What follows belongs to an exercise in optimizing a design on an open flow for small area; a production flow would make more cautious choices. Where RTL was checked, it was by simulation tests only, not by an equivalence proof against the original. Not every run is shown, and edits may drop behaviour that the tests do not exercise. The RTL of runs 2 to 4 and 13 was laid out without a check of its function. No driver is modelled on the clock port, so clocking that relies on it looks cheaper here than on a real chip. Power and IR drop assume default switching activity.

--- flow/constraint.sdc ---
create_clock -name core_clock -period 20.0 [get_ports {clk_50M}]
set_input_delay 4.0000 -clock core_clock [delete_from_list [all_inputs] [get_ports {clk_50M}]]
set_output_delay 4.0000 -clock core_clock [all_outputs]
set_load 0.01 [all_outputs]
--- flow/flow/run.sh ---
#!/bin/bash
# Own flow: the standard synthesis, its gates re-mapped for area by ABC
# (registers untouched), then the standard layout with smaller port buffers
# and a clock tree without dummy loads.
set -euo pipefail
W=$(pwd)
R=$W/orfs/results/$FLOW_PLATFORM/lab3/base
FLOWDIR=$(cd "$(dirname "${BASH_SOURCE[0]}")" && pwd)

bash standard.sh synth > $W/flow_synth.log 2>&1
cp $R/1_2_yosys.v $W/standard_1_2_yosys.v
REABC_LIB=$FLOW_HOME/platforms/$FLOW_PLATFORM/lib/sky130_fd_sc_hd__tt_025C_1v80.lib \
REABC_IN=$W/standard_1_2_yosys.v REABC_OUT=$W/reabc_1_2_yosys.v \
  yosys -c $FLOWDIR/reabc.tcl > $W/flow_reabc.log 2>&1
cp $W/reabc_1_2_yosys.v $R/1_2_yosys.v
rm -f $R/1_synth.odb $R/1_synth.sdc

bash standard.sh \
  "BUFFER_PORTS_ARGS=-buffer_cell sky130_fd_sc_hd__buf_1" \
  "CTS_ARGS=-sink_clustering_enable -repair_clock_nets -dont_use_dummy_load -buf_list sky130_fd_sc_hd__clkbuf_8" \
  finish > $W/flow_finish.log 2>&1
--- flow/standard.sh ---
#!/bin/bash
# synth_recipe.tcl (not shown) runs the flow's synth.tcl, then flattens the netlist and writes it again
# the make line also repeats each setting of config.mk as NAME=value (left out here)
make -C /OpenROAD-flow-scripts/flow DESIGN_CONFIG=/design/flow/config.mk WORK_HOME=/design/flow/orfs CLKGATE_MAP_FILE= SYNTH_SCRIPT=/design/flow/synth_recipe.tcl "${@:-finish}"
--- flow/flow/reabc.tcl ---
# Re-map the combinational logic of the standard synthesis for area.
# The flip-flops and tie cells of the standard netlist are kept as they are
# (same instances, names and cell types); only the gates between them are
# re-synthesised by ABC.
yosys -import
set lib $::env(REABC_LIB)
read_liberty -ignore_miss_func $lib
read_verilog $::env(REABC_IN)
hierarchy -top $::env(FLOW_TOP)
blackbox sky130_fd_sc_hd__df* sky130_fd_sc_hd__edf* sky130_fd_sc_hd__sdf* sky130_fd_sc_hd__dl* sky130_fd_sc_hd__conb*
flatten
opt_clean
stat -liberty $lib
abc -liberty $lib -dont_use sky130_fd_sc_hd__conb_1 -dont_use sky130_fd_sc_hd__fill_1 -dont_use sky130_fd_sc_hd__fill_2 -dont_use sky130_fd_sc_hd__fill_4 -dont_use sky130_fd_sc_hd__fill_8 -dont_use sky130_fd_sc_hd__lpflow_bleeder_1 -dont_use sky130_fd_sc_hd__lpflow_clkbufkapwr_1 -dont_use sky130_fd_sc_hd__lpflow_clkbufkapwr_16 -dont_use sky130_fd_sc_hd__lpflow_clkbufkapwr_2 -dont_use sky130_fd_sc_hd__lpflow_clkbufkapwr_4 -dont_use sky130_fd_sc_hd__lpflow_clkbufkapwr_8 -dont_use sky130_fd_sc_hd__lpflow_clkinvkapwr_1 -dont_use sky130_fd_sc_hd__lpflow_clkinvkapwr_16 -dont_use sky130_fd_sc_hd__lpflow_clkinvkapwr_2 -dont_use sky130_fd_sc_hd__lpflow_clkinvkapwr_4 -dont_use sky130_fd_sc_hd__lpflow_clkinvkapwr_8 -dont_use sky130_fd_sc_hd__lpflow_decapkapwr_12 -dont_use sky130_fd_sc_hd__lpflow_decapkapwr_3 -dont_use sky130_fd_sc_hd__lpflow_decapkapwr_4 -dont_use sky130_fd_sc_hd__lpflow_decapkapwr_6 -dont_use sky130_fd_sc_hd__lpflow_decapkapwr_8 -dont_use sky130_fd_sc_hd__lpflow_inputiso0n_1 -dont_use sky130_fd_sc_hd__lpflow_inputiso0p_1 -dont_use sky130_fd_sc_hd__lpflow_inputiso1n_1 -dont_use sky130_fd_sc_hd__lpflow_inputiso1p_1 -dont_use sky130_fd_sc_hd__lpflow_inputisolatch_1 -dont_use sky130_fd_sc_hd__lpflow_isobufsrc_1 -dont_use sky130_fd_sc_hd__lpflow_isobufsrc_16 -dont_use sky130_fd_sc_hd__lpflow_isobufsrc_2 -dont_use sky130_fd_sc_hd__lpflow_isobufsrc_4 -dont_use sky130_fd_sc_hd__lpflow_isobufsrc_8 -dont_use sky130_fd_sc_hd__lpflow_isobufsrckapwr_16 -dont_use sky130_fd_sc_hd__lpflow_lsbuf_lh_hl_isowell_tap_1 -dont_use sky130_fd_sc_hd__lpflow_lsbuf_lh_hl_isowell_tap_2 -dont_use sky130_fd_sc_hd__lpflow_lsbuf_lh_hl_isowell_tap_4 -dont_use sky130_fd_sc_hd__lpflow_lsbuf_lh_isowell_4 -dont_use sky130_fd_sc_hd__lpflow_lsbuf_lh_isowell_tap_1 -dont_use sky130_fd_sc_hd__lpflow_lsbuf_lh_isowell_tap_2 -dont_use sky130_fd_sc_hd__lpflow_lsbuf_lh_isowell_tap_4 -dont_use sky130_fd_sc_hd__probe_p_8 -dont_use sky130_fd_sc_hd__probec_p_8  -script "+strash;&get,-n;&dch,-f;&if,-a,-K,6;&mfs;&st;&dch,-f;&nf,-a,-R,1000;&put"
opt_clean -purge
hilomap -singleton -hicell sky130_fd_sc_hd__conb_1 HI -locell sky130_fd_sc_hd__conb_1 LO
insbuf -buf sky130_fd_sc_hd__buf_4 A X
splitnets
opt_clean -purge
select $::env(FLOW_TOP)
stat -liberty $lib
write_verilog -noattr -nohex -nodec -selected $::env(REABC_OUT)
--- flow/config.mk ---
export PLATFORM = sky130hd
export DESIGN_NAME = lab3
export DESIGN_NICKNAME = lab3
export VERILOG_FILES = /design/flow/design.v
export SDC_FILE = /design/flow/constraint.sdc
export NUM_CORES = 4
export LEC_CHECK = 0
export CAP_MARGIN = 20
export CORE_MARGIN = 2
export CORE_UTILIZATION = 40
export PLACE_DENSITY = 0.6
export SLEW_MARGIN = 20
--- flow/design.v ---
module debounce(key, clk, reset, sample, fall);
input key, clk, reset, sample;
output fall;
reg pre_key;
reg out;
assign fall = out & ~pre_key & ~key;
always @(posedge clk or negedge reset)
begin
	if (!reset) begin
		pre_key <= 1'b1;
		out <= 1'b1;
	end else if (sample) begin
		pre_key <= key;
		if (pre_key == key) out <= key;
	end
end
endmodule
module lab3(clk_50M,key0,key1,key2,reset_n,RS,RW,DB,EN,ON);
input clk_50M,key0,key1,key2,reset_n;
output EN,ON;
output RS,RW;
output [7:0] DB;
reg [16:0] div;
localparam [25:0] CS_INIT  = 26'h2bf2131;   
localparam [25:0] CS_LAST  = 26'h15f9098;   
localparam [25:0] CS_START = 26'h051e238;   
reg [25:0] count_sec;
reg [8:0] q;
localparam [3:0] I_ADDR = 4'b1000, I_INIT = 4'b1001, I_PRE = 4'b1100, I_GO = 4'b1101;
reg [3:0] idx;
reg [3:0] dbl;    
reg [3:0] S_1; reg [2:0] S_10;
reg [3:0] M_1; reg [2:0] M_10;
reg [3:0] H_1; reg [1:0] H_10;
wire sample = (div == 17'd65537);
wire apply  = (div == 17'd65539);
wire f0, f1, f2;
debounce D1(.clk(clk_50M), .key(key0), .reset(reset_n), .sample(sample), .fall(f0));
debounce D2(.clk(clk_50M), .key(key1), .reset(reset_n), .sample(sample), .fall(f1));
debounce D3(.clk(clk_50M), .key(key2), .reset(reset_n), .sample(sample), .fall(f2));
reg [1:0] key_field;
always @(posedge clk_50M)
	if (sample) key_field <= f0 ? 2'd1 : f1 ? 2'd2 : f2 ? 2'd3 : 2'd0;
wire tick  = (count_sec == CS_LAST);
wire start = (count_sec == CS_START);
wire neg0 = apply & (key_field == 2'd1);
wire neg1 = apply & (key_field == 2'd2);
wire neg2 = apply & (key_field == 2'd3);
wire s1_9  = S_1[3] & S_1[0];
wire s10_5 = S_10[2] & S_10[0];
wire m1_9  = M_1[3] & M_1[0];
wire m10_5 = M_10[2] & M_10[0];
wire h1_9  = H_1[3] & H_1[0];
wire h_23  = H_10[1] & H_1[1] & H_1[0];
wire inc_s = neg0 | tick;
wire inc_m = neg1 | (tick & s1_9 & s10_5);
wire inc_h = neg2 | (tick & s1_9 & s10_5 & m1_9 & m10_5);
wire hold   = (idx == I_PRE) & q[8] & ~q[0];
wire inc_q  = (div[2:0] == 3'd0) & ~hold;
wire wrap   = inc_q & q[8] & q[0];
wire [8:0] q_next = wrap ? 9'd0 : q + {8'd0, inc_q};
reg [3:0] idx_step;
always @* begin
	case (idx)
		I_ADDR: idx_step = 4'd0;
		I_INIT: idx_step = 4'd1;
		I_PRE:  idx_step = I_PRE;
		I_GO:   idx_step = I_INIT;
		default: idx_step = idx + 4'd1;
	endcase
end
wire [3:0] idx_next = wrap ? idx_step : (start & (idx == I_PRE)) ? I_GO : idx;
reg [3:0] byte_lo;
always @* begin
	case (idx_next)
		4'd0: byte_lo = S_1;
		4'd1: byte_lo = {1'b0, S_10};
		4'd2: byte_lo = 4'd10;
		4'd3: byte_lo = M_1;
		4'd4: byte_lo = {1'b0, M_10};
		4'd5: byte_lo = 4'd10;
		4'd6: byte_lo = H_1;
		4'd7: byte_lo = {2'b0, H_10};
		I_INIT: byte_lo = 4'd6;
		default: byte_lo = 4'd0;
	endcase
end
wire load = (q_next < 9'd7);
assign ON = 1'b1;
assign EN = (q >= 9'd2) & (q <= 9'd4);
assign RS = ~idx[3];
assign RW = idx[3] & idx[2];
assign DB = {idx == I_ADDR, 1'b0, RS, RS, dbl};
always @(posedge clk_50M or negedge reset_n)
begin
	if (!reset_n) begin
		div <= 17'd0;
		count_sec <= CS_INIT;
		q <= 9'd257;
		idx <= I_PRE;
		dbl <= 4'd0;
		S_1 <= 0; S_10 <= 0; M_1 <= 0; M_10 <= 0; H_1 <= 0; H_10 <= 0;
	end else begin
		div <= div + 1'b1;
		count_sec <= {count_sec[24:0], count_sec[25] ^ count_sec[5] ^ count_sec[1] ^ count_sec[0] ^ tick};
		q <= q_next;
		idx <= idx_next;
		if (load) dbl <= byte_lo;
		if (inc_s) begin
			S_1 <= s1_9 ? 4'd0 : S_1 + 1'b1;
			if (s1_9) S_10 <= s10_5 ? 3'd0 : S_10 + 1'b1;
		end
		if (inc_m) begin
			M_1 <= m1_9 ? 4'd0 : M_1 + 1'b1;
			if (m1_9) M_10 <= m10_5 ? 3'd0 : M_10 + 1'b1;
		end
		if (inc_h) begin
			if (h_23) begin
				H_1 <= 4'd0; H_10 <= 2'd0;
			end else if (h1_9) begin
				H_1 <= 4'd0; H_10 <= H_10 + 1'b1;
			end else
				H_1 <= H_1 + 1'b1;
		end
	end
end
endmodule
Figure 1. The worst timing path (run 1).
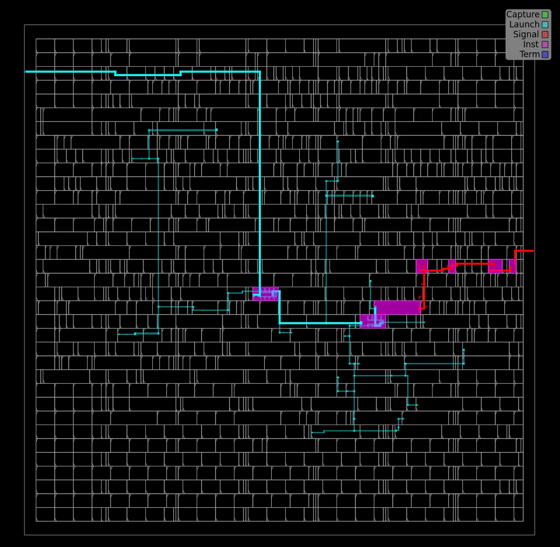
final core utilization: 43.9%
setup TNS: 0 ps
post-route non-filler standard cell count: 482
Tmin final: 5530 ps
setup slack of the critical path after layout: 14470 ps

Figure 2. Power grid (run 1).
Scale: 4 px per µm. Pins as bars on the die edge. Tap cells in grey.
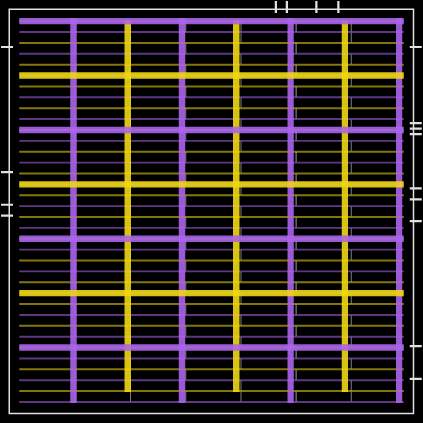
legend:
  yellow:
    net: VDD
  purple:
    net: VSS
met1 rails: 36
met5 straps: 7
tap cells: 111

==> results.json, run 1 <==
{
  "crit_path_cell_trace": "nor4_1 > nand2_1 > nor3b_1 > buf_1",
  "number_of_buffers_other_than_clock_buffers_in_the_final_layout": 15,
  "final.clkbuf_count": 9,
  "timing.final.setup_violations": 0,
  "power_frac_comb_pct": 1.5,
  "routability_congestion": 0.817,
  "cpPeakStageDelay_ps": 420,
  "p_seq_share_pct": 64.6,
  "cts_made_buffers": 9,
  "wire_length_of_the_first_global_routing_pass_um": 12000,
  "layout_common_cells": "sky130_fd_sc_hd__dfrtp_1 (63), sky130_fd_sc_hd__nor2_1 (36), sky130_fd_sc_hd__nand2_1 (35), sky130_fd_sc_hd__a21oi_1 (35), sky130_fd_sc_hd__dfstp_2 (23)",
  "timing.fmax_ghz": 0.181,
  "cts_tree": "built",
  "power_leakage_uw": 0.00178,
  "worstSkewPairLatency_ps": 350,
  "drt_drc_violations_left": 0,
  "cts.root.buffer_cell": "sky130_fd_sc_hd__clkbuf_8",
  "clock_skew_ps": 26.0,
  "ctsResizeCount": 0,
  "status": "finished clean",
  "route.final.wire_length_um": 6800,
  "nMultiInputCombCells": 245,
  "grt.met1_usage_pct": 21.8,
  "chipHeight_um": 101,
  "largest_register_ff_count": 26,
  "areaGrowthSynthToFinish_pct": 7.42,
  "detailedRoute.firstIterationViolations": 113,
  "final_hold_viol_count": 0,
  "synth_area_um2": 3740,
  "timing.critical_path.to": "EN",
  "power_leader": "sequential cells",
  "detail_route.first_pass.iterations": 4,
  "synthesis.yosys.warnings": 2,
  "cts_num_sinks": 88,
  "critical_path_at_ps": 1530,
  "clockPowerShare_pct": 33.9,
  "criticalPathCategory": "reg -> out",
  "timing.critical_path.depth": 4,
  "grtUsageMet2_pct": 22.1,
  "globalRouteTotalUtil_pct": 15.0,
  "dominant-cell-class": "sequential cells",
  "taps": 111,
  "fin_worst_hold_slack_ps": 357,
  "path_max_fanout": 5,
  "drive_above_1_share_pct": 9.16,
  "regToRegSetupSlack_ps": 16500,
  "worstHoldStart": "count_sec[22]",
  "sh_seq_area_pct": 55.8,
  "topRoutingLayerUsed": "met4",
  "p_total_uw": 276,
  "cell_count_after_synthesis": 354
}
Figure 3. Zoomed window (run 1).
Region (38, 38) to (63, 63) µm. Cells in grey, sequential cells in the stronger grey; small squares are vias.
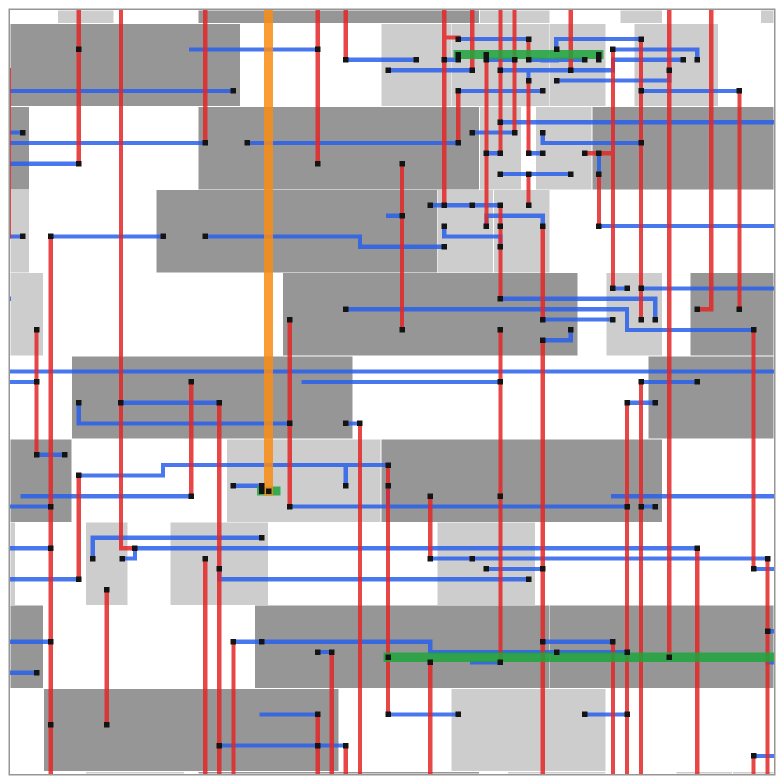
legend:
  red:
    layer: metal 2
  blue:
    layer: metal 1
  orange:
    layer: metal 4
  green:
    layer: metal 3
netlist names of flops here include: `count_sec` (6), `M_1` (2)
cells with their middle in the window: 25
most frequent: dfrtp_1 (6), a21oi_1 (4), dfstp_2 (4)
sequential cells in the window: 10

Figure 4. Metal 1 (run 1).
Scale: 4 px per µm. Supply wires on this layer in grey.
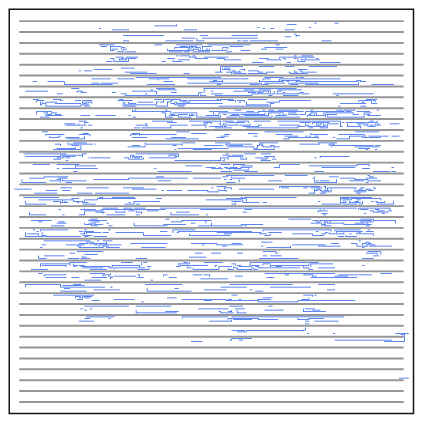

==> inputs of run 2 (changes only) <==
--- a/flow/design.v
+++ b/flow/design.v
@@ -1,7 +1,6 @@
-module debounce(key, clk, reset, sample, fall);
+module debounce(key, clk, reset, sample, fell);
 input key, clk, reset, sample;
-output fall;
+output reg fell;
 reg pre_key;
 reg out;
-assign fall = out & ~pre_key & ~key;
 always @(posedge clk or negedge reset)
@@ -16,2 +15,4 @@
 end
+always @(posedge clk)
+	if (sample) fell <= out & ~pre_key & ~key;
 endmodule
@@ -37,13 +38,10 @@
 wire f0, f1, f2;
-debounce D1(.clk(clk_50M), .key(key0), .reset(reset_n), .sample(sample), .fall(f0));
-debounce D2(.clk(clk_50M), .key(key1), .reset(reset_n), .sample(sample), .fall(f1));
-debounce D3(.clk(clk_50M), .key(key2), .reset(reset_n), .sample(sample), .fall(f2));
-reg [1:0] key_field;
-always @(posedge clk_50M)
-	if (sample) key_field <= f0 ? 2'd1 : f1 ? 2'd2 : f2 ? 2'd3 : 2'd0;
+debounce D1(.clk(clk_50M), .key(key0), .reset(reset_n), .sample(sample), .fell(f0));
+debounce D2(.clk(clk_50M), .key(key1), .reset(reset_n), .sample(sample), .fell(f1));
+debounce D3(.clk(clk_50M), .key(key2), .reset(reset_n), .sample(sample), .fell(f2));
 wire tick  = (count_sec == CS_LAST);
 wire start = (count_sec == CS_START);
-wire neg0 = apply & (key_field == 2'd1);
-wire neg1 = apply & (key_field == 2'd2);
-wire neg2 = apply & (key_field == 2'd3);
+wire neg0 = apply & f0;
+wire neg1 = apply & f1 & ~f0;
+wire neg2 = apply & f2 & ~f0 & ~f1;
 wire s1_9  = S_1[3] & S_1[0];
==> flow/run.sh (new file) <==
#!/bin/bash
# synth_recipe.tcl (not shown) runs the flow's synth.tcl, then flattens the netlist and writes it again
# the make line also repeats each setting of config.mk as NAME=value (left out here)
make -C /OpenROAD-flow-scripts/flow DESIGN_CONFIG=/design/flow/config.mk WORK_HOME=/design/flow/orfs CLKGATE_MAP_FILE= SYNTH_SCRIPT=/design/flow/synth_recipe.tcl finish
--- a/flow/config.mk
+++ b/flow/config.mk
@@ -10,2 +10,5 @@
 export CORE_UTILIZATION = 40
+export CTS_BUF_LIST = sky130_fd_sc_hd__clkbuf_8
+export CTS_CLUSTER_DIAMETER = 500
+export CTS_CLUSTER_SIZE = 100
 export PLACE_DENSITY = 0.6
removed: flow/flow/run.sh
removed: flow/flow/reabc.tcl
removed: flow/standard.sh
Figure 5. Metal 1 (run 2).
Scale: 4 px per µm. Supply wires on this layer in grey.
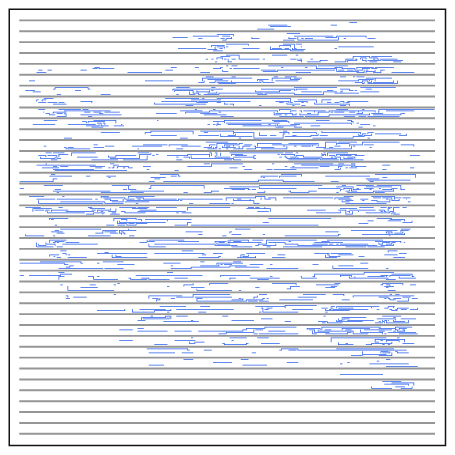
wire length on this layer: 4140 µm
main direction: horizontal
longest straight run: 31.7 µm
share of all routed wire: 51%
nets with wire on the layer: 399

Figure 6. Power grid (run 2).
Scale: 4 px per µm. Pins as bars on the die edge. Tap cells in grey.
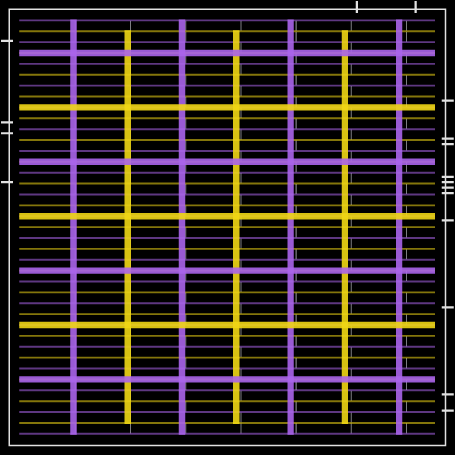
legend:
  purple:
    net: VSS
  yellow:
    net: VDD
met4 straps: 7
tap cells: 140
met1 rails: 39
signal pins: 17
rows: 38
horizontal die dimension: 109 µm
die height: 109 µm
Max VDD drop: 39.3 µV
core footprint: 10700 µm²

==> run 2 against run 1 <==
Against the previous run: combinational power grew about 10%; via count up 15%; final cell count grew 19%; critical path type unchanged; setup slack got worse by 380 ps; synthesized area rose by 17%; clock skew down 13 ps; first-iteration DRC count rose by 140%; critical path depth up 1; fmax down 6.5%; core utilization increased by 0.96 points; die area increased by 16%; still clean on timing, DRC and antenna; highest routed layer unchanged.
==> results.json, run 2 <==
{
  "status": "finished clean",
  "nMultiInputCombCells": 296,
  "taps": 140,
  "cts.root.buffer_cell": "sky130_fd_sc_hd__clkbuf_8",
  "timing.critical_path.depth": 5,
  "layoutNonFillerInstCount": 573,
  "largest_register_ff_count": 26,
  "timing.fmax_ghz": 0.169,
  "crit_path_cell_trace": "inv_1 > ha_1 > nand2_1 > nor2_1 > clkdlybuf4s50_1",
  "p_total_uw": 317,
  "final.clkbuf_count": 9,
  "drive_above_1_share_pct": 13.9,
  "clockPowerShare_pct": 41.5,
  "layout_setup_ws_ps": 14080,
  "fin_worst_hold_slack_ps": 358,
  "path_max_fanout": 6,
  "cts_made_buffers": 9,
  "timing.final.setup_violations": 0,
  "cell_count_after_synthesis": 416,
  "setup-tns-final_ps": 0,
  "synth_area_um2": 4380,
  "cpPeakStageDelay_ps": 530,
  "power_leader": "sequential cells",
  "layout_common_cells": "sky130_fd_sc_hd__dfrtp_1 (63), sky130_fd_sc_hd__nand2_1 (53), sky130_fd_sc_hd__o21ai_0 (38)",
  "ctsResizeCount": 0,
  "wire_length_of_the_first_global_routing_pass_um": 14100,
  "synthesis.yosys.warnings": 2,
  "regToRegSetupSlack_ps": 16770,
  "route.final.wire_length_um": 8150,
  "worstHoldStart": "count_sec[16]",
  "number_of_buffers_other_than_clock_buffers_in_the_final_layout": 15,
  "drt_drc_violations_left": 0,
  "timing.critical_path.to": "DB[7]",
  "criticalPathCategory": "reg -> out",
  "critical_path_at_ps": 1920,
  "dominant-cell-class": "sequential cells",
  "final_hold_viol_count": 0,
  "power_leakage_uw": 0.00207,
  "grtUsageMet2_pct": 22.7,
  "sh_seq_area_pct": 47.1
}
Figure 7. The worst timing path (run 2).
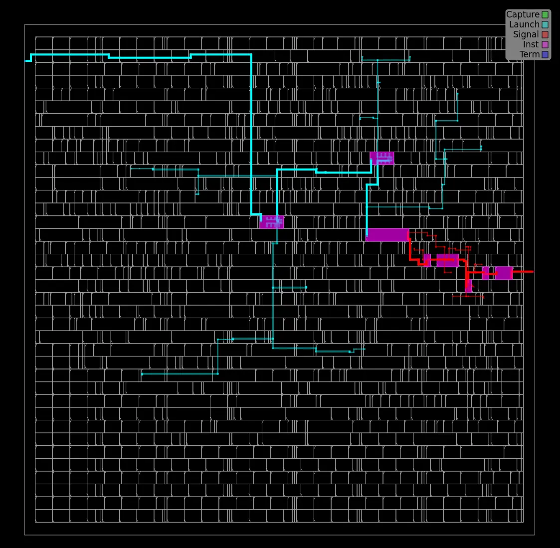

==> inputs of run 3 (changes only) <==
--- a/flow/config.mk
+++ b/flow/config.mk
@@ -10,5 +10,2 @@
 export CORE_UTILIZATION = 40
-export CTS_BUF_LIST = sky130_fd_sc_hd__clkbuf_8
-export CTS_CLUSTER_DIAMETER = 500
-export CTS_CLUSTER_SIZE = 100
 export PLACE_DENSITY = 0.6
Figure 8. The worst timing path (run 3).
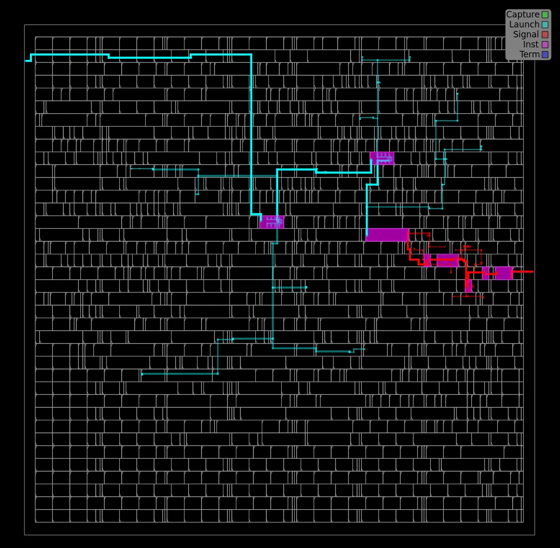
setup slack of the critical path after layout: 14080 ps
post-route non-filler standard cell count: 573

==> run 3 against run 2 <==
Against the previous run: clock-buffer cell count grew 2; clock power is essentially flat; register-to-register slack is essentially flat; still clean.
==> results.json, run 3 <==
{
  "status": "finished clean",
  "critPathBufInv": 2,
  "dominant-cell-class": "sequential cells",
  "timing.critical_path.to": "DB[7]",
  "route.final.wire_length_um": 8170,
  "drt_drc_violations_left": 0,
  "sh_seq_area_pct": 47.1,
  "drive_above_1_share_pct": 13.9,
  "final.clkbuf_count": 11,
  "cts_made_buffers": 9,
  "largest_register_ff_count": 26,
  "chipHeight_um": 109,
  "hold_class": "reg -> reg",
  "fill_cells": 1043,
  "timing.final.setup_violations": 0,
  "core.rowCount": 38,
  "placeableCoreArea_um2": 10700,
  "final_standard_cell_area_without_fillers_um2": 4820,
  "cpPeakStageDelay_ps": 530,
  "worstSetupStartpointType": "flip-flop",
  "synth_top_cell_area_share_pct": 36.0,
  "horizontal_die_dimension_um": 109,
  "cell_count_after_synthesis": 416,
  "detail_route.first_pass.iterations": 4,
  "grtUsageMet2_pct": 22.7,
  "clockPowerShare_pct": 41.7,
  "power_leader": "sequential cells",
  "vdd_drop_max_uv": 39.5,
  "p_total_uw": 318,
  "crit_path_cell_trace": "inv_1 > ha_1 > nand2_1 > nor2_1 > clkdlybuf4s50_1",
  "path_max_fanout": 6,
  "worstHoldStart": "count_sec[16]",
  "critical_path_at_ps": 1920,
  "taps": 140,
  "number_of_buffers_other_than_clock_buffers_in_the_final_layout": 15,
  "comb_cell_power_uw": 4.55,
  "criticalPathCategory": "reg -> out",
  "wire_length_of_the_first_global_routing_pass_um": 14100,
  "nMultiInputCombCells": 296,
  "fin_worst_hold_slack_ps": 358,
  "power_leakage_uw": 0.00206,
  "synthesis.yosys.warnings": 2,
  "regToRegSetupSlack_ps": 16770,
  "layout_common_cells": "sky130_fd_sc_hd__dfrtp_1 (63), sky130_fd_sc_hd__nand2_1 (53), sky130_fd_sc_hd__o21ai_0 (38)",
  "cts.root.buffer_cell": "sky130_fd_sc_hd__clkbuf_8",
  "timing.critical_path.depth": 5,
  "ctsResizeCount": 0,
  "diodes": 0,
  "setup-tns-final_ps": 0,
  "pwr_density_cell_nw_per_um2": 66.0,
  "timing.fmax_ghz": 0.169,
  "synth_area_um2": 4380,
  "final_hold_viol_count": 0
}
Figure 9. Sequential cells grouped by signal name (run 3).
Scale: 4 px per µm. Other sequential cells in the stronger grey, the rest of the logic in the fainter grey.
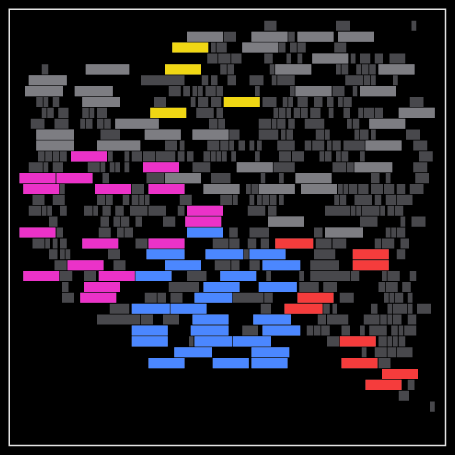
legend:
  yellow:
    name_in_the_netlist: `H_1`
    sequential_cells: 4
    where: top middle
  blue:
    name_in_the_netlist: `count_sec`
    sequential_cells: 26
  red:
    name_in_the_netlist: `q`
    sequential_cells: 9
  magenta:
    name_in_the_netlist: `div`
    sequential_cells: 17
    where: left middle
not coloured: 33

Figure 10. Metal 1 (run 3).
Scale: 4 px per µm. Supply wires on this layer in grey.
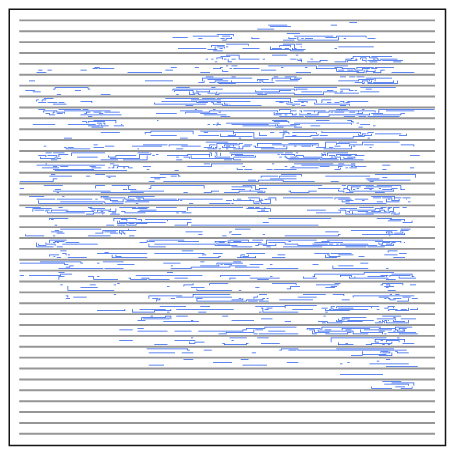

==> inputs of run 4 (changes only) <==
--- a/flow/design.v
+++ b/flow/design.v
@@ -24,8 +24,5 @@
 reg [16:0] div;
-localparam [25:0] CS_INIT  = 26'h2bf2131;   
-localparam [25:0] CS_LAST  = 26'h15f9098;   
-localparam [25:0] CS_START = 26'h051e238;   
 reg [25:0] count_sec;
 reg [8:0] q;
-localparam [3:0] I_ADDR = 4'b1000, I_INIT = 4'b1001, I_PRE = 4'b1100, I_GO = 4'b1101;
+localparam [3:0] I_ADDR = 4'b1000, I_INIT = 4'b1001, I_PRE = 4'b1100;
 reg [3:0] idx;
@@ -41,4 +38,4 @@
 debounce D3(.clk(clk_50M), .key(key2), .reset(reset_n), .sample(sample), .fell(f2));
-wire tick  = (count_sec == CS_LAST);
-wire start = (count_sec == CS_START);
+wire tick  = &(count_sec | ~26'd50000000);
+wire start = &(count_sec[25:9] | ~17'd4083);
 wire neg0 = apply & f0;
@@ -55,3 +52,3 @@
 wire inc_h = neg2 | (tick & s1_9 & s10_5 & m1_9 & m10_5);
-wire hold   = (idx == I_PRE) & q[8] & ~q[0];
+wire hold   = (idx == I_PRE) & q[8] & ~q[0] & ~start;
 wire inc_q  = (div[2:0] == 3'd0) & ~hold;
@@ -64,4 +61,3 @@
 		I_INIT: idx_step = 4'd1;
-		I_PRE:  idx_step = I_PRE;
-		I_GO:   idx_step = I_INIT;
+		I_PRE:  idx_step = count_sec[20] ? I_INIT : I_PRE;
 		default: idx_step = idx + 4'd1;
@@ -69,3 +65,3 @@
 end
-wire [3:0] idx_next = wrap ? idx_step : (start & (idx == I_PRE)) ? I_GO : idx;
+wire [3:0] idx_next = wrap ? idx_step : idx;
 reg [3:0] byte_lo;
@@ -95,3 +91,3 @@
 		div <= 17'd0;
-		count_sec <= CS_INIT;
+		count_sec <= 26'd0;
 		q <= 9'd257;
@@ -102,3 +98,3 @@
 		div <= div + 1'b1;
-		count_sec <= {count_sec[24:0], count_sec[25] ^ count_sec[5] ^ count_sec[1] ^ count_sec[0] ^ tick};
+		count_sec <= tick ? 26'd0 : count_sec + 1'b1;
 		q <= q_next;
Figure 11. Metal 1 (run 4).
Scale: 4 px per µm. Supply wires on this layer in grey.
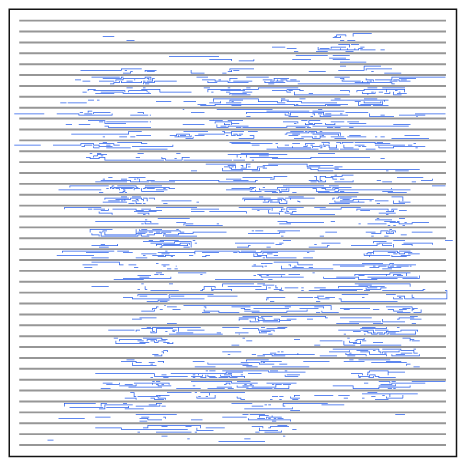
share of all routed wire: 50%
main direction: horizontal
number of vias in the routed layout: 3324
Global Route met1 Usage: 21.0%
final routed wirelength across all metal layers: 8650 µm

==> run 4 against run 3 <==
Against the previous run: sequential cell count unchanged; fmax decreased by 2.6%; register-to-register slack improved by 100 ps; die area increased by 5.2%; highest routed layer unchanged; still clean.
==> results.json, run 4 <==
{
  "final.clkbuf_count": 9,
  "chipHeight_um": 111,
  "setup-tns-final_ps": 0,
  "critPathBufInv": 1,
  "synth_top_cell_area_share_pct": 41.2,
  "sh_seq_area_pct": 43.8,
  "taps": 143,
  "timing.final.setup_violations": 0,
  "power_leader": "sequential cells",
  "criticalPathCategory": "reg -> out",
  "vdd_drop_max_uv": 34.4,
  "timing.critical_path.depth": 3,
  "cpPeakStageDelay_ps": 580,
  "power_leakage_uw": 0.00221,
  "final_hold_viol_count": 0,
  "nMultiInputCombCells": 347,
  "final_standard_cell_area_without_fillers_um2": 5150,
  "drt_drc_violations_left": 0,
  "ctsResizeCount": 0,
  "layout_common_cells": "sky130_fd_sc_hd__dfrtp_1 (76), sky130_fd_sc_hd__nor2_1 (46), sky130_fd_sc_hd__nand2_1 (43)",
  "comb_cell_power_uw": 4.63,
  "fin_worst_hold_slack_ps": 466,
  "core.rowCount": 39,
  "hold_class": "reg -> reg",
  "status": "finished clean",
  "wire_length_of_the_first_global_routing_pass_um": 15400,
  "largest_register_ff_count": 26
}
Figure 12. The worst timing path (run 4).
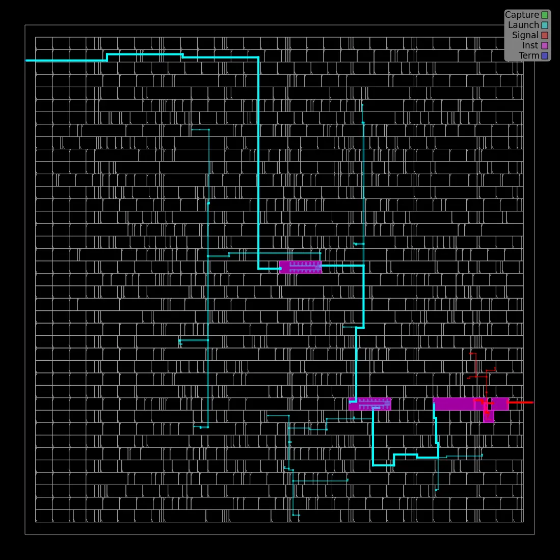
final core utilization: 45.5%
setup slack of the critical path after layout: 13920 ps
post-route non-filler standard cell count: 632

Figure 13. Zoomed window (run 4).
Region (43, 43) to (68, 68) µm. Cells in grey, sequential cells in the stronger grey; small squares are vias.
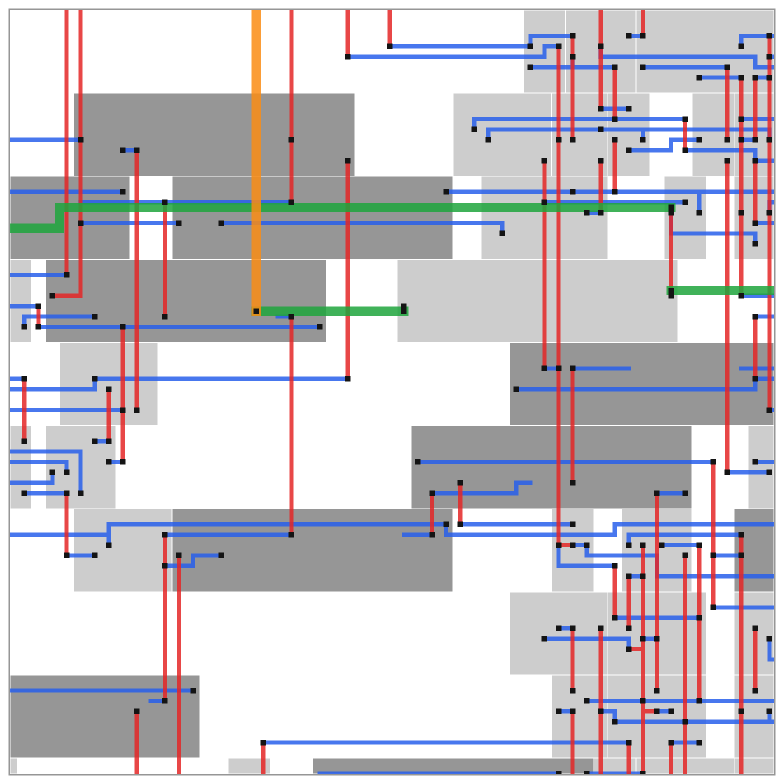

==> run 5: a larger rewrite; changed files in full <==
removed: flow/run.sh
==> flow/design.v <==
module debounce(key, clk, reset, sample, fall);
input key, clk, reset, sample;
output fall;
reg pre_key;
reg out;
assign fall = out & ~pre_key & ~key;
always @(posedge clk or negedge reset)
begin
	if (!reset) begin
		pre_key <= 1'b1;
		out <= 1'b1;
	end else if (sample) begin
		pre_key <= key;
		if (pre_key == key) out <= key;
	end
end
endmodule
module lab3(clk_50M,key0,key1,key2,reset_n,RS,RW,DB,EN,ON);
input clk_50M,key0,key1,key2,reset_n;
output EN,ON;
output RS,RW;
output [7:0] DB;
reg [16:0] kdiv;
reg [2:0] sub;
localparam [25:0] CS_INIT  = 26'h2bf2131;   
localparam [25:0] CS_LAST  = 26'h15f9098;   
localparam [25:0] CS_START = 26'h051e238;   
reg [25:0] count_sec;
reg [8:0] q;
localparam [3:0] I_ADDR = 4'b1000, I_INIT = 4'b1001, I_PRE = 4'b1100, I_GO = 4'b1101;
reg [3:0] idx;
reg [3:0] dbl;    
reg [3:0] S_1; reg [2:0] S_10;
reg [3:0] M_1; reg [2:0] M_10;
reg [3:0] H_1; reg [1:0] H_10;
wire kz14   = (kdiv[15:2] == 14'd0);
wire kz16   = kz14 & ~kdiv[1] & ~kdiv[0];
wire sample = kz16 & ~kdiv[16];                           
wire apply  = kz14 & kdiv[1] & ~kdiv[0] & ~kdiv[16];      
wire f0, f1, f2;
debounce D1(.clk(clk_50M), .key(key0), .reset(reset_n), .sample(sample), .fall(f0));
debounce D2(.clk(clk_50M), .key(key1), .reset(reset_n), .sample(sample), .fall(f1));
debounce D3(.clk(clk_50M), .key(key2), .reset(reset_n), .sample(sample), .fall(f2));
reg [1:0] key_field;
always @(posedge clk_50M)
	if (sample) key_field <= f0 ? 2'd1 : f1 ? 2'd2 : f2 ? 2'd3 : 2'd0;
wire tick  = (count_sec == CS_LAST);
wire start = (count_sec == CS_START);
wire neg0 = apply & (key_field == 2'd1);
wire neg1 = apply & (key_field == 2'd2);
wire neg2 = apply & (key_field == 2'd3);
wire s1_9  = S_1[3] & S_1[0];
wire s10_5 = S_10[2] & S_10[0];
wire m1_9  = M_1[3] & M_1[0];
wire m10_5 = M_10[2] & M_10[0];
wire h1_9  = H_1[3] & H_1[0];
wire h_23  = H_10[1] & H_1[1] & H_1[0];
wire inc_s = neg0 | tick;
wire inc_m = neg1 | (tick & s1_9 & s10_5);
wire inc_h = neg2 | (tick & s1_9 & s10_5 & m1_9 & m10_5);
wire hold   = (idx == I_PRE) & q[8] & ~q[0];
wire inc_q  = (sub == 3'd0) & ~hold;
wire wrap   = inc_q & q[8] & q[0];
wire [8:0] q_next = wrap ? 9'd0 : q + {8'd0, inc_q};
reg [3:0] idx_step;
always @* begin
	case (idx)
		I_ADDR: idx_step = 4'd0;
		I_INIT: idx_step = 4'd1;
		I_PRE:  idx_step = I_PRE;
		I_GO:   idx_step = I_INIT;
		default: idx_step = idx + 4'd1;
	endcase
end
wire [3:0] idx_next = wrap ? idx_step : (start & (idx == I_PRE)) ? I_GO : idx;
reg [3:0] byte_lo;
always @* begin
	case (idx_next)
		4'd0: byte_lo = S_1;
		4'd1: byte_lo = {1'b0, S_10};
		4'd2: byte_lo = 4'd10;
		4'd3: byte_lo = M_1;
		4'd4: byte_lo = {1'b0, M_10};
		4'd5: byte_lo = 4'd10;
		4'd6: byte_lo = H_1;
		4'd7: byte_lo = {2'b0, H_10};
		I_INIT: byte_lo = 4'd6;
		default: byte_lo = 4'd0;
	endcase
end
wire load = (q_next < 9'd7);
assign ON = 1'b1;
assign EN = (q >= 9'd2) & (q <= 9'd4);
assign RS = ~idx[3];
assign RW = idx[3] & idx[2];
assign DB = {idx == I_ADDR, 1'b0, RS, RS, dbl};
always @(posedge clk_50M or negedge reset_n)
begin
	if (!reset_n) begin
		kdiv <= 17'h00081;
		sub <= 3'd0;
		count_sec <= CS_INIT;
		q <= 9'd257;
		idx <= I_PRE;
		dbl <= 4'd0;
		S_1 <= 0; S_10 <= 0; M_1 <= 0; M_10 <= 0; H_1 <= 0; H_10 <= 0;
	end else begin
		kdiv <= {kdiv[15:0], kdiv[16] ^ kdiv[13] ^ kz16};
		sub <= sub + 1'b1;
		count_sec <= {count_sec[24:0], count_sec[25] ^ count_sec[5] ^ count_sec[1] ^ count_sec[0] ^ tick};
		q <= q_next;
		idx <= idx_next;
		if (load) dbl <= byte_lo;
		if (inc_s) begin
			S_1 <= s1_9 ? 4'd0 : S_1 + 1'b1;
			if (s1_9) S_10 <= s10_5 ? 3'd0 : S_10 + 1'b1;
		end
		if (inc_m) begin
			M_1 <= m1_9 ? 4'd0 : M_1 + 1'b1;
			if (m1_9) M_10 <= m10_5 ? 3'd0 : M_10 + 1'b1;
		end
		if (inc_h) begin
			if (h_23) begin
				H_1 <= 4'd0; H_10 <= 2'd0;
			end else if (h1_9) begin
				H_1 <= 4'd0; H_10 <= H_10 + 1'b1;
			end else
				H_1 <= H_1 + 1'b1;
		end
	end
end
endmodule
==> flow/flow/run.sh <==
#!/bin/bash
# Own flow: the standard synthesis, its gates re-mapped for area by ABC
# (registers untouched; the smallest of a few ABC scripts is kept), then the
# standard layout with small port buffers and a clock tree without dummy loads.
set -euo pipefail
W=$(pwd)
R=$W/orfs/results/$FLOW_PLATFORM/lab3/base
FLOWDIR=$(cd "$(dirname "${BASH_SOURCE[0]}")" && pwd)

bash standard.sh synth > $W/flow_synth.log 2>&1
cp $R/1_2_yosys.v $W/standard_1_2_yosys.v

SCRIPTS=(
  "strash;&get,-n;&dch,-f;&if,-a,-K,6;&mfs;&st;&dch,-f;&nf,-a,-R,1000;&put"
  "strash;&get,-n;&dch,-f;&nf,-a,-R,1000;&put"
  "strash;&get,-n;&st;&syn2;&dch,-f;&nf,-a,-R,1000;&put"
  "strash;dc2;dch,-f;map,-a;amap"
  "strash;&get,-n;&dch,-f;&if,-a,-K,4;&mfs;&st;&dch,-f;&nf,-a,-R,1000;&put"
)
for i in "${!SCRIPTS[@]}"; do
  REABC_LIB=$FLOW_HOME/platforms/$FLOW_PLATFORM/lib/sky130_fd_sc_hd__tt_025C_1v80.lib \
  REABC_IN=$W/standard_1_2_yosys.v REABC_OUT=$W/reabc_$i.v REABC_SCRIPT="${SCRIPTS[$i]}" \
    yosys -c $FLOWDIR/reabc.tcl > $W/flow_reabc_$i.log 2>&1 &
done
wait
best=""; best_area=""
for i in "${!SCRIPTS[@]}"; do
  [[ -s $W/reabc_$i.v && -s $W/reabc_$i.v.area ]] || continue
  a=$(grep "Chip area" $W/reabc_$i.v.area | awk '{print $NF}')
  echo "script $i area $a" >> $W/flow_reabc_choice.log
  if [[ -z "$best" ]] || awk -v a="$a" -v b="$best_area" 'BEGIN{exit !(a<b)}'; then best=$i; best_area=$a; fi
done
echo "chosen $best area $best_area" >> $W/flow_reabc_choice.log
if [[ -n "$best" ]]; then
  cp $W/reabc_$best.v $R/1_2_yosys.v
  rm -f $R/1_synth.odb $R/1_synth.sdc
fi

bash standard.sh \
  "BUFFER_PORTS_ARGS=-buffer_cell sky130_fd_sc_hd__buf_1" \
  "CTS_ARGS=-sink_clustering_enable -repair_clock_nets -dont_use_dummy_load -buf_list sky130_fd_sc_hd__clkbuf_4" \
  finish > $W/flow_finish.log 2>&1
==> flow/flow/reabc.tcl <==
# Re-map the combinational logic of the standard synthesis for area.
# The flip-flops and tie cells of the standard netlist are kept as they are
# (same instances, names and cell types); only the gates between them are
# re-synthesised by ABC with the script in REABC_SCRIPT.
yosys -import
set lib $::env(REABC_LIB)
read_liberty -ignore_miss_func $lib
read_verilog $::env(REABC_IN)
hierarchy -top $::env(FLOW_TOP)
blackbox sky130_fd_sc_hd__df* sky130_fd_sc_hd__edf* sky130_fd_sc_hd__sdf* sky130_fd_sc_hd__dl* sky130_fd_sc_hd__conb*
flatten
opt_clean
abc -liberty $lib -dont_use sky130_fd_sc_hd__conb_1 -dont_use sky130_fd_sc_hd__fill_1 -dont_use sky130_fd_sc_hd__fill_2 -dont_use sky130_fd_sc_hd__fill_4 -dont_use sky130_fd_sc_hd__fill_8 -dont_use sky130_fd_sc_hd__lpflow_bleeder_1 -dont_use sky130_fd_sc_hd__lpflow_clkbufkapwr_1 -dont_use sky130_fd_sc_hd__lpflow_clkbufkapwr_16 -dont_use sky130_fd_sc_hd__lpflow_clkbufkapwr_2 -dont_use sky130_fd_sc_hd__lpflow_clkbufkapwr_4 -dont_use sky130_fd_sc_hd__lpflow_clkbufkapwr_8 -dont_use sky130_fd_sc_hd__lpflow_clkinvkapwr_1 -dont_use sky130_fd_sc_hd__lpflow_clkinvkapwr_16 -dont_use sky130_fd_sc_hd__lpflow_clkinvkapwr_2 -dont_use sky130_fd_sc_hd__lpflow_clkinvkapwr_4 -dont_use sky130_fd_sc_hd__lpflow_clkinvkapwr_8 -dont_use sky130_fd_sc_hd__lpflow_decapkapwr_12 -dont_use sky130_fd_sc_hd__lpflow_decapkapwr_3 -dont_use sky130_fd_sc_hd__lpflow_decapkapwr_4 -dont_use sky130_fd_sc_hd__lpflow_decapkapwr_6 -dont_use sky130_fd_sc_hd__lpflow_decapkapwr_8 -dont_use sky130_fd_sc_hd__lpflow_inputiso0n_1 -dont_use sky130_fd_sc_hd__lpflow_inputiso0p_1 -dont_use sky130_fd_sc_hd__lpflow_inputiso1n_1 -dont_use sky130_fd_sc_hd__lpflow_inputiso1p_1 -dont_use sky130_fd_sc_hd__lpflow_inputisolatch_1 -dont_use sky130_fd_sc_hd__lpflow_isobufsrc_1 -dont_use sky130_fd_sc_hd__lpflow_isobufsrc_16 -dont_use sky130_fd_sc_hd__lpflow_isobufsrc_2 -dont_use sky130_fd_sc_hd__lpflow_isobufsrc_4 -dont_use sky130_fd_sc_hd__lpflow_isobufsrc_8 -dont_use sky130_fd_sc_hd__lpflow_isobufsrckapwr_16 -dont_use sky130_fd_sc_hd__lpflow_lsbuf_lh_hl_isowell_tap_1 -dont_use sky130_fd_sc_hd__lpflow_lsbuf_lh_hl_isowell_tap_2 -dont_use sky130_fd_sc_hd__lpflow_lsbuf_lh_hl_isowell_tap_4 -dont_use sky130_fd_sc_hd__lpflow_lsbuf_lh_isowell_4 -dont_use sky130_fd_sc_hd__lpflow_lsbuf_lh_isowell_tap_1 -dont_use sky130_fd_sc_hd__lpflow_lsbuf_lh_isowell_tap_2 -dont_use sky130_fd_sc_hd__lpflow_lsbuf_lh_isowell_tap_4 -dont_use sky130_fd_sc_hd__probe_p_8 -dont_use sky130_fd_sc_hd__probec_p_8  -script "+$::env(REABC_SCRIPT)"
opt_clean -purge
hilomap -singleton -hicell sky130_fd_sc_hd__conb_1 HI -locell sky130_fd_sc_hd__conb_1 LO
insbuf -buf sky130_fd_sc_hd__buf_4 A X
splitnets
opt_clean -purge
select $::env(FLOW_TOP)
check
tee -o $::env(REABC_OUT).area stat -liberty $lib
write_verilog -noattr -nohex -nodec -selected $::env(REABC_OUT)
==> flow/standard.sh <==
#!/bin/bash
# synth_recipe.tcl (not shown) runs the flow's synth.tcl, then flattens the netlist and writes it again
# the make line also repeats each setting of config.mk as NAME=value (left out here)
make -C /OpenROAD-flow-scripts/flow DESIGN_CONFIG=/design/flow/config.mk WORK_HOME=/design/flow/orfs CLKGATE_MAP_FILE= SYNTH_SCRIPT=/design/flow/synth_recipe.tcl "${@:-finish}"
==> flow/config.mk <==
export PLATFORM = sky130hd
export DESIGN_NAME = lab3
export DESIGN_NICKNAME = lab3
export VERILOG_FILES = /design/flow/design.v
export SDC_FILE = /design/flow/constraint.sdc
export NUM_CORES = 4
export LEC_CHECK = 0
export CAP_MARGIN = 20
export CORE_MARGIN = 2
export CORE_UTILIZATION = 80
export PLACE_DENSITY = 0.9
export SLEW_MARGIN = 20
Figure 14. Zoomed window (run 5).
Region (23, 23) to (48, 48) µm. Cells in grey, sequential cells in the stronger grey; small squares are vias.
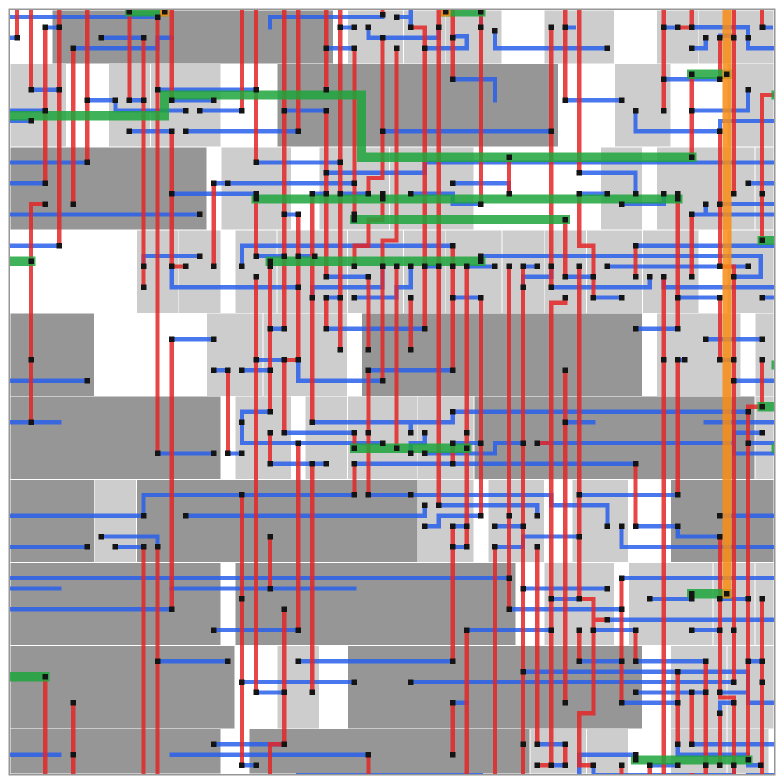
legend:
  red:
    layer: metal 2
  green:
    layer: metal 3
  orange:
    layer: metal 4
  blue:
    layer: metal 1
cells with their middle in the window: 62
netlist names of flops here include: `S_1` (4), `count_sec` (3), `S_10` (2)
sequential cells in the window: 13
most frequent: dfrtp_1 (12), a21oi_1 (9)

==> run 5 against run 4 <==
Against the previous run: still clean; total power is 26% lower; die area is 59% lower; synthesized area is 22% lower; register-to-register slack worse by 180 ps; sequential cell count is 2 higher; clock power is 57% lower; synthesized cell count is 31% lower; combinational power is 5.4% higher; fmax is 4.6% higher; sequential share of layout area is 18 points higher; hold slack worse by 99 ps; first-iteration DRC count is 8.3% lower; largest cell class unchanged; highest routed layer unchanged.
==> results.json, run 5 <==
{
  "status": "finished clean",
  "synthesis.area_per_instance_um2": 11.1,
  "final_hold_viol_count": 0,
  "chipHeight_um": 71.3,
  "critical_path_at_ps": 1810,
  "path_max_fanout": 9,
  "placeableCoreArea_um2": 4350,
  "maximum_level_of_the_cts_h_tree": 3,
  "route.final.wire_length_um": 6660,
  "taps": 52,
  "diodes": 0,
  "wl_met2_um": 3280,
  "power_leader": "sequential cells",
  "largest_register_ff_count": 26,
  "timing.final.setup_violations": 0,
  "final.clkbuf_count": 9,
  "comb_cell_power_uw": 4.88,
  "ctsResizeCount": 0,
  "top_regs": "count_sec (26), kdiv (17), q (9)",
  "area_occupied_by_multi_input_gates_um2": 1210,
  "fin_worst_hold_slack_ps": 367,
  "setup-tns-final_ps": 0,
  "vdd_drop_max_uv": 72.7,
  "timing.critical_path.depth": 3,
  "final_standard_cell_area_without_fillers_um2": 3770,
  "grt.met1_usage_pct": 42.3,
  "hold_class": "reg -> reg",
  "core.rowCount": 24,
  "power_leakage_uw": 0.00166,
  "layout_common_cells": "sky130_fd_sc_hd__dfrtp_1 (64), sky130_fd_sc_hd__nand2_1 (37), sky130_fd_sc_hd__nor2_1 (30)",
  "criticalPathCategory": "reg -> out",
  "vias": 2528,
  "sh_seq_area_pct": 61.4,
  "dominant-cell-class": "sequential cells",
  "wire_length_of_the_first_global_routing_pass_um": 11300,
  "nMultiInputCombCells": 219,
  "critPathBufInv": 2,
  "cpPeakStageDelay_ps": 560,
  "io_buffers": 14
}
Figure 15. The worst timing path (run 5).
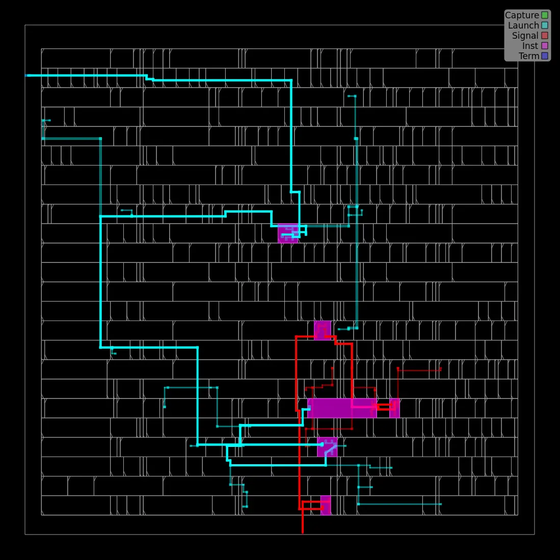
post-route non-filler standard cell count: 397
final core utilization: 86.7%
setup slack of the critical path after layout: 14190 ps
Tmin final: 5810 ps

==> inputs of run 6 (changes only) <==
--- a/flow/config.mk
+++ b/flow/config.mk
@@ -9,4 +9,4 @@
 export CORE_MARGIN = 2
-export CORE_UTILIZATION = 80
-export PLACE_DENSITY = 0.9
+export CORE_UTILIZATION = 90
+export PLACE_DENSITY = 0.95
 export SLEW_MARGIN = 20
==> run 6 against run 5 <==
Against the previous run: the run now fails in global placement without I/O; synthesized cell count stayed put; synthesized area stayed put.
==> results.json, run 6 <==
{
  "status": "aborted with a tool error",
  "stop_stage": "global placement without I/O",
  "error_message": "[ERROR GPL-0301] Utilization 100.326 % exceeds 100%.",
  "synthesis.area_per_instance_um2": 11.1,
  "core.rowCount": 23,
  "cell_count_after_synthesis": 328,
  "chipHeight_um": 67.5,
  "synthesis.yosys.warnings": 2,
  "horizontal_die_dimension_um": 67.5,
  "synth_area_um2": 3630,
  "start_util_pct": 92.0
}
==> inputs of run 7 (changes only) <==
--- a/flow/flow/run.sh
+++ b/flow/flow/run.sh
@@ -40,3 +40,3 @@
   "BUFFER_PORTS_ARGS=-buffer_cell sky130_fd_sc_hd__buf_1" \
-  "CTS_ARGS=-sink_clustering_enable -repair_clock_nets -dont_use_dummy_load -buf_list sky130_fd_sc_hd__clkbuf_4" \
+  "CTS_ARGS=-sink_clustering_enable -repair_clock_nets -dont_use_dummy_load -buf_list sky130_fd_sc_hd__clkbuf_4 -root_buf sky130_fd_sc_hd__clkbuf_8" \
   finish > $W/flow_finish.log 2>&1
--- a/flow/config.mk
+++ b/flow/config.mk
@@ -9,4 +9,4 @@
 export CORE_MARGIN = 2
-export CORE_UTILIZATION = 90
-export PLACE_DENSITY = 0.95
+export CORE_UTILIZATION = 80
+export PLACE_DENSITY = 0.9
 export SLEW_MARGIN = 20
Figure 16. Metal 1 (run 7).
Scale: 6 px per µm. Supply wires on this layer in grey.
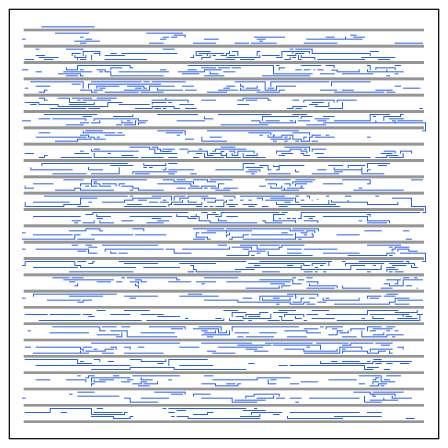
longest straight run: 21.2 µm
nets with wire on the layer: 330
main direction: horizontal

Figure 17. The worst timing path (run 7).
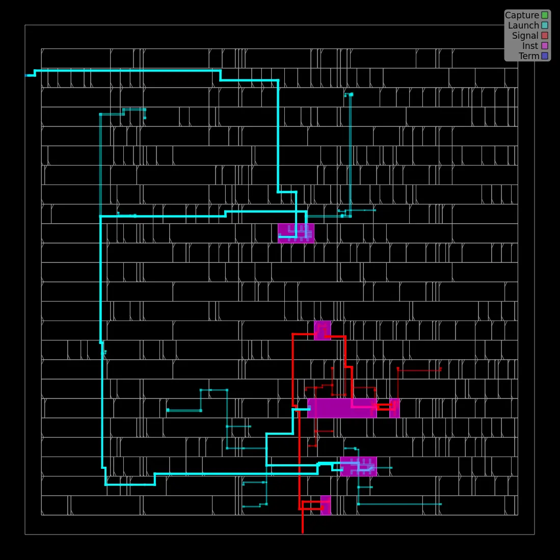
Tmin final: 5720 ps
setup slack of the critical path after layout: 14280 ps
final core utilization: 88.0%

==> run 7 against run 6 <==
Against the previous run: the run now finishes clean; synthesized area did not move; synthesized cell count did not move.
==> results.json, run 7 <==
{
  "ctsResizeCount": 0,
  "cell_count_after_synthesis": 328,
  "p_clk_uw": 95.0,
  "status": "finished clean",
  "layout.cells.most_common": "sky130_fd_sc_hd__dfrtp_1",
  "cts_made_buffers": 9,
  "vias": 2592,
  "via_per_inst": 6.53,
  "chipHeight_um": 71.3,
  "cts_tree": "built",
  "horizontal_die_dimension_um": 71.3,
  "synth_area_um2": 3630,
  "route.final.wire_length_um": 7430,
  "detail_route.first_pass.iterations": 5,
  "path_clk_slew_ps": 80,
  "fin_worst_hold_slack_ps": 360,
  "crit_path_cell_trace": "clkinv_1 > nor4_1 > buf_1",
  "synthesis.yosys.warnings": 2,
  "start_util_pct": 83.3,
  "final_hold_viol_count": 0,
  "hold_depth": 0,
  "synthesis.area_per_instance_um2": 11.1,
  "timing.critical_path.depth": 3,
  "detailedRoute.firstIterationViolations": 340,
  "worstHoldStart": "kdiv[10]",
  "postCtsHoldBufs": 0,
  "wire_length_of_the_first_global_routing_pass_um": 12400,
  "hold-path-endpoint": "kdiv[11]",
  "drive_above_1_share_pct": 10.4,
  "pwr_density_cell_nw_per_um2": 74.6,
  "topRoutingLayerUsed": "met4",
  "pre_cts_slack_ps": 14670,
  "timing_worst_slew_pin_value_ps": 888,
  "core.rowCount": 24
}
Figure 18. Zoomed window (run 7).
Region (23, 23) to (48, 48) µm. Cells in grey, sequential cells in the stronger grey; small squares are vias.
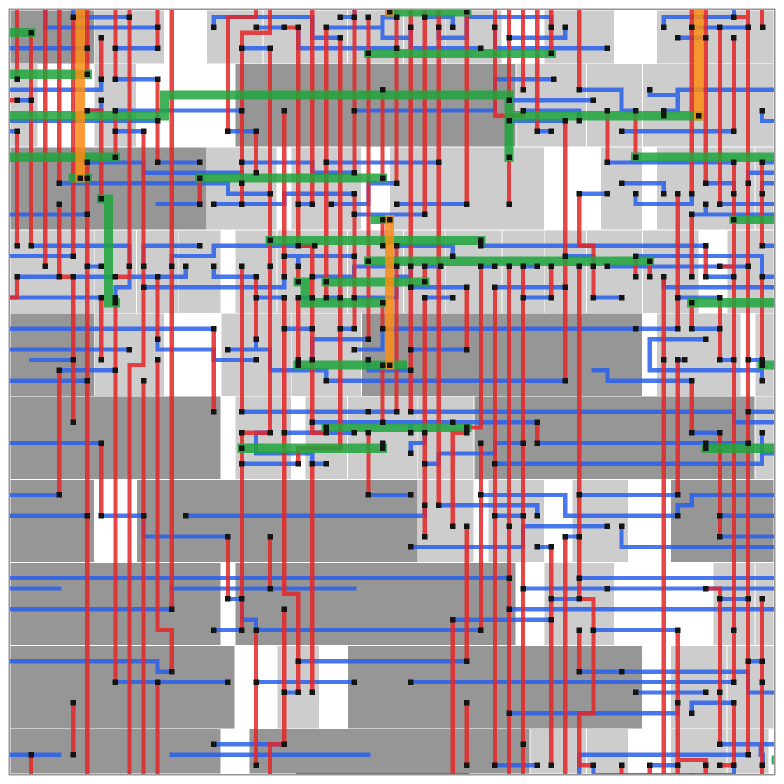

==> inputs of run 8 (changes only) <==
--- a/flow/flow/run.sh
+++ b/flow/flow/run.sh
@@ -3,3 +3,4 @@
 # (registers untouched; the smallest of a few ABC scripts is kept), then the
-# standard layout with small port buffers and a clock tree without dummy loads.
+# standard layout with small port buffers and a clock tree without dummy loads
+# (clkbuf_4, upsized to clkbuf_8 where one drives 12 or more flip-flops).
 set -euo pipefail
@@ -18,2 +19,5 @@
   "strash;&get,-n;&dch,-f;&if,-a,-K,4;&mfs;&st;&dch,-f;&nf,-a,-R,1000;&put"
+  "strash;&get,-n;&dch,-f;&if,-a,-K,5;&mfs;&st;&dch,-f;&nf,-a,-R,1000;&put"
+  "strash;&get,-n;&deepsyn,-I,4,-J,30,-S,2;&dch,-f;&nf,-a,-R,1000;&put"
+  "strash;&get,-n;&deepsyn,-I,20,-J,100;&dch,-f;&nf,-a,-R,1000;&put"
 )
@@ -40,3 +44,4 @@
   "BUFFER_PORTS_ARGS=-buffer_cell sky130_fd_sc_hd__buf_1" \
-  "CTS_ARGS=-sink_clustering_enable -repair_clock_nets -dont_use_dummy_load -buf_list sky130_fd_sc_hd__clkbuf_4 -root_buf sky130_fd_sc_hd__clkbuf_8" \
+  "CTS_ARGS=-sink_clustering_enable -repair_clock_nets -dont_use_dummy_load -buf_list sky130_fd_sc_hd__clkbuf_4" \
+  "POST_CTS_TCL=$FLOWDIR/post_cts.tcl" \
   finish > $W/flow_finish.log 2>&1
==> flow/flow/post_cts.tcl (new file) <==
set db [ord::get_db]
set block [[$db getChip] getBlock]
set big [$db findMaster sky130_fd_sc_hd__clkbuf_8]
set n 0
foreach inst [$block getInsts] {
  if { [[$inst getMaster] getName] ne "sky130_fd_sc_hd__clkbuf_4" } { continue }
  set out [$inst findITerm X]
  set net [$out getNet]
  if { $net eq "NULL" } { continue }
  set fanout [expr { [llength [$net getITerms]] - 1 }]
  if { $fanout >= 12 } {
    $inst swapMaster $big
    incr n
    puts "post_cts: [$inst getName] drives $fanout pins, now clkbuf_8"
  }
}
puts "post_cts: upsized $n clock buffers"
if { $n > 0 } {
  detailed_placement
  check_placement -verbose
  estimate_parasitics -placement
}
Figure 19. Zoomed window (run 8).
Region (23, 23) to (48, 48) µm. Cells in grey, sequential cells in the stronger grey; small squares are vias.
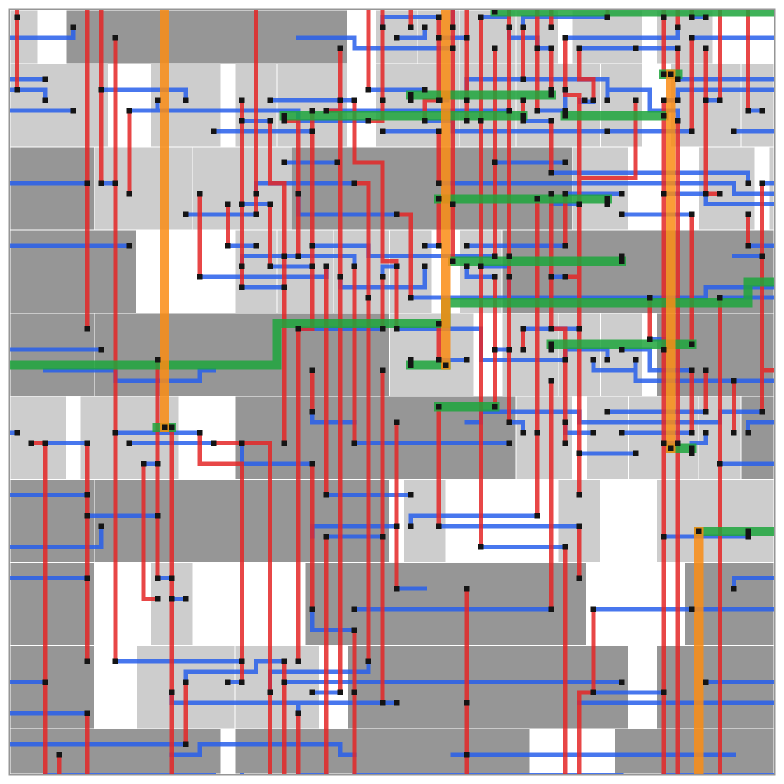
legend:
  green:
    layer: metal 3
  blue:
    layer: metal 1
  orange:
    layer: metal 4
  red:
    layer: metal 2
most frequent: dfrtp_1 (8), nor2_1 (7), nand2_1 (6)
cells with their middle in the window: 51
sequential cells in the window: 11
netlist names of flops here include: `count_sec` (5), `H_1` (3)

==> run 8 against run 7 <==
Against the previous run: die area is 2.6% lower; wire length is 18% lower; largest cell class unchanged; final cell count is 6.0% lower; synthesized cell count is 7.3% lower; clock skew is 24 ps higher; critical path depth is 2 higher; non-clock buffer count stayed put; first-iteration DRC count is 50% lower; total power is 5.1% lower; highest routed layer unchanged.
==> results.json, run 8 <==
{
  "status": "finished clean",
  "final_core_utilization_pct": 86.2,
  "timing_worst_slew_pin_value_ps": 734,
  "grtUsageMet2_pct": 42.5,
  "final.clkbuf_count": 9,
  "detailedRoute.firstIterationViolations": 170,
  "total_die_area_um2": 4950,
  "route.final.wire_length_um": 6100,
  "setup-tns-final_ps": 0,
  "core.rowCount": 24,
  "wire_length_of_the_first_global_routing_pass_um": 10400,
  "sh_seq_area_pct": 62.6,
  "topRoutingLayerUsed": "met4",
  "path_clk_slew_ps": 80,
  "hold_depth": 0,
  "hold-path-endpoint": "count_sec[5]",
  "detail_route.first_pass.iterations": 4,
  "design.seq.count": 91,
  "diodes": 0,
  "maxSlewViolCount": 0,
  "critical_path_at_ps": 1870,
  "globalRouteOverflowTotal": 0,
  "finalNetCount": 328,
  "p_clk_uw": 81.3,
  "crit_path_cell_trace": "or4_1 > nor3_1 > nand2_1 > nor2_1 > buf_1",
  "routability_congestion": 0.871,
  "layout.cells.most_common": "sky130_fd_sc_hd__dfrtp_1",
  "wl_met2_um": 2930,
  "cp.required_ps": 16000,
  "horizontal_die_dimension_um": 70.4,
  "synth_area_um2": 3530,
  "grt_pass1_vias": 2249,
  "hold_class": "reg -> reg",
  "synthesis.yosys.warnings": 2,
  "drive_above_1_share_pct": 11.5,
  "design.portCount": 17,
  "final_min_period_over_clock_period_pct": 29.4,
  "final_standard_cell_area_without_fillers_um2": 3700,
  "drt_drc_violations_left": 0,
  "timing.critical_path.to": "EN",
  "start_util_pct": 82.1,
  "final_hold_viol_count": 0,
  "cts_tree": "built",
  "p_seq_share_pct": 68.4,
  "cell_count_after_synthesis": 304,
  "chipHeight_um": 70.4,
  "globalRouteTotalUtil_pct": 27.7,
  "synthesis.area_per_instance_um2": 11.6,
  "worstHoldStart": "count_sec[4]",
  "finalCriticalPeriod_ps": 5870,
  "pre_cts_slack_ps": 14570,
  "timing.critical_path.depth": 5,
  "vias": 2298,
  "layout_setup_ws_ps": 14130,
  "p_total_uw": 271,
  "clock_skew_ps": 39.5,
  "fin_worst_hold_slack_ps": 367,
  "pwr_density_cell_nw_per_um2": 73.2,
  "via_per_inst": 6.16
}
Figure 20. Power grid (run 8).
Scale: 6 px per µm. Pins as bars on the die edge. Tap cells in grey.
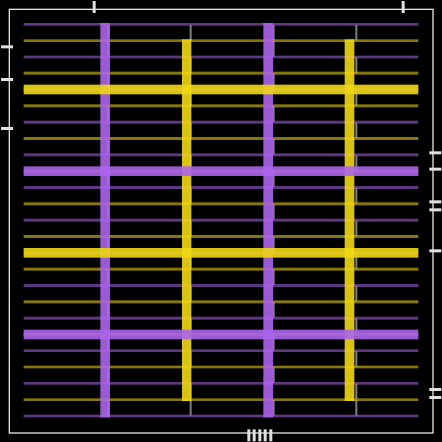
legend:
  purple:
    net: VSS
  yellow:
    net: VDD
signal pins: 17
rows: 24
met5 straps: 4
tap cells: 52
met4 straps: 4

Figure 21. The worst timing path (run 8).
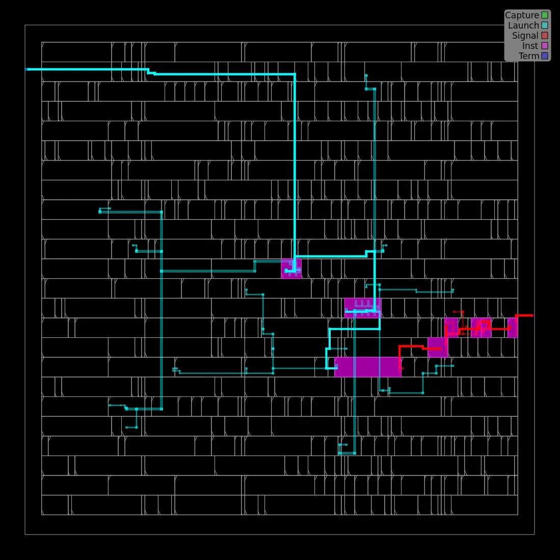

==> inputs of run 9 (changes only) <==
--- a/flow/flow/run.sh
+++ b/flow/flow/run.sh
@@ -4,3 +4,3 @@
 # standard layout with small port buffers and a clock tree without dummy loads
-# (clkbuf_4, upsized to clkbuf_8 where one drives 12 or more flip-flops).
+# (clkbuf_4, upsized to clkbuf_8 where one drives 11 or more flip-flops).
 set -euo pipefail
--- a/flow/flow/post_cts.tcl
+++ b/flow/flow/post_cts.tcl
@@ -10,3 +10,3 @@
   set fanout [expr { [llength [$net getITerms]] - 1 }]
-  if { $fanout >= 12 } {
+  if { $fanout >= 11 } {
     $inst swapMaster $big
Figure 22. The worst timing path (run 9).
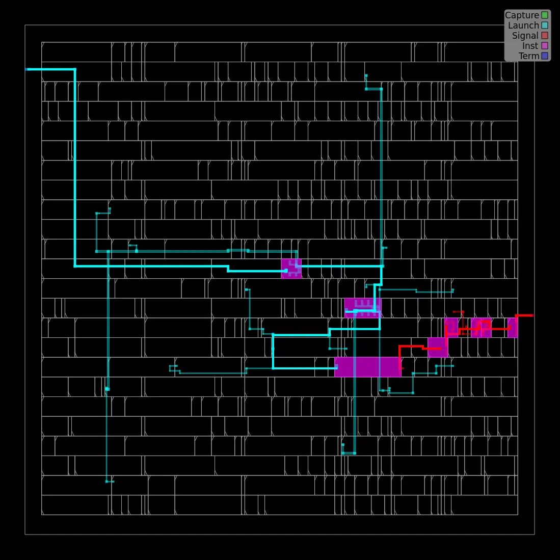
final core utilization: 86.7%
post-route non-filler standard cell count: 373
setup slack of the critical path after layout: 14120 ps
Tmin final: 5880 ps

Figure 23. Zoomed window (run 9).
Region (23, 23) to (48, 48) µm. Cells in grey, sequential cells in the stronger grey; small squares are vias.
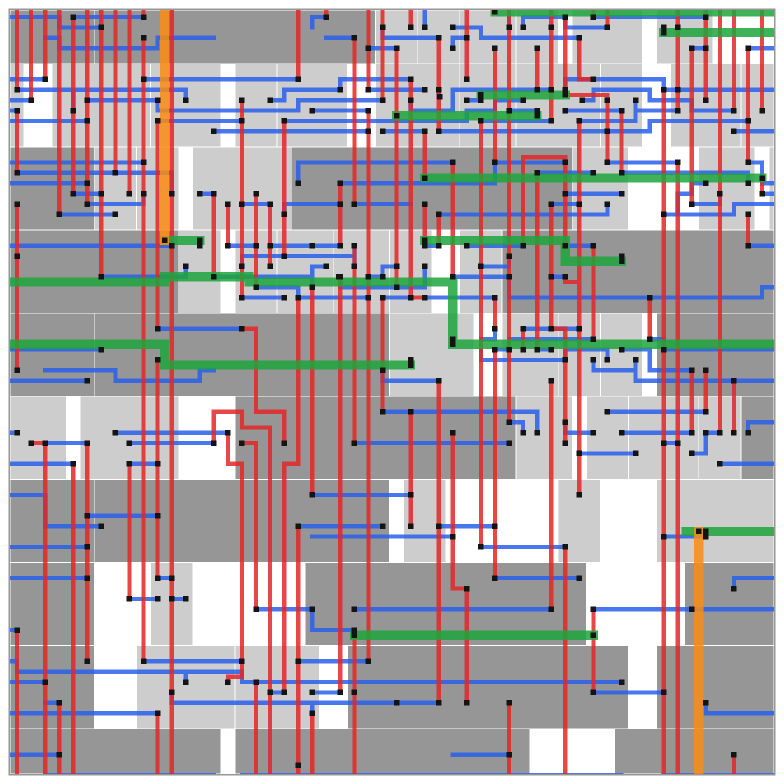
legend:
  red:
    layer: metal 2
  blue:
    layer: metal 1
  orange:
    layer: metal 4
  green:
    layer: metal 3
most frequent: dfrtp_1 (9), nor2_1 (8), nand2_1 (7)
sequential cells in the window: 12
netlist names of flops here include: `count_sec` (5), `H_1` (3)
cells with their middle in the window: 54

==> run 9 against run 8 <==
Against the previous run: setup slack worse by 9.7 ps; sequential share of layout area down 0.32 points; clock skew down 18 ps; hold slack worse by 8.3 ps; critical path depth unchanged; synthesized cell count unchanged.
==> results.json, run 9 <==
{
  "globalRouteTotalUtil_pct": 29.5,
  "final.clkbuf_count": 9,
  "setup-tns-final_ps": 0,
  "drive_above_1_share_pct": 11.5,
  "path_clk_slew_ps": 80,
  "start_util_pct": 82.1,
  "layout.cells.most_common": "sky130_fd_sc_hd__dfrtp_1",
  "core.rowCount": 24,
  "cts_tree": "built",
  "topRoutingLayerUsed": "met4",
  "wire_length_of_the_first_global_routing_pass_um": 11000,
  "globalRouteOverflowTotal": 0,
  "vias": 2330,
  "synthesis.area_per_instance_um2": 11.6,
  "pwr_density_cell_nw_per_um2": 75.0,
  "timing.critical_path.to": "EN",
  "hold-path-endpoint": "count_sec[21]",
  "cell_count_after_synthesis": 304,
  "hold_class": "reg -> reg",
  "finalNetCount": 328,
  "final_standard_cell_area_without_fillers_um2": 3720,
  "wl_met2_um": 3190,
  "chipHeight_um": 70.4,
  "sh_seq_area_pct": 62.3,
  "detail_route.first_pass.iterations": 4,
  "p_clk_uw": 88.9,
  "status": "finished clean",
  "routability_congestion": 0.871,
  "design.portCount": 17,
  "worstHoldStart": "count_sec[20]"
}
Figure 24. Sequential cells grouped by signal name (run 9).
Scale: 8 px per µm. Other sequential cells in the stronger grey, the rest of the logic in the fainter grey.
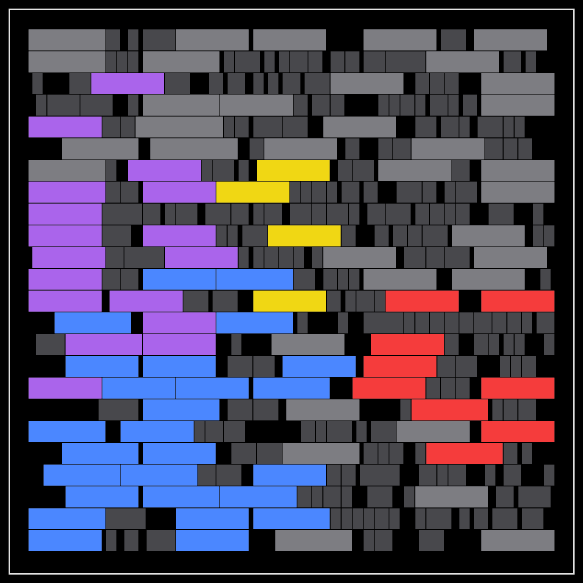

==> inputs of run 10 (changes only) <==
--- a/flow/flow/run.sh
+++ b/flow/flow/run.sh
@@ -15,5 +15,2 @@
   "strash;&get,-n;&dch,-f;&if,-a,-K,6;&mfs;&st;&dch,-f;&nf,-a,-R,1000;&put"
-  "strash;&get,-n;&dch,-f;&nf,-a,-R,1000;&put"
-  "strash;&get,-n;&st;&syn2;&dch,-f;&nf,-a,-R,1000;&put"
-  "strash;dc2;dch,-f;map,-a;amap"
   "strash;&get,-n;&dch,-f;&if,-a,-K,4;&mfs;&st;&dch,-f;&nf,-a,-R,1000;&put"
@@ -22,2 +19,4 @@
   "strash;&get,-n;&deepsyn,-I,20,-J,100;&dch,-f;&nf,-a,-R,1000;&put"
+  "strash;&get,-n;&deepsyn,-I,20,-J,100,-S,11;&dch,-f;&nf,-a,-R,1000;&put"
+  "strash;&get,-n;&dc2;&deepsyn,-I,20,-J,100;&dch,-f;&nf,-a,-R,1000;&put"
 )
Figure 25. Sequential cells grouped by signal name (run 10).
Scale: 8 px per µm. Other sequential cells in the stronger grey, the rest of the logic in the fainter grey.
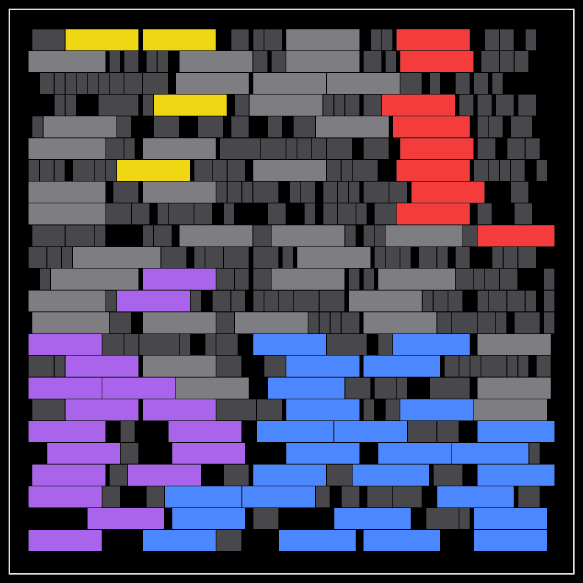
legend:
  blue:
    name_in_the_netlist: `count_sec`
    sequential_cells: 26
  yellow:
    name_in_the_netlist: `H_1`
    sequential_cells: 4
    where: top left
  red:
    name_in_the_netlist: `q`
    sequential_cells: 9
    where: top right
  purple:
    name_in_the_netlist: `kdiv`
    sequential_cells: 17

==> run 10 against run 9 <==
Against the previous run: still clean; first-iteration DRC count shrank 10%; register-to-register slack lost 380 ps; core utilization shrank 0.12 points; hold slack gained 2.9 ps; synthesized cell count shrank 0.66%; global-route usage grew 0.40 points; critical path type unchanged; highest routed layer unchanged.
==> results.json, run 10 <==
{
  "status": "finished clean",
  "sh_seq_area_pct": 62.4,
  "cts_tree": "built",
  "synthesis.area_per_instance_um2": 11.7,
  "timing_worst_slew_pin_value_ps": 740,
  "total_switching_power_uw": 55.3,
  "hold_class": "reg -> reg",
  "layout_common_cells": "sky130_fd_sc_hd__dfrtp_1 (64), sky130_fd_sc_hd__nor2_1 (32), sky130_fd_sc_hd__nand2_1 (27)",
  "maxSlewViolCount": 0,
  "design.portCount": 17,
  "pre_cts_slack_ps": 14770,
  "drive_above_1_share_pct": 11.6,
  "critical_path.startpoint": "q[5]",
  "grt.met1_usage_pct": 40.3,
  "layout_setup_ws_ps": 14290,
  "topRoutingLayerUsed": "met4",
  "hold-path-endpoint": "count_sec[21]",
  "globalRouteTotalUtil_pct": 29.9,
  "final_standard_cell_area_without_fillers_um2": 3720,
  "chipHeight_um": 70.4,
  "register_name_with_the_most_flops": "count_sec",
  "final.clkbuf_count": 9,
  "power_leader": "sequential cells",
  "path_max_fanout": 3,
  "final_core_utilization_pct": 86.6,
  "cell_count_after_synthesis": 302,
  "worst_r2r_start": "count_sec[17]",
  "wl_met2_um": 3210,
  "layoutNonFillerInstCount": 372,
  "worstHoldStart": "count_sec[20]",
  "core.rowCount": 24,
  "pwr_density_cell_nw_per_um2": 73.9,
  "total_die_area_um2": 4950,
  "taps": 52,
  "p_clk_uw": 84.6,
  "routability_congestion": 0.814,
  "layout.cells.most_common": "sky130_fd_sc_hd__dfrtp_1",
  "path_clk_slew_ps": 80,
  "finalNetCount": 327,
  "timing.critical_path.to": "EN",
  "wire_length_of_the_first_global_routing_pass_um": 11200,
  "p_seq_share_pct": 67.5,
  "vias": 2412,
  "globalRouteOverflowTotal": 0,
  "finalCriticalPeriod_ps": 5710,
  "via_per_inst": 6.48,
  "critical_path_at_ps": 1710,
  "detail_route.first_pass.iterations": 6,
  "setup-tns-final_ps": 0
}
Figure 26. Metal 1 (run 10).
Scale: 6 px per µm. Supply wires on this layer in grey.
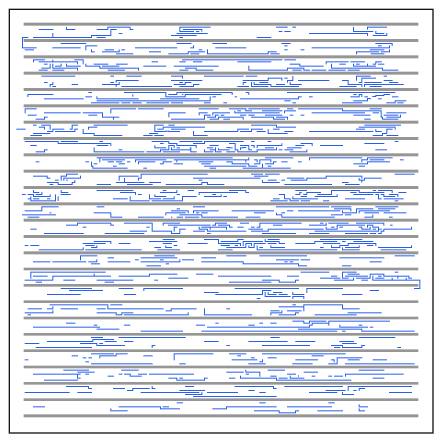
share of all routed wire: 42%
wire length on this layer: 2690 µm
nets with wire on the layer: 304

==> inputs of run 11 (changes only) <==
--- a/flow/flow/run.sh
+++ b/flow/flow/run.sh
@@ -21,2 +21,4 @@
   "strash;&get,-n;&dc2;&deepsyn,-I,20,-J,100;&dch,-f;&nf,-a,-R,1000;&put"
+  "strash;&get,-n;&deepsyn,-I,20,-J,100,-S,3;&dch,-f;&nf,-a,-R,1000;&put"
+  "strash;&get,-n;&dc2;&deepsyn,-I,20,-J,100,-S,7;&dch,-f;&nf,-a,-R,1000;&put"
 )
Figure 27. The worst timing path (run 11).
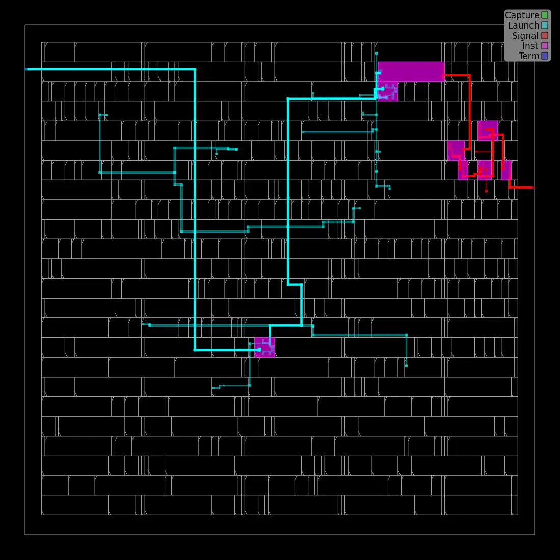
post-route non-filler standard cell count: 372
Tmin final: 5710 ps
final core utilization: 86.6%
setup slack of the critical path after layout: 14290 ps

Figure 28. Power grid (run 11).
Scale: 6 px per µm. Pins as bars on the die edge. Tap cells in grey.
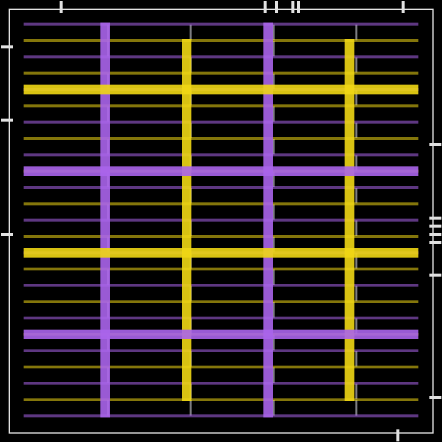
legend:
  purple:
    net: VSS
  yellow:
    net: VDD
met5 straps: 4
rows: 24
met1 rails: 25
met4 straps: 4

==> run 11 against run 10 <==
Against the previous run: sequential power about the same; total power unchanged; clock-buffer cell count unchanged; setup slack unchanged; synthesized cell count unchanged; sequential share of layout area unchanged; global-route usage unchanged; clock skew unchanged; clock power about the same; sequential cell count unchanged; design area unchanged; die area unchanged.
==> results.json, run 11 <==
{
  "status": "finished clean",
  "routability_congestion": 0.814,
  "path_clk_slew_ps": 80,
  "detail_route.first_pass.iterations": 6,
  "p_clk_uw": 84.6,
  "topRoutingLayerUsed": "met4",
  "worstHoldStart": "count_sec[20]",
  "finalNetCount": 327,
  "layout.cells.most_common": "sky130_fd_sc_hd__dfrtp_1",
  "path_max_fanout": 3,
  "timing_worst_slew_pin_value_ps": 740,
  "chipHeight_um": 70.4,
  "total_switching_power_uw": 55.3,
  "globalRouteTotalUtil_pct": 29.9,
  "pwr_density_cell_nw_per_um2": 73.9,
  "hold-path-endpoint": "count_sec[21]",
  "cell_count_after_synthesis": 302,
  "vias": 2412,
  "critical_path.startpoint": "q[5]",
  "final.clkbuf_count": 9,
  "cts_tree": "built",
  "synthesis.area_per_instance_um2": 11.7,
  "worst_r2r_start": "count_sec[17]",
  "power_leader": "sequential cells",
  "final_standard_cell_area_without_fillers_um2": 3720,
  "globalRouteOverflowTotal": 0,
  "design.portCount": 17,
  "drive_above_1_share_pct": 11.6,
  "sh_seq_area_pct": 62.4,
  "core.rowCount": 24,
  "taps": 52,
  "maxSlewViolCount": 0,
  "via_per_inst": 6.48,
  "wl_met2_um": 3210,
  "register_name_with_the_most_flops": "count_sec",
  "wire_length_of_the_first_global_routing_pass_um": 11200,
  "setup-tns-final_ps": 0
}
Figure 29. Zoomed window (run 11).
Region (23, 23) to (48, 48) µm. Cells in grey, sequential cells in the stronger grey; small squares are vias.
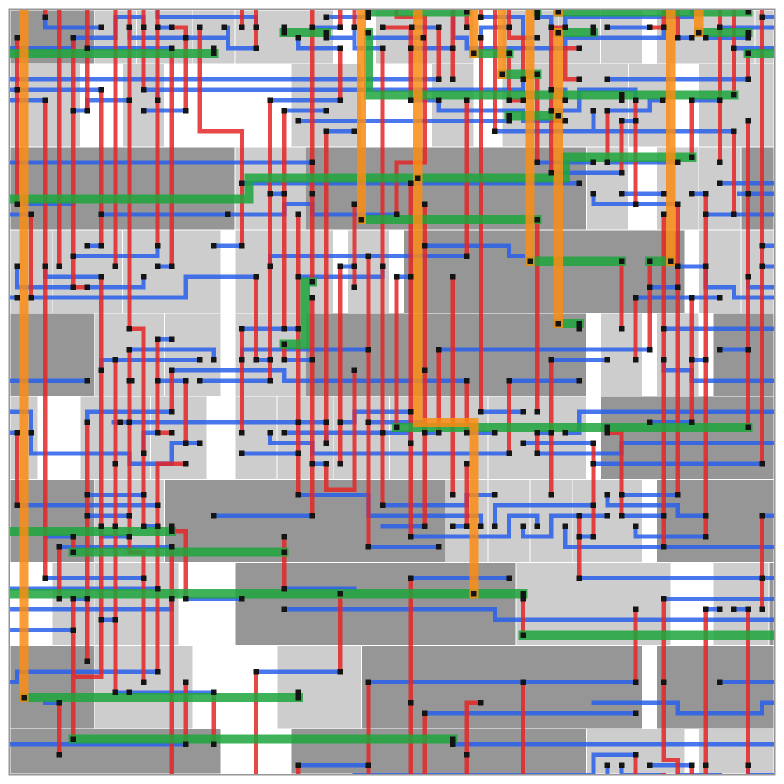

==> inputs of run 12 (changes only) <==
--- a/flow/config.mk
+++ b/flow/config.mk
@@ -7,3 +7,3 @@
 export LEC_CHECK = 0
-export CAP_MARGIN = 20
+export CAP_MARGIN = 0
 export CORE_MARGIN = 2
@@ -11,2 +11,2 @@
 export PLACE_DENSITY = 0.9
-export SLEW_MARGIN = 20
+export SLEW_MARGIN = 0
Figure 30. Zoomed window (run 12).
Region (23, 23) to (48, 48) µm. Cells in grey, sequential cells in the stronger grey; small squares are vias.
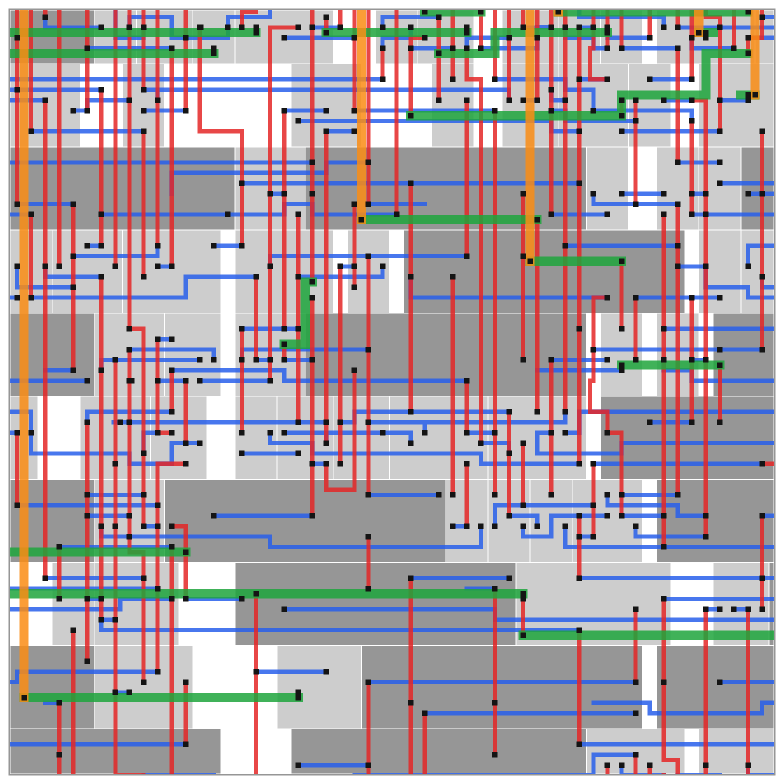
legend:
  blue:
    layer: metal 1
  orange:
    layer: metal 4
  red:
    layer: metal 2
  green:
    layer: metal 3
cells with their middle in the window: 65
netlist names of flops here include: `M_1` (4), `count_sec` (3)
sequential cells in the window: 10
most frequent: nor2_1 (12), dfrtp_1 (9), nand2_1 (6)

==> run 12 against run 11 <==
Against the previous run: setup slack improved by 16 ps; sequential share of layout area up 0.063 points; synthesized cell count unchanged; synthesized area did not move; combinational power decreased by 2%; first-iteration DRC count is 4.4% lower; fmax up 0.29%; via count decreased by 1.5%.
==> results.json, run 12 <==
{
  "pwr_density_cell_nw_per_um2": 73.8,
  "wire_length_of_the_first_global_routing_pass_um": 11200,
  "globalRouteOverflowTotal": 0,
  "finalCriticalPeriod_ps": 5690,
  "drive_above_1_share_pct": 11.6,
  "layout.cells.most_common": "sky130_fd_sc_hd__dfrtp_1",
  "finalNetCount": 327,
  "crit_path_cell_trace": "nor4_1 > nand2_1 > a21oi_1 > o21a_1 > buf_1",
  "grt_use_met3_pct": 7.07,
  "diodes": 0,
  "final.clkbuf_count": 9,
  "path_clk_slew_ps": 80,
  "layoutNonFillerInstCount": 372,
  "placedInstanceArea_um2": 3610,
  "setup-tns-final_ps": 0,
  "design.portCount": 17,
  "taps": 52,
  "critical_path.startpoint": "q[5]",
  "worstHoldStart": "count_sec[20]",
  "power_leader": "sequential cells",
  "detail_route.first_pass.iterations": 6,
  "register_name_with_the_most_flops": "count_sec",
  "layout_setup_ws_ps": 14310,
  "synthesis.area_per_instance_um2": 11.7,
  "final_hold_viol_count": 0,
  "chipHeight_um": 70.4,
  "hold_depth": 0,
  "cts_tree": "built",
  "final.signal_inverter_count": 7,
  "critical_path.slowest_cell": "sky130_fd_sc_hd__dfrtp_1",
  "maxSlewViolCount": 0,
  "topRoutingLayerUsed": "met4",
  "routability_congestion": 0.814,
  "status": "finished clean",
  "final_standard_cell_area_without_fillers_um2": 3710,
  "worst_r2r_start": "count_sec[17]",
  "hold-path-endpoint": "count_sec[21]",
  "cell_count_after_synthesis": 302,
  "total_switching_power_uw": 54.7,
  "globalRouteTotalUtil_pct": 29.9,
  "sh_seq_area_pct": 62.4,
  "path_max_fanout": 3
}
Figure 31. Sequential cells grouped by signal name (run 12).
Scale: 8 px per µm. Other sequential cells in the stronger grey, the rest of the logic in the fainter grey.
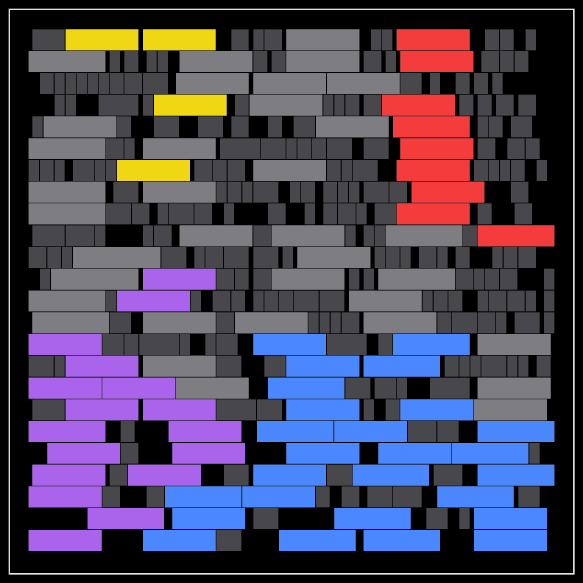
legend:
  yellow:
    name_in_the_netlist: `H_1`
    sequential_cells: 4
    where: top left
  purple:
    name_in_the_netlist: `kdiv`
    sequential_cells: 17
  red:
    name_in_the_netlist: `q`
    sequential_cells: 9
    where: top right
  blue:
    name_in_the_netlist: `count_sec`
    sequential_cells: 26
not coloured: 35

Figure 32. Metal 1 (run 12).
Scale: 6 px per µm. Supply wires on this layer in grey.
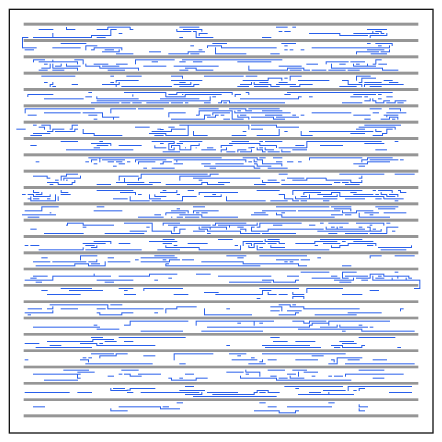

==> run 13: a larger rewrite; changed files in full <==
removed: flow/flow/run.sh
removed: flow/flow/post_cts.tcl
removed: flow/flow/reabc.tcl
removed: flow/standard.sh
==> flow/design.v <==
module debounce(key,clk,out,reset);
input key,clk,reset;
reg pre_key;
output out;
reg [22:0]div_count;
reg out;
wire ck_1kHz;
wire ck_1k_pos;
assign ck_1kHz=div_count[16];
reg ck_1k_d1;
reg ck_1k_d2;
assign ck_1k_pos=ck_1k_d1 & ~ck_1k_d2;
always @(posedge clk or negedge reset)
begin
	if(!reset)
	begin
		pre_key<=1'b1;
		div_count<=23'b0;
		ck_1k_d1<=1'b0;
		ck_1k_d2<=1'b0;
		out<=1'b1;
	end
   else begin	
	div_count<=div_count+1;
	ck_1k_d1<= ck_1kHz;
	ck_1k_d2<= ck_1k_d1;
	if(ck_1k_pos==1)
	begin
			if(pre_key==key)
					begin  out<=key; end
			else
					begin  out<=out; end
			pre_key<=key;			
	end
  end
end
 endmodule 
module lab3(clk_50M,key0,key1,key2,reset_n,RS,RW,DB,EN,ON);
input clk_50M,key0,key1,key2,reset_n;
output  EN,ON;
output RS,RW;
output [7:0]DB;
wire key0,key1,key2;
wire clk_50M;
reg RS,RW;
reg EN,ON;
reg [7:0]DB;
reg [20:0] counter;   
reg [3:0]init_set;     
reg [32:0]count_sec;   
reg delay_flag;   
reg  [3:0]state_counter;
reg  [2:0]counter_ST;    
reg [19:0]delay;
parameter state_initial=3'b000;
parameter state_send_address=3'b001;
parameter state_send_data=3'b010;
parameter state_delay=3'b011;
parameter state_send_delay_after=3'b100;
reg   [1:0] state;  
reg   [2:0] address;  
reg   [2:0] address_1;
reg   [2:0] address_2;
reg   [19:0] delay_state;
wire key_0,key_1,key_2;
wire neg_key0,neg_key1,neg_key2;
  debounce D1(.clk(clk_50M),.key(key0),.out(key_0),.reset(reset_n));
  debounce D2(.clk(clk_50M),.key(key1),.out(key_1),.reset(reset_n));
  debounce D3(.clk(clk_50M),.key(key2),.out(key_2),.reset(reset_n));
reg key_0_d1;
reg key_0_d2;
reg key_1_d1;
reg key_1_d2;
reg key_2_d1;
reg key_2_d2;
assign neg_key0=~key_0_d1 & key_0_d2;
assign neg_key1=~key_1_d1 & key_1_d2;
assign neg_key2=~key_2_d1 & key_2_d2; 
reg [3:0] S_1;reg [3:0] S_10;reg [3:0] M_1;reg [3:0] M_10;reg [3:0] H_1;reg [3:0] H_10;
always @ (posedge clk_50M or negedge reset_n)
begin
	if(!reset_n)
   begin
	counter<=21'd0;	
	count_sec<=33'd0;
	DB<=8'b0;
   init_set<=4'd0;
	address<=3'b0;
	address_1<=3'b0;
	address_2<=3'b0;
	state<=state_initial;
	ON<=1'b1;
	EN<=1'b0;
	 key_0_d1<=1'b0;
   key_0_d2<= 1'b0;
   key_1_d1<= 1'b0;
   key_1_d2<=1'b0;
   key_2_d1<=1'b0;
   key_2_d2<=1'b0;
	RW<=1'b1;
	RS<=1'b0;
	state_counter<=4'b0;
	counter_ST<=3'b0;
	delay_flag<=1'b0;
	delay<=20'd0;
	delay_state<=20'd0;
	H_1<=0;
	H_10<=0;
	S_1<=0;
	S_10<=0;
	M_10<=0;
	M_1<=0;   
	end
	else
	begin
	    ON<=1'b1;
		 key_0_d1<= key_0;
		 key_0_d2<= key_0_d1;
		 key_1_d1<= key_1;
		 key_1_d2<= key_1_d1;
		 key_2_d1<= key_2;
		 key_2_d2<= key_2_d1;
		if(neg_key0==1)
		begin
				if(S_1<4'd9)
				begin
						S_1<=S_1+1'b1;
				end
				else if(S_1>=4'd9)
				begin
					S_1<=4'd0;
					if(S_10<4'd5)
					begin
							S_10<=S_10+1'b1;
					end
					else if(S_10>=4'd5)
					begin
							S_10<=4'd0;
					end
		     end
		end	  
	 else	if(neg_key1==1'b1)
		begin
			if(M_1<4'd9)
			begin
					M_1<=M_1+1'b1;
			end
			else if(M_1>=4'd9)
			begin
					M_1<=4'd0;
					if(M_10<4'd5)
					begin
							M_10<=M_10+1'b1;
					end
					else if(M_10>=4'd5)
					begin
							M_10<=4'd0;
					end
			end
		end
	 else	if(neg_key2==1)
		begin
			if(H_1<4'd9)
			begin
				if(H_10==4'd2 && H_1>=4'd3)
				begin
					H_10<=4'd0; H_1<=4'd0;
				end
				else begin
				H_1<=H_1+1'b1;
				end
			end
		   else if(H_1>=4'd9)
			begin
					H_1<=4'd0;
					if(H_10<4'd2)
					begin
							H_10<=H_10+1'b1;
					end
					else if(H_10>=4'd2)
					begin
							H_10<=4'd0;
					end
			end
	 end	
		if(counter_ST<3'd7)
		begin
		counter_ST<=counter_ST+1'b1;
		end
		else if(counter_ST>=3'd7)    
		begin
			if(state_counter<4'd7)    
			begin
			state_counter<=state_counter+1'b1;
			end
			else if(state_counter>=4'd7)
			begin
				if(state_counter>=4'd7 && delay_flag==1'b1)
					begin
					state_counter<=4'd0;
					delay_flag<=1'b0;
					end
			   else if(state_counter>=4'd7 && delay_flag==1'b0)
				begin
						state_counter<=4'd7;
				end  
			end
			counter_ST<=3'd0;
		end
		case(state_counter)    
				4'd0: begin   EN<=1'b0;        delay_flag<=1'b0;      end
				4'd1: begin   EN<=1'b0;              end
				4'd2: begin   EN<=1'b1;              end
			   4'd3: begin   EN<=1'b1;              end
			   4'd4: begin   EN<=1'b1;              end
				4'd5: begin   EN<=1'b0;              end
				4'd6: begin   EN<=1'b0;              end
				4'd7: begin   EN<=1'b0;              end
			endcase	
       if(count_sec<31'd50_00_0000 )
		 begin
		      count_sec<=count_sec+1'b1;
	    end
		 else if(count_sec>=31'd50_00_0000)
	    begin
			count_sec<=31'd0;
		 if(S_1<4'd9)
		 begin
			S_1<=S_1+1'b1;
		 end 
		 else if(S_1>=4'd9)
		 begin
			S_1<=4'b0;
			if(S_10<4'd5)
			begin
					S_10<=S_10+1'b1;
			end
			else if(S_10>=4'd5)
			begin
					S_10<=4'd0;
					if(M_1<4'd9)
					begin
						M_1<=M_1+1'b1;
					end
					else if(M_1>=4'd9)
					begin
							M_1<=4'b0;
							if(M_10<4'd5)
							begin
								M_10<=M_10+1'b1;
							end
							else if(M_10>=4'd5)
							begin
									M_10<=4'b0;
									if(H_1<4'd9)
									begin
										if(H_10==4'd2 && H_1>=4'd3)
										begin
											H_1<=4'd0; H_10<=4'd0;
										end
										else begin
												H_1<=H_1+1'b1;
										end
									end
									else if(H_1>=4'd9)
									begin
									H_1<=4'b0;
									if(H_10<4'd2)
									begin
									H_10<=H_10+1'b1;
									end
								else if(H_10>=4'd2 )
									begin
									H_10<=4'd0;
									end
							end
						end
					end
			  end
		end
	end
   	if(counter<21'd2000000)
			begin
				counter<=counter+1'd1;
			end
		else if(counter>=21'd2000000)	
		   begin
			  if(state==state_initial)
			  begin 
					if(init_set==0)
					begin
						if(state_counter>=4'd0 && state_counter<4'd7)
						begin
								RS<=0; RW<=0; 
						end
						if(state_counter>=4'd0 && state_counter< 4'd7)
						begin
								DB<=8'b00111000;  
						end
						if(state_counter>=4'd7)
						begin
								if(delay<20'd250)
								begin
										delay<=delay+1'd1;
										delay_flag<=1'b0;
								end
								else if(delay>=20'd250) begin
									init_set<=init_set+1'b1;
									delay<=20'd0;
									delay_flag<=1'b1;
								end                    
						end	
				 end
					else if (init_set==1)
					begin
						if(state_counter>=4'd0 && state_counter<4'd7)
						begin
								RS<=1'b0; RW<=1'b0;
						end
						if(state_counter>=4'd0 && state_counter< 4'd7)
						begin
								DB<=8'b00001100;  
						end
						if(state_counter>=4'd7)
						begin
								if(delay<20'd250)
								begin
										delay<=delay+1'd1;
										delay_flag<=1'b0;
								end
								else if(delay>=20'd250)
								begin
								init_set<=init_set+1'b1;
								delay<=20'd0;
								delay_flag<=1'b1;
								end                      
						end
					end	
					else if(init_set==2)
					begin
						if(state_counter>=4'd0 && state_counter<4'd7)
						begin
								RS<=0;  RW<=0; 
						end		
						if(state_counter>=4'd0 && state_counter< 4'd7)
						begin
								DB<=8'b00000001;   
						end
						if(state_counter>=4'd7)
						begin
								if(delay<20'd90000)
								begin
										delay<=delay+1'd1;
										delay_flag<=1'b0;
								end
								else if(delay>=20'd90000)
								begin
								init_set<=init_set+1'b1;
								delay<=20'd0;
								delay_flag<=1'b1;
								end
                  end  				
					end
					else if (init_set==3)
					begin
						if(state_counter>=4'd0 && state_counter<4'd7)
						begin
								RS<=0;   RW<=0;
						end
						if(state_counter>=4'd0 && state_counter< 4'd7)
						begin	
								DB<=8'b00000110; 
					   end
						if(state_counter>=4'd7)
						begin
								if(delay<20'd250)
								begin
										delay<=delay+1'd1;
										delay_flag<=1'b0;
								end
								else if(delay>=20'd250)
								begin
								state<=state_send_address;
								delay<=20'd0;
								delay_flag<=1'b1;
								end
						end
					end
			 end	
				else  if(state==state_send_address)
				begin
					case (address_2)
					3'b000:begin	if(state_counter>=4'd0 && state_counter< 4'd7)   
								begin  
									DB<=8'b10000000; 
								end 
								else if(state_counter>=4'd7)
								begin   
										if(delay<20'd250)
										begin 
												delay<=delay+1'd1;   
												delay_flag<=1'b0;
										end
										else if(delay>=20'd250)
										begin    
												delay<=20'd0; 
												state<=state_send_data; 
												delay_flag<=1'b1;
										end  
								end       
					if(state_counter>=4'd0 && state_counter<4'd7)
					begin
						RS<=0;
						RW<=0;
					end
				end
			endcase
		 	end		
				else  if(state==state_send_data)
				begin
					if(state_counter>=4'd0 && state_counter<4'd7)
					begin
							RW<=1'b0;
							RS<=1'b1;
					end
					 case(address_1) 
					 3'b000:begin if(state_counter>=4'd0 && state_counter< 4'd7)begin DB<=8'b00110000+H_10;  end   else if(state_counter>=4'd7)begin 		if(delay<20'd250)begin  delay<=delay+1'd1; delay_flag<=1'b0;   end else if(delay>=20'd250)begin  delay_flag<=1'b1;  delay<=20'd0;    address_1<=address_1+1'b1;      end    end  end
					 3'b001:begin if(state_counter>=4'd0 && state_counter< 4'd7)begin DB<=8'b00110000+H_1;   end   else if(state_counter>=4'd7)begin  		if(delay<20'd250)begin  delay<=delay+1'd1; delay_flag<=1'b0;  end else if(delay>=20'd250)begin   delay_flag<=1'b1; delay<=20'd0;      address_1<=address_1+1'b1;     end   end  end
					 3'b010:begin if(state_counter>=4'd0 && state_counter< 4'd7)begin DB<=8'b00111010;       end   else if(state_counter>=4'd7)begin 		if(delay<20'd250)begin  delay<=delay+1'd1; delay_flag<=1'b0;  end else if(delay>=20'd250)begin   delay_flag<=1'b1; delay<=20'd0;      address_1<=address_1+1'b1;    end   end  end 
					 3'b011:begin if(state_counter>=4'd0 && state_counter< 4'd7)begin DB<=8'b00110000+M_10;  end   else if(state_counter>=4'd7)begin  	   if(delay<20'd250)begin  delay<=delay+1'd1; delay_flag<=1'b0;  end else if(delay>=20'd250)begin   delay_flag<=1'b1; delay<=20'd0;      address_1<=address_1+1'b1;    end   end  end
					 3'b100:begin if(state_counter>=4'd0 && state_counter< 4'd7)begin DB<=8'b00110000+M_1;   end   else if(state_counter>=4'd7)begin  		if(delay<20'd250)begin  delay<=delay+1'd1; delay_flag<=1'b0;  end else if(delay>=20'd250)begin   delay_flag<=1'b1; delay<=20'd0;      address_1<=address_1+1'b1;    end   end  end
					 3'b101:begin if(state_counter>=4'd0 && state_counter< 4'd7)begin DB<=8'b00111010;       end   else if(state_counter>=4'd7)begin  		if(delay<20'd250)begin  delay<=delay+1'd1; delay_flag<=1'b0;  end else if(delay>=20'd250)begin   delay_flag<=1'b1; delay<=20'd0;       address_1<=address_1+1'b1; end    end  end
					 3'b110:begin if(state_counter>=4'd0 && state_counter< 4'd7)begin DB<=8'b00110000+S_10;  end   else if(state_counter>=4'd7)begin   		if(delay<20'd250)begin  delay<=delay+1'd1; delay_flag<=1'b0;  end else if(delay>=20'd250)begin   delay_flag<=1'b1; delay<=20'd0;      address_1<=address_1+1'b1;     end    end   end
					 3'b111:begin if(state_counter>=4'd0 && state_counter< 4'd7)begin DB<=8'b00110000+S_1;   end   else if(state_counter>=4'd7)begin  		if(delay<20'd250)begin  delay<=delay+1'd1; delay_flag<=1'b0;  end else if(delay>=20'd250)begin   delay_flag<=1'b1; delay<=20'd0;  state<=state_send_address; address_2<=3'b0;    address_1<=3'b0;      end     end   end
				    endcase
				end
		   end
      end
  end
endmodule
==> flow/run.sh <==
#!/bin/bash
# synth_recipe.tcl (not shown) runs the flow's synth.tcl, then flattens the netlist and writes it again
# the make line also repeats each setting of config.mk as NAME=value (left out here)
make -C /OpenROAD-flow-scripts/flow DESIGN_CONFIG=/design/flow/config.mk WORK_HOME=/design/flow/orfs CLKGATE_MAP_FILE= SYNTH_SCRIPT=/design/flow/synth_recipe.tcl finish
==> flow/config.mk <==
export PLATFORM = sky130hd
export DESIGN_NAME = lab3
export DESIGN_NICKNAME = lab3
export VERILOG_FILES = /design/flow/design.v
export SDC_FILE = /design/flow/constraint.sdc
export NUM_CORES = 4
export LEC_CHECK = 0
export CAP_MARGIN = 20
export CORE_MARGIN = 2
export CORE_UTILIZATION = 40
export PLACE_DENSITY = 0.6
export SLEW_MARGIN = 20
Figure 33. Metal 1 (run 13).
Scale: 3 px per µm. Supply wires on this layer in grey.
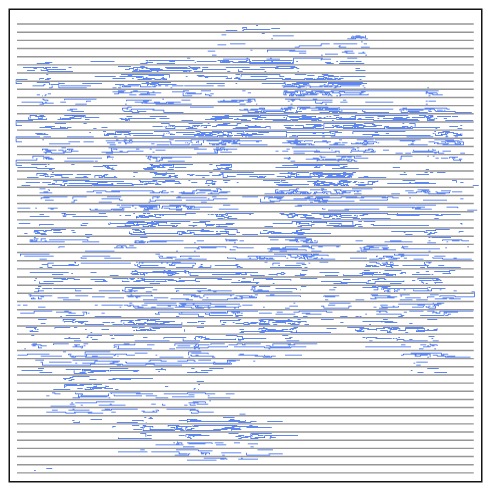
main direction: horizontal
longest straight run: 46.0 µm
share of all routed wire: 49%
wire length on this layer: 8660 µm

Figure 34. Sequential cells grouped by signal name (run 13).
Scale: 4 px per µm. Other sequential cells in the stronger grey, the rest of the logic in the fainter grey.
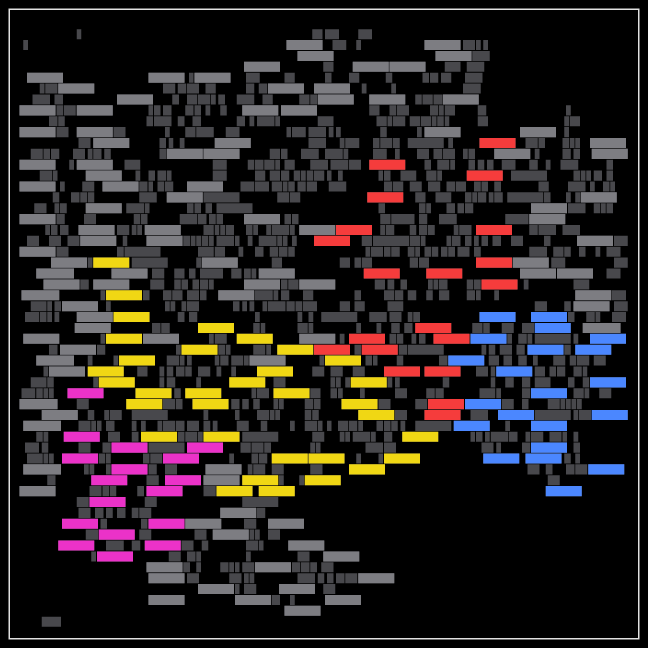
legend:
  magenta:
    name_in_the_netlist: `D1.div_count`
    sequential_cells: 17
    where: bottom left
  yellow:
    name_in_the_netlist: `count_sec`
    sequential_cells: 33
  blue:
    name_in_the_netlist: `counter`
    sequential_cells: 21
    where: right middle
  red:
    name_in_the_netlist: `delay`
    sequential_cells: 20

==> run 13 against run 12 <==
Against the previous run: sequential share of layout area decreased by 16 points; critical path depth decreased by 4; setup slack improved by 210 ps; critical path type unchanged.
==> results.json, run 13 <==
{
  "drive_above_1_share_pct": 5.72,
  "power_leader": "sequential cells",
  "path_max_fanout": 2,
  "powerSeq_uw": 410,
  "globalRouteOverflowTotal": 0,
  "signal_buf_overhead_pct": 1.46,
  "wire_length_of_the_first_global_routing_pass_um": 30800,
  "final_hold_viol_count": 0,
  "path_clk_slew_ps": 80,
  "diodes": 0,
  "topRoutingLayerUsed": "met4",
  "critical_path.startpoint": "RW",
  "final_standard_cell_area_without_fillers_um2": 10400,
  "setup-tns-final_ps": 0,
  "critPathBufInv": 1,
  "start_util_pct": 41.1,
  "chipHeight_um": 157,
  "layout.cells.most_common": "sky130_fd_sc_hd__dfrtp_1",
  "status": "finished clean",
  "final.clkbuf_count": 19,
  "crit_path_cell_trace": "clkdlybuf4s50_1",
  "sh_seq_area_pct": 46.6,
  "critical_path.slowest_cell": "sky130_fd_sc_hd__dfstp_2",
  "layoutNonFillerInstCount": 1275,
  "register_name_with_the_most_flops": "count_sec",
  "taps": 313,
  "layout_setup_ws_ps": 14520,
  "placedInstanceArea_um2": 9830,
  "synth-edff-count": 0,
  "pwr_density_cell_nw_per_um2": 74.4,
  "total_switching_power_uw": 196,
  "finalCriticalPeriod_ps": 5480,
  "power_frac_comb_pct": 4.9,
  "cts.root.buffer_cell": "sky130_fd_sc_hd__clkbuf_16",
  "detail_route.first_pass.iterations": 6,
  "final.signal_inverter_count": 51,
  "cell_count_after_synthesis": 931,
  "globalRouteTotalUtil_pct": 15.4,
  "cts_tree": "built",
  "finalNetCount": 991,
  "max-slew-margin-rel_pct": 36.0,
  "core.rowCount": 55,
  "critPathCaptureType": "output pin",
  "ctsResizeCount": 0,
  "hold_depth": 0,
  "hold-path-endpoint": "D3.ck_1k_d2",
  "design.portCount": 17,
  "grt_use_met3_pct": 3.55,
  "worst_r2r_start": "address_1[0]",
  "maxSlewViolCount": 0,
  "synthesis.area_per_instance_um2": 10.1,
  "dominant-cell-class": "sequential cells",
  "routability_congestion": 0.807,
  "vias": 6573,
  "netSwitchingFraction_pct": 25.3
}

==> screenshots <==
Sequential cells grouped by signal name.
Plate I
Scale: 8 px per µm. Other sequential cells in the stronger grey, the rest of the logic in the fainter grey.
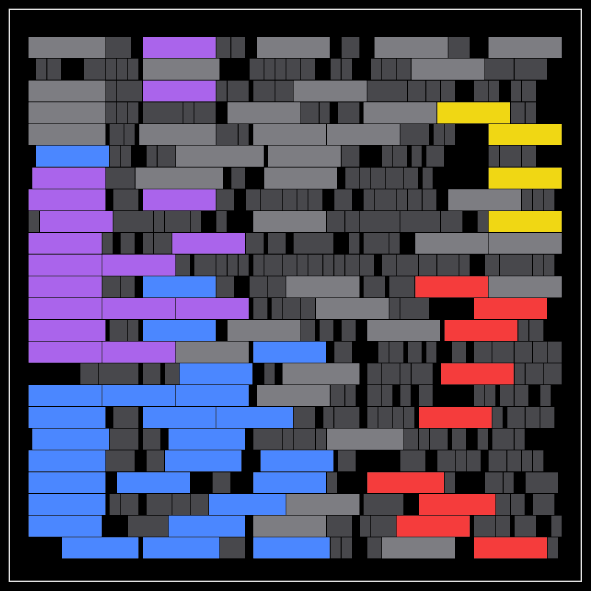
Plate II
Scale: 6 px per µm. Other sequential cells in the stronger grey, the rest of the logic in the fainter grey.
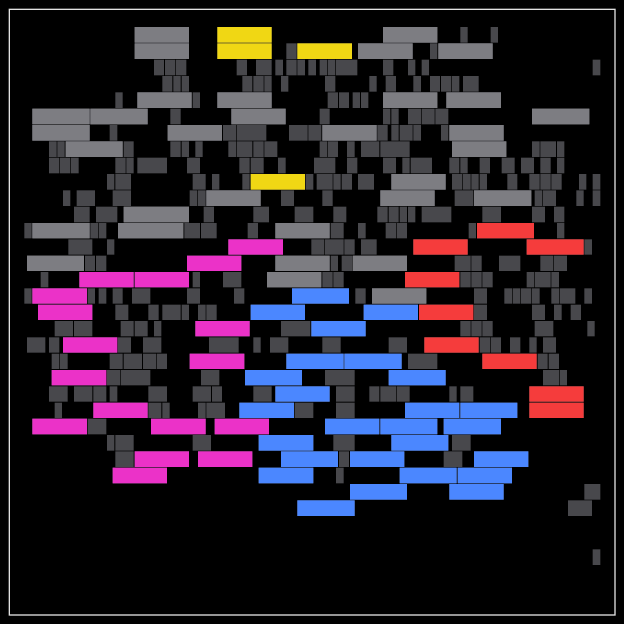
Plate III
Scale: 4 px per µm. Other sequential cells in the stronger grey, the rest of the logic in the fainter grey.
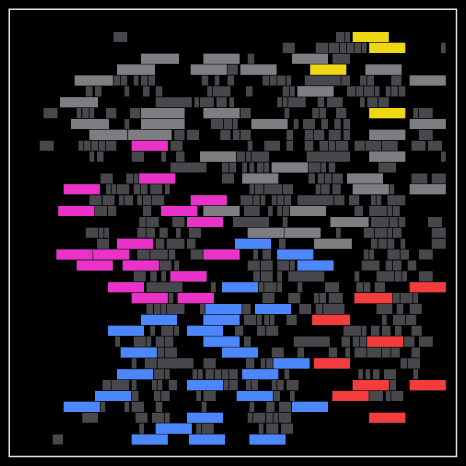
Plate IV
Scale: 8 px per µm. Other sequential cells in the stronger grey, the rest of the logic in the fainter grey.
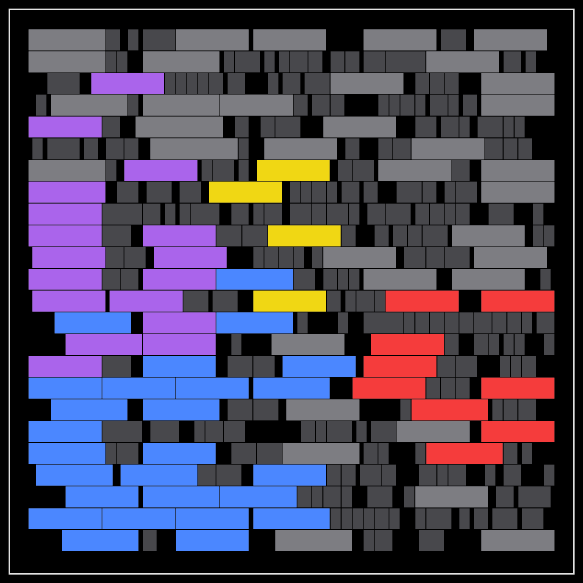
| from | picture |
|---|---|
| run 7 | Plate I |
| run 1 | Plate II |
| run 4 | Plate III |
| run 8 | Plate IV |
- largest die: Plate III

Key to Plate II:
legend:
  red:
    name_in_the_netlist: `q`
    sequential_cells: 9
    where: right middle
  magenta:
    name_in_the_netlist: `div`
    sequential_cells: 17
    where: left middle
  blue:
    name_in_the_netlist: `count_sec`
    sequential_cells: 26
  yellow:
    name_in_the_netlist: `H_1`
    sequential_cells: 4
    where: top middle
not coloured: 32


## Gallery

Power grid.
(a)
Scale: 6 px per µm. Pins as bars on the die edge. Tap cells in grey.
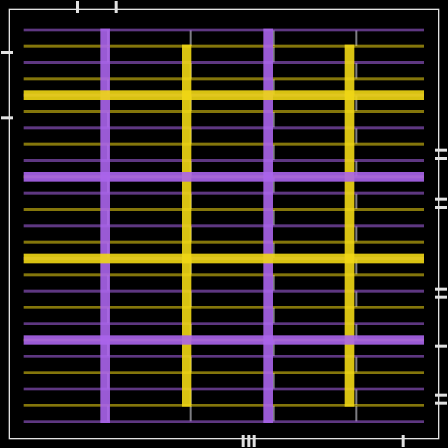
(b)
Scale: 3 px per µm. Pins as bars on the die edge. Tap cells in grey.
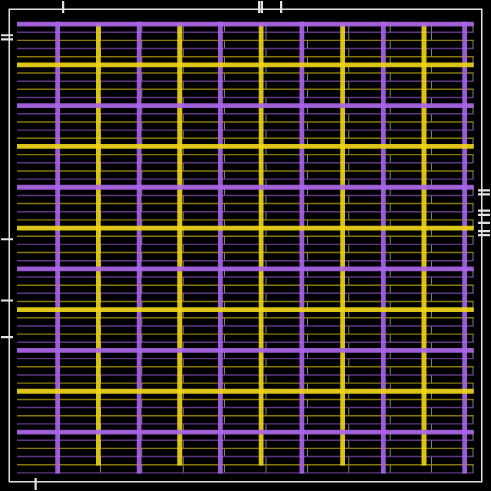
(c)
Scale: 4 px per µm. Pins as bars on the die edge. Tap cells in grey.
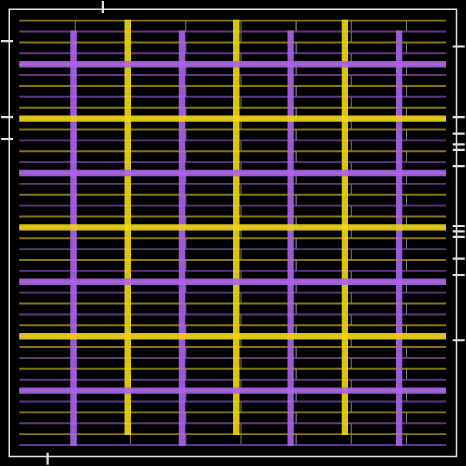
Of these, smallest die: (a)
Of these, largest die: (b)
run 13 -> (b)
run 7 -> (a)
run 4 -> (c)

Key to (b):
legend:
  yellow:
    net: VDD
  purple:
    net: VSS
rows: 55
met5 straps: 11

==> separate check: timing with driven ports <==
How much do the figures lean on ideal ports? The routed layouts below were timed once more, with nothing changed but the port constraints. Step 1 sets driving cells, clkbuf_16 on the clock port and buf_2 on the other inputs (assumed; they add their load-dependent delay and slew). Step 2 adds t to the input delays and takes it off the output delays; t is the mean of the earliest and latest rising clock arrival at the registers after step 1. Input paths then give back, and output paths get back, about the clock's delay inside the block. a / b / c = no drivers / after step 1 / after step 2; a / b = the first two.
| run | t (ns) | slack for setup (ns) | latest minus earliest clock arrival (ns) |
|---|---|---|---|
| run 1 | 0.366 | 14.466 / 14.434 / 14.800 | 0.026 / 0.026 |
| run 2 | 0.374 | 14.083 / 14.052 / 14.427 | 0.012 / 0.013 |
| run 3 | 0.374 | 14.076 / 14.046 / 14.420 | 0.012 / 0.013 |
| run 4 | 0.370 | 13.917 / 13.880 / 14.250 | 0.006 / 0.006 |
| run 5 | 0.436 | 14.188 / 14.161 / 14.597 | 0.026 / 0.026 |
| run 7 | 0.371 | 14.281 / 14.252 / 14.624 | 0.016 / 0.015 |
| run 8 | 0.445 | 14.128 / 14.100 / 14.545 | 0.040 / 0.040 |
| run 9 | 0.438 | 14.118 / 14.091 / 14.529 | 0.022 / 0.022 |
| run 10 | 0.448 | 14.293 / 14.265 / 14.713 | 0.020 / 0.020 |
| run 11 | 0.448 | 14.293 / 14.265 / 14.713 | 0.020 / 0.020 |
| run 12 | 0.436 | 14.309 / 14.282 / 14.718 | 0.019 / 0.019 |
| run 13 | 0.476 | 14.518 / 14.472 / 14.358 | 0.012 / 0.013 |
After both steps every run listed still meets setup and hold. The setup slack of run 13, which loses most, moves by -0.046 ns with the drivers and by -0.160 ns with both steps. Setup slack includes reset recovery checks.
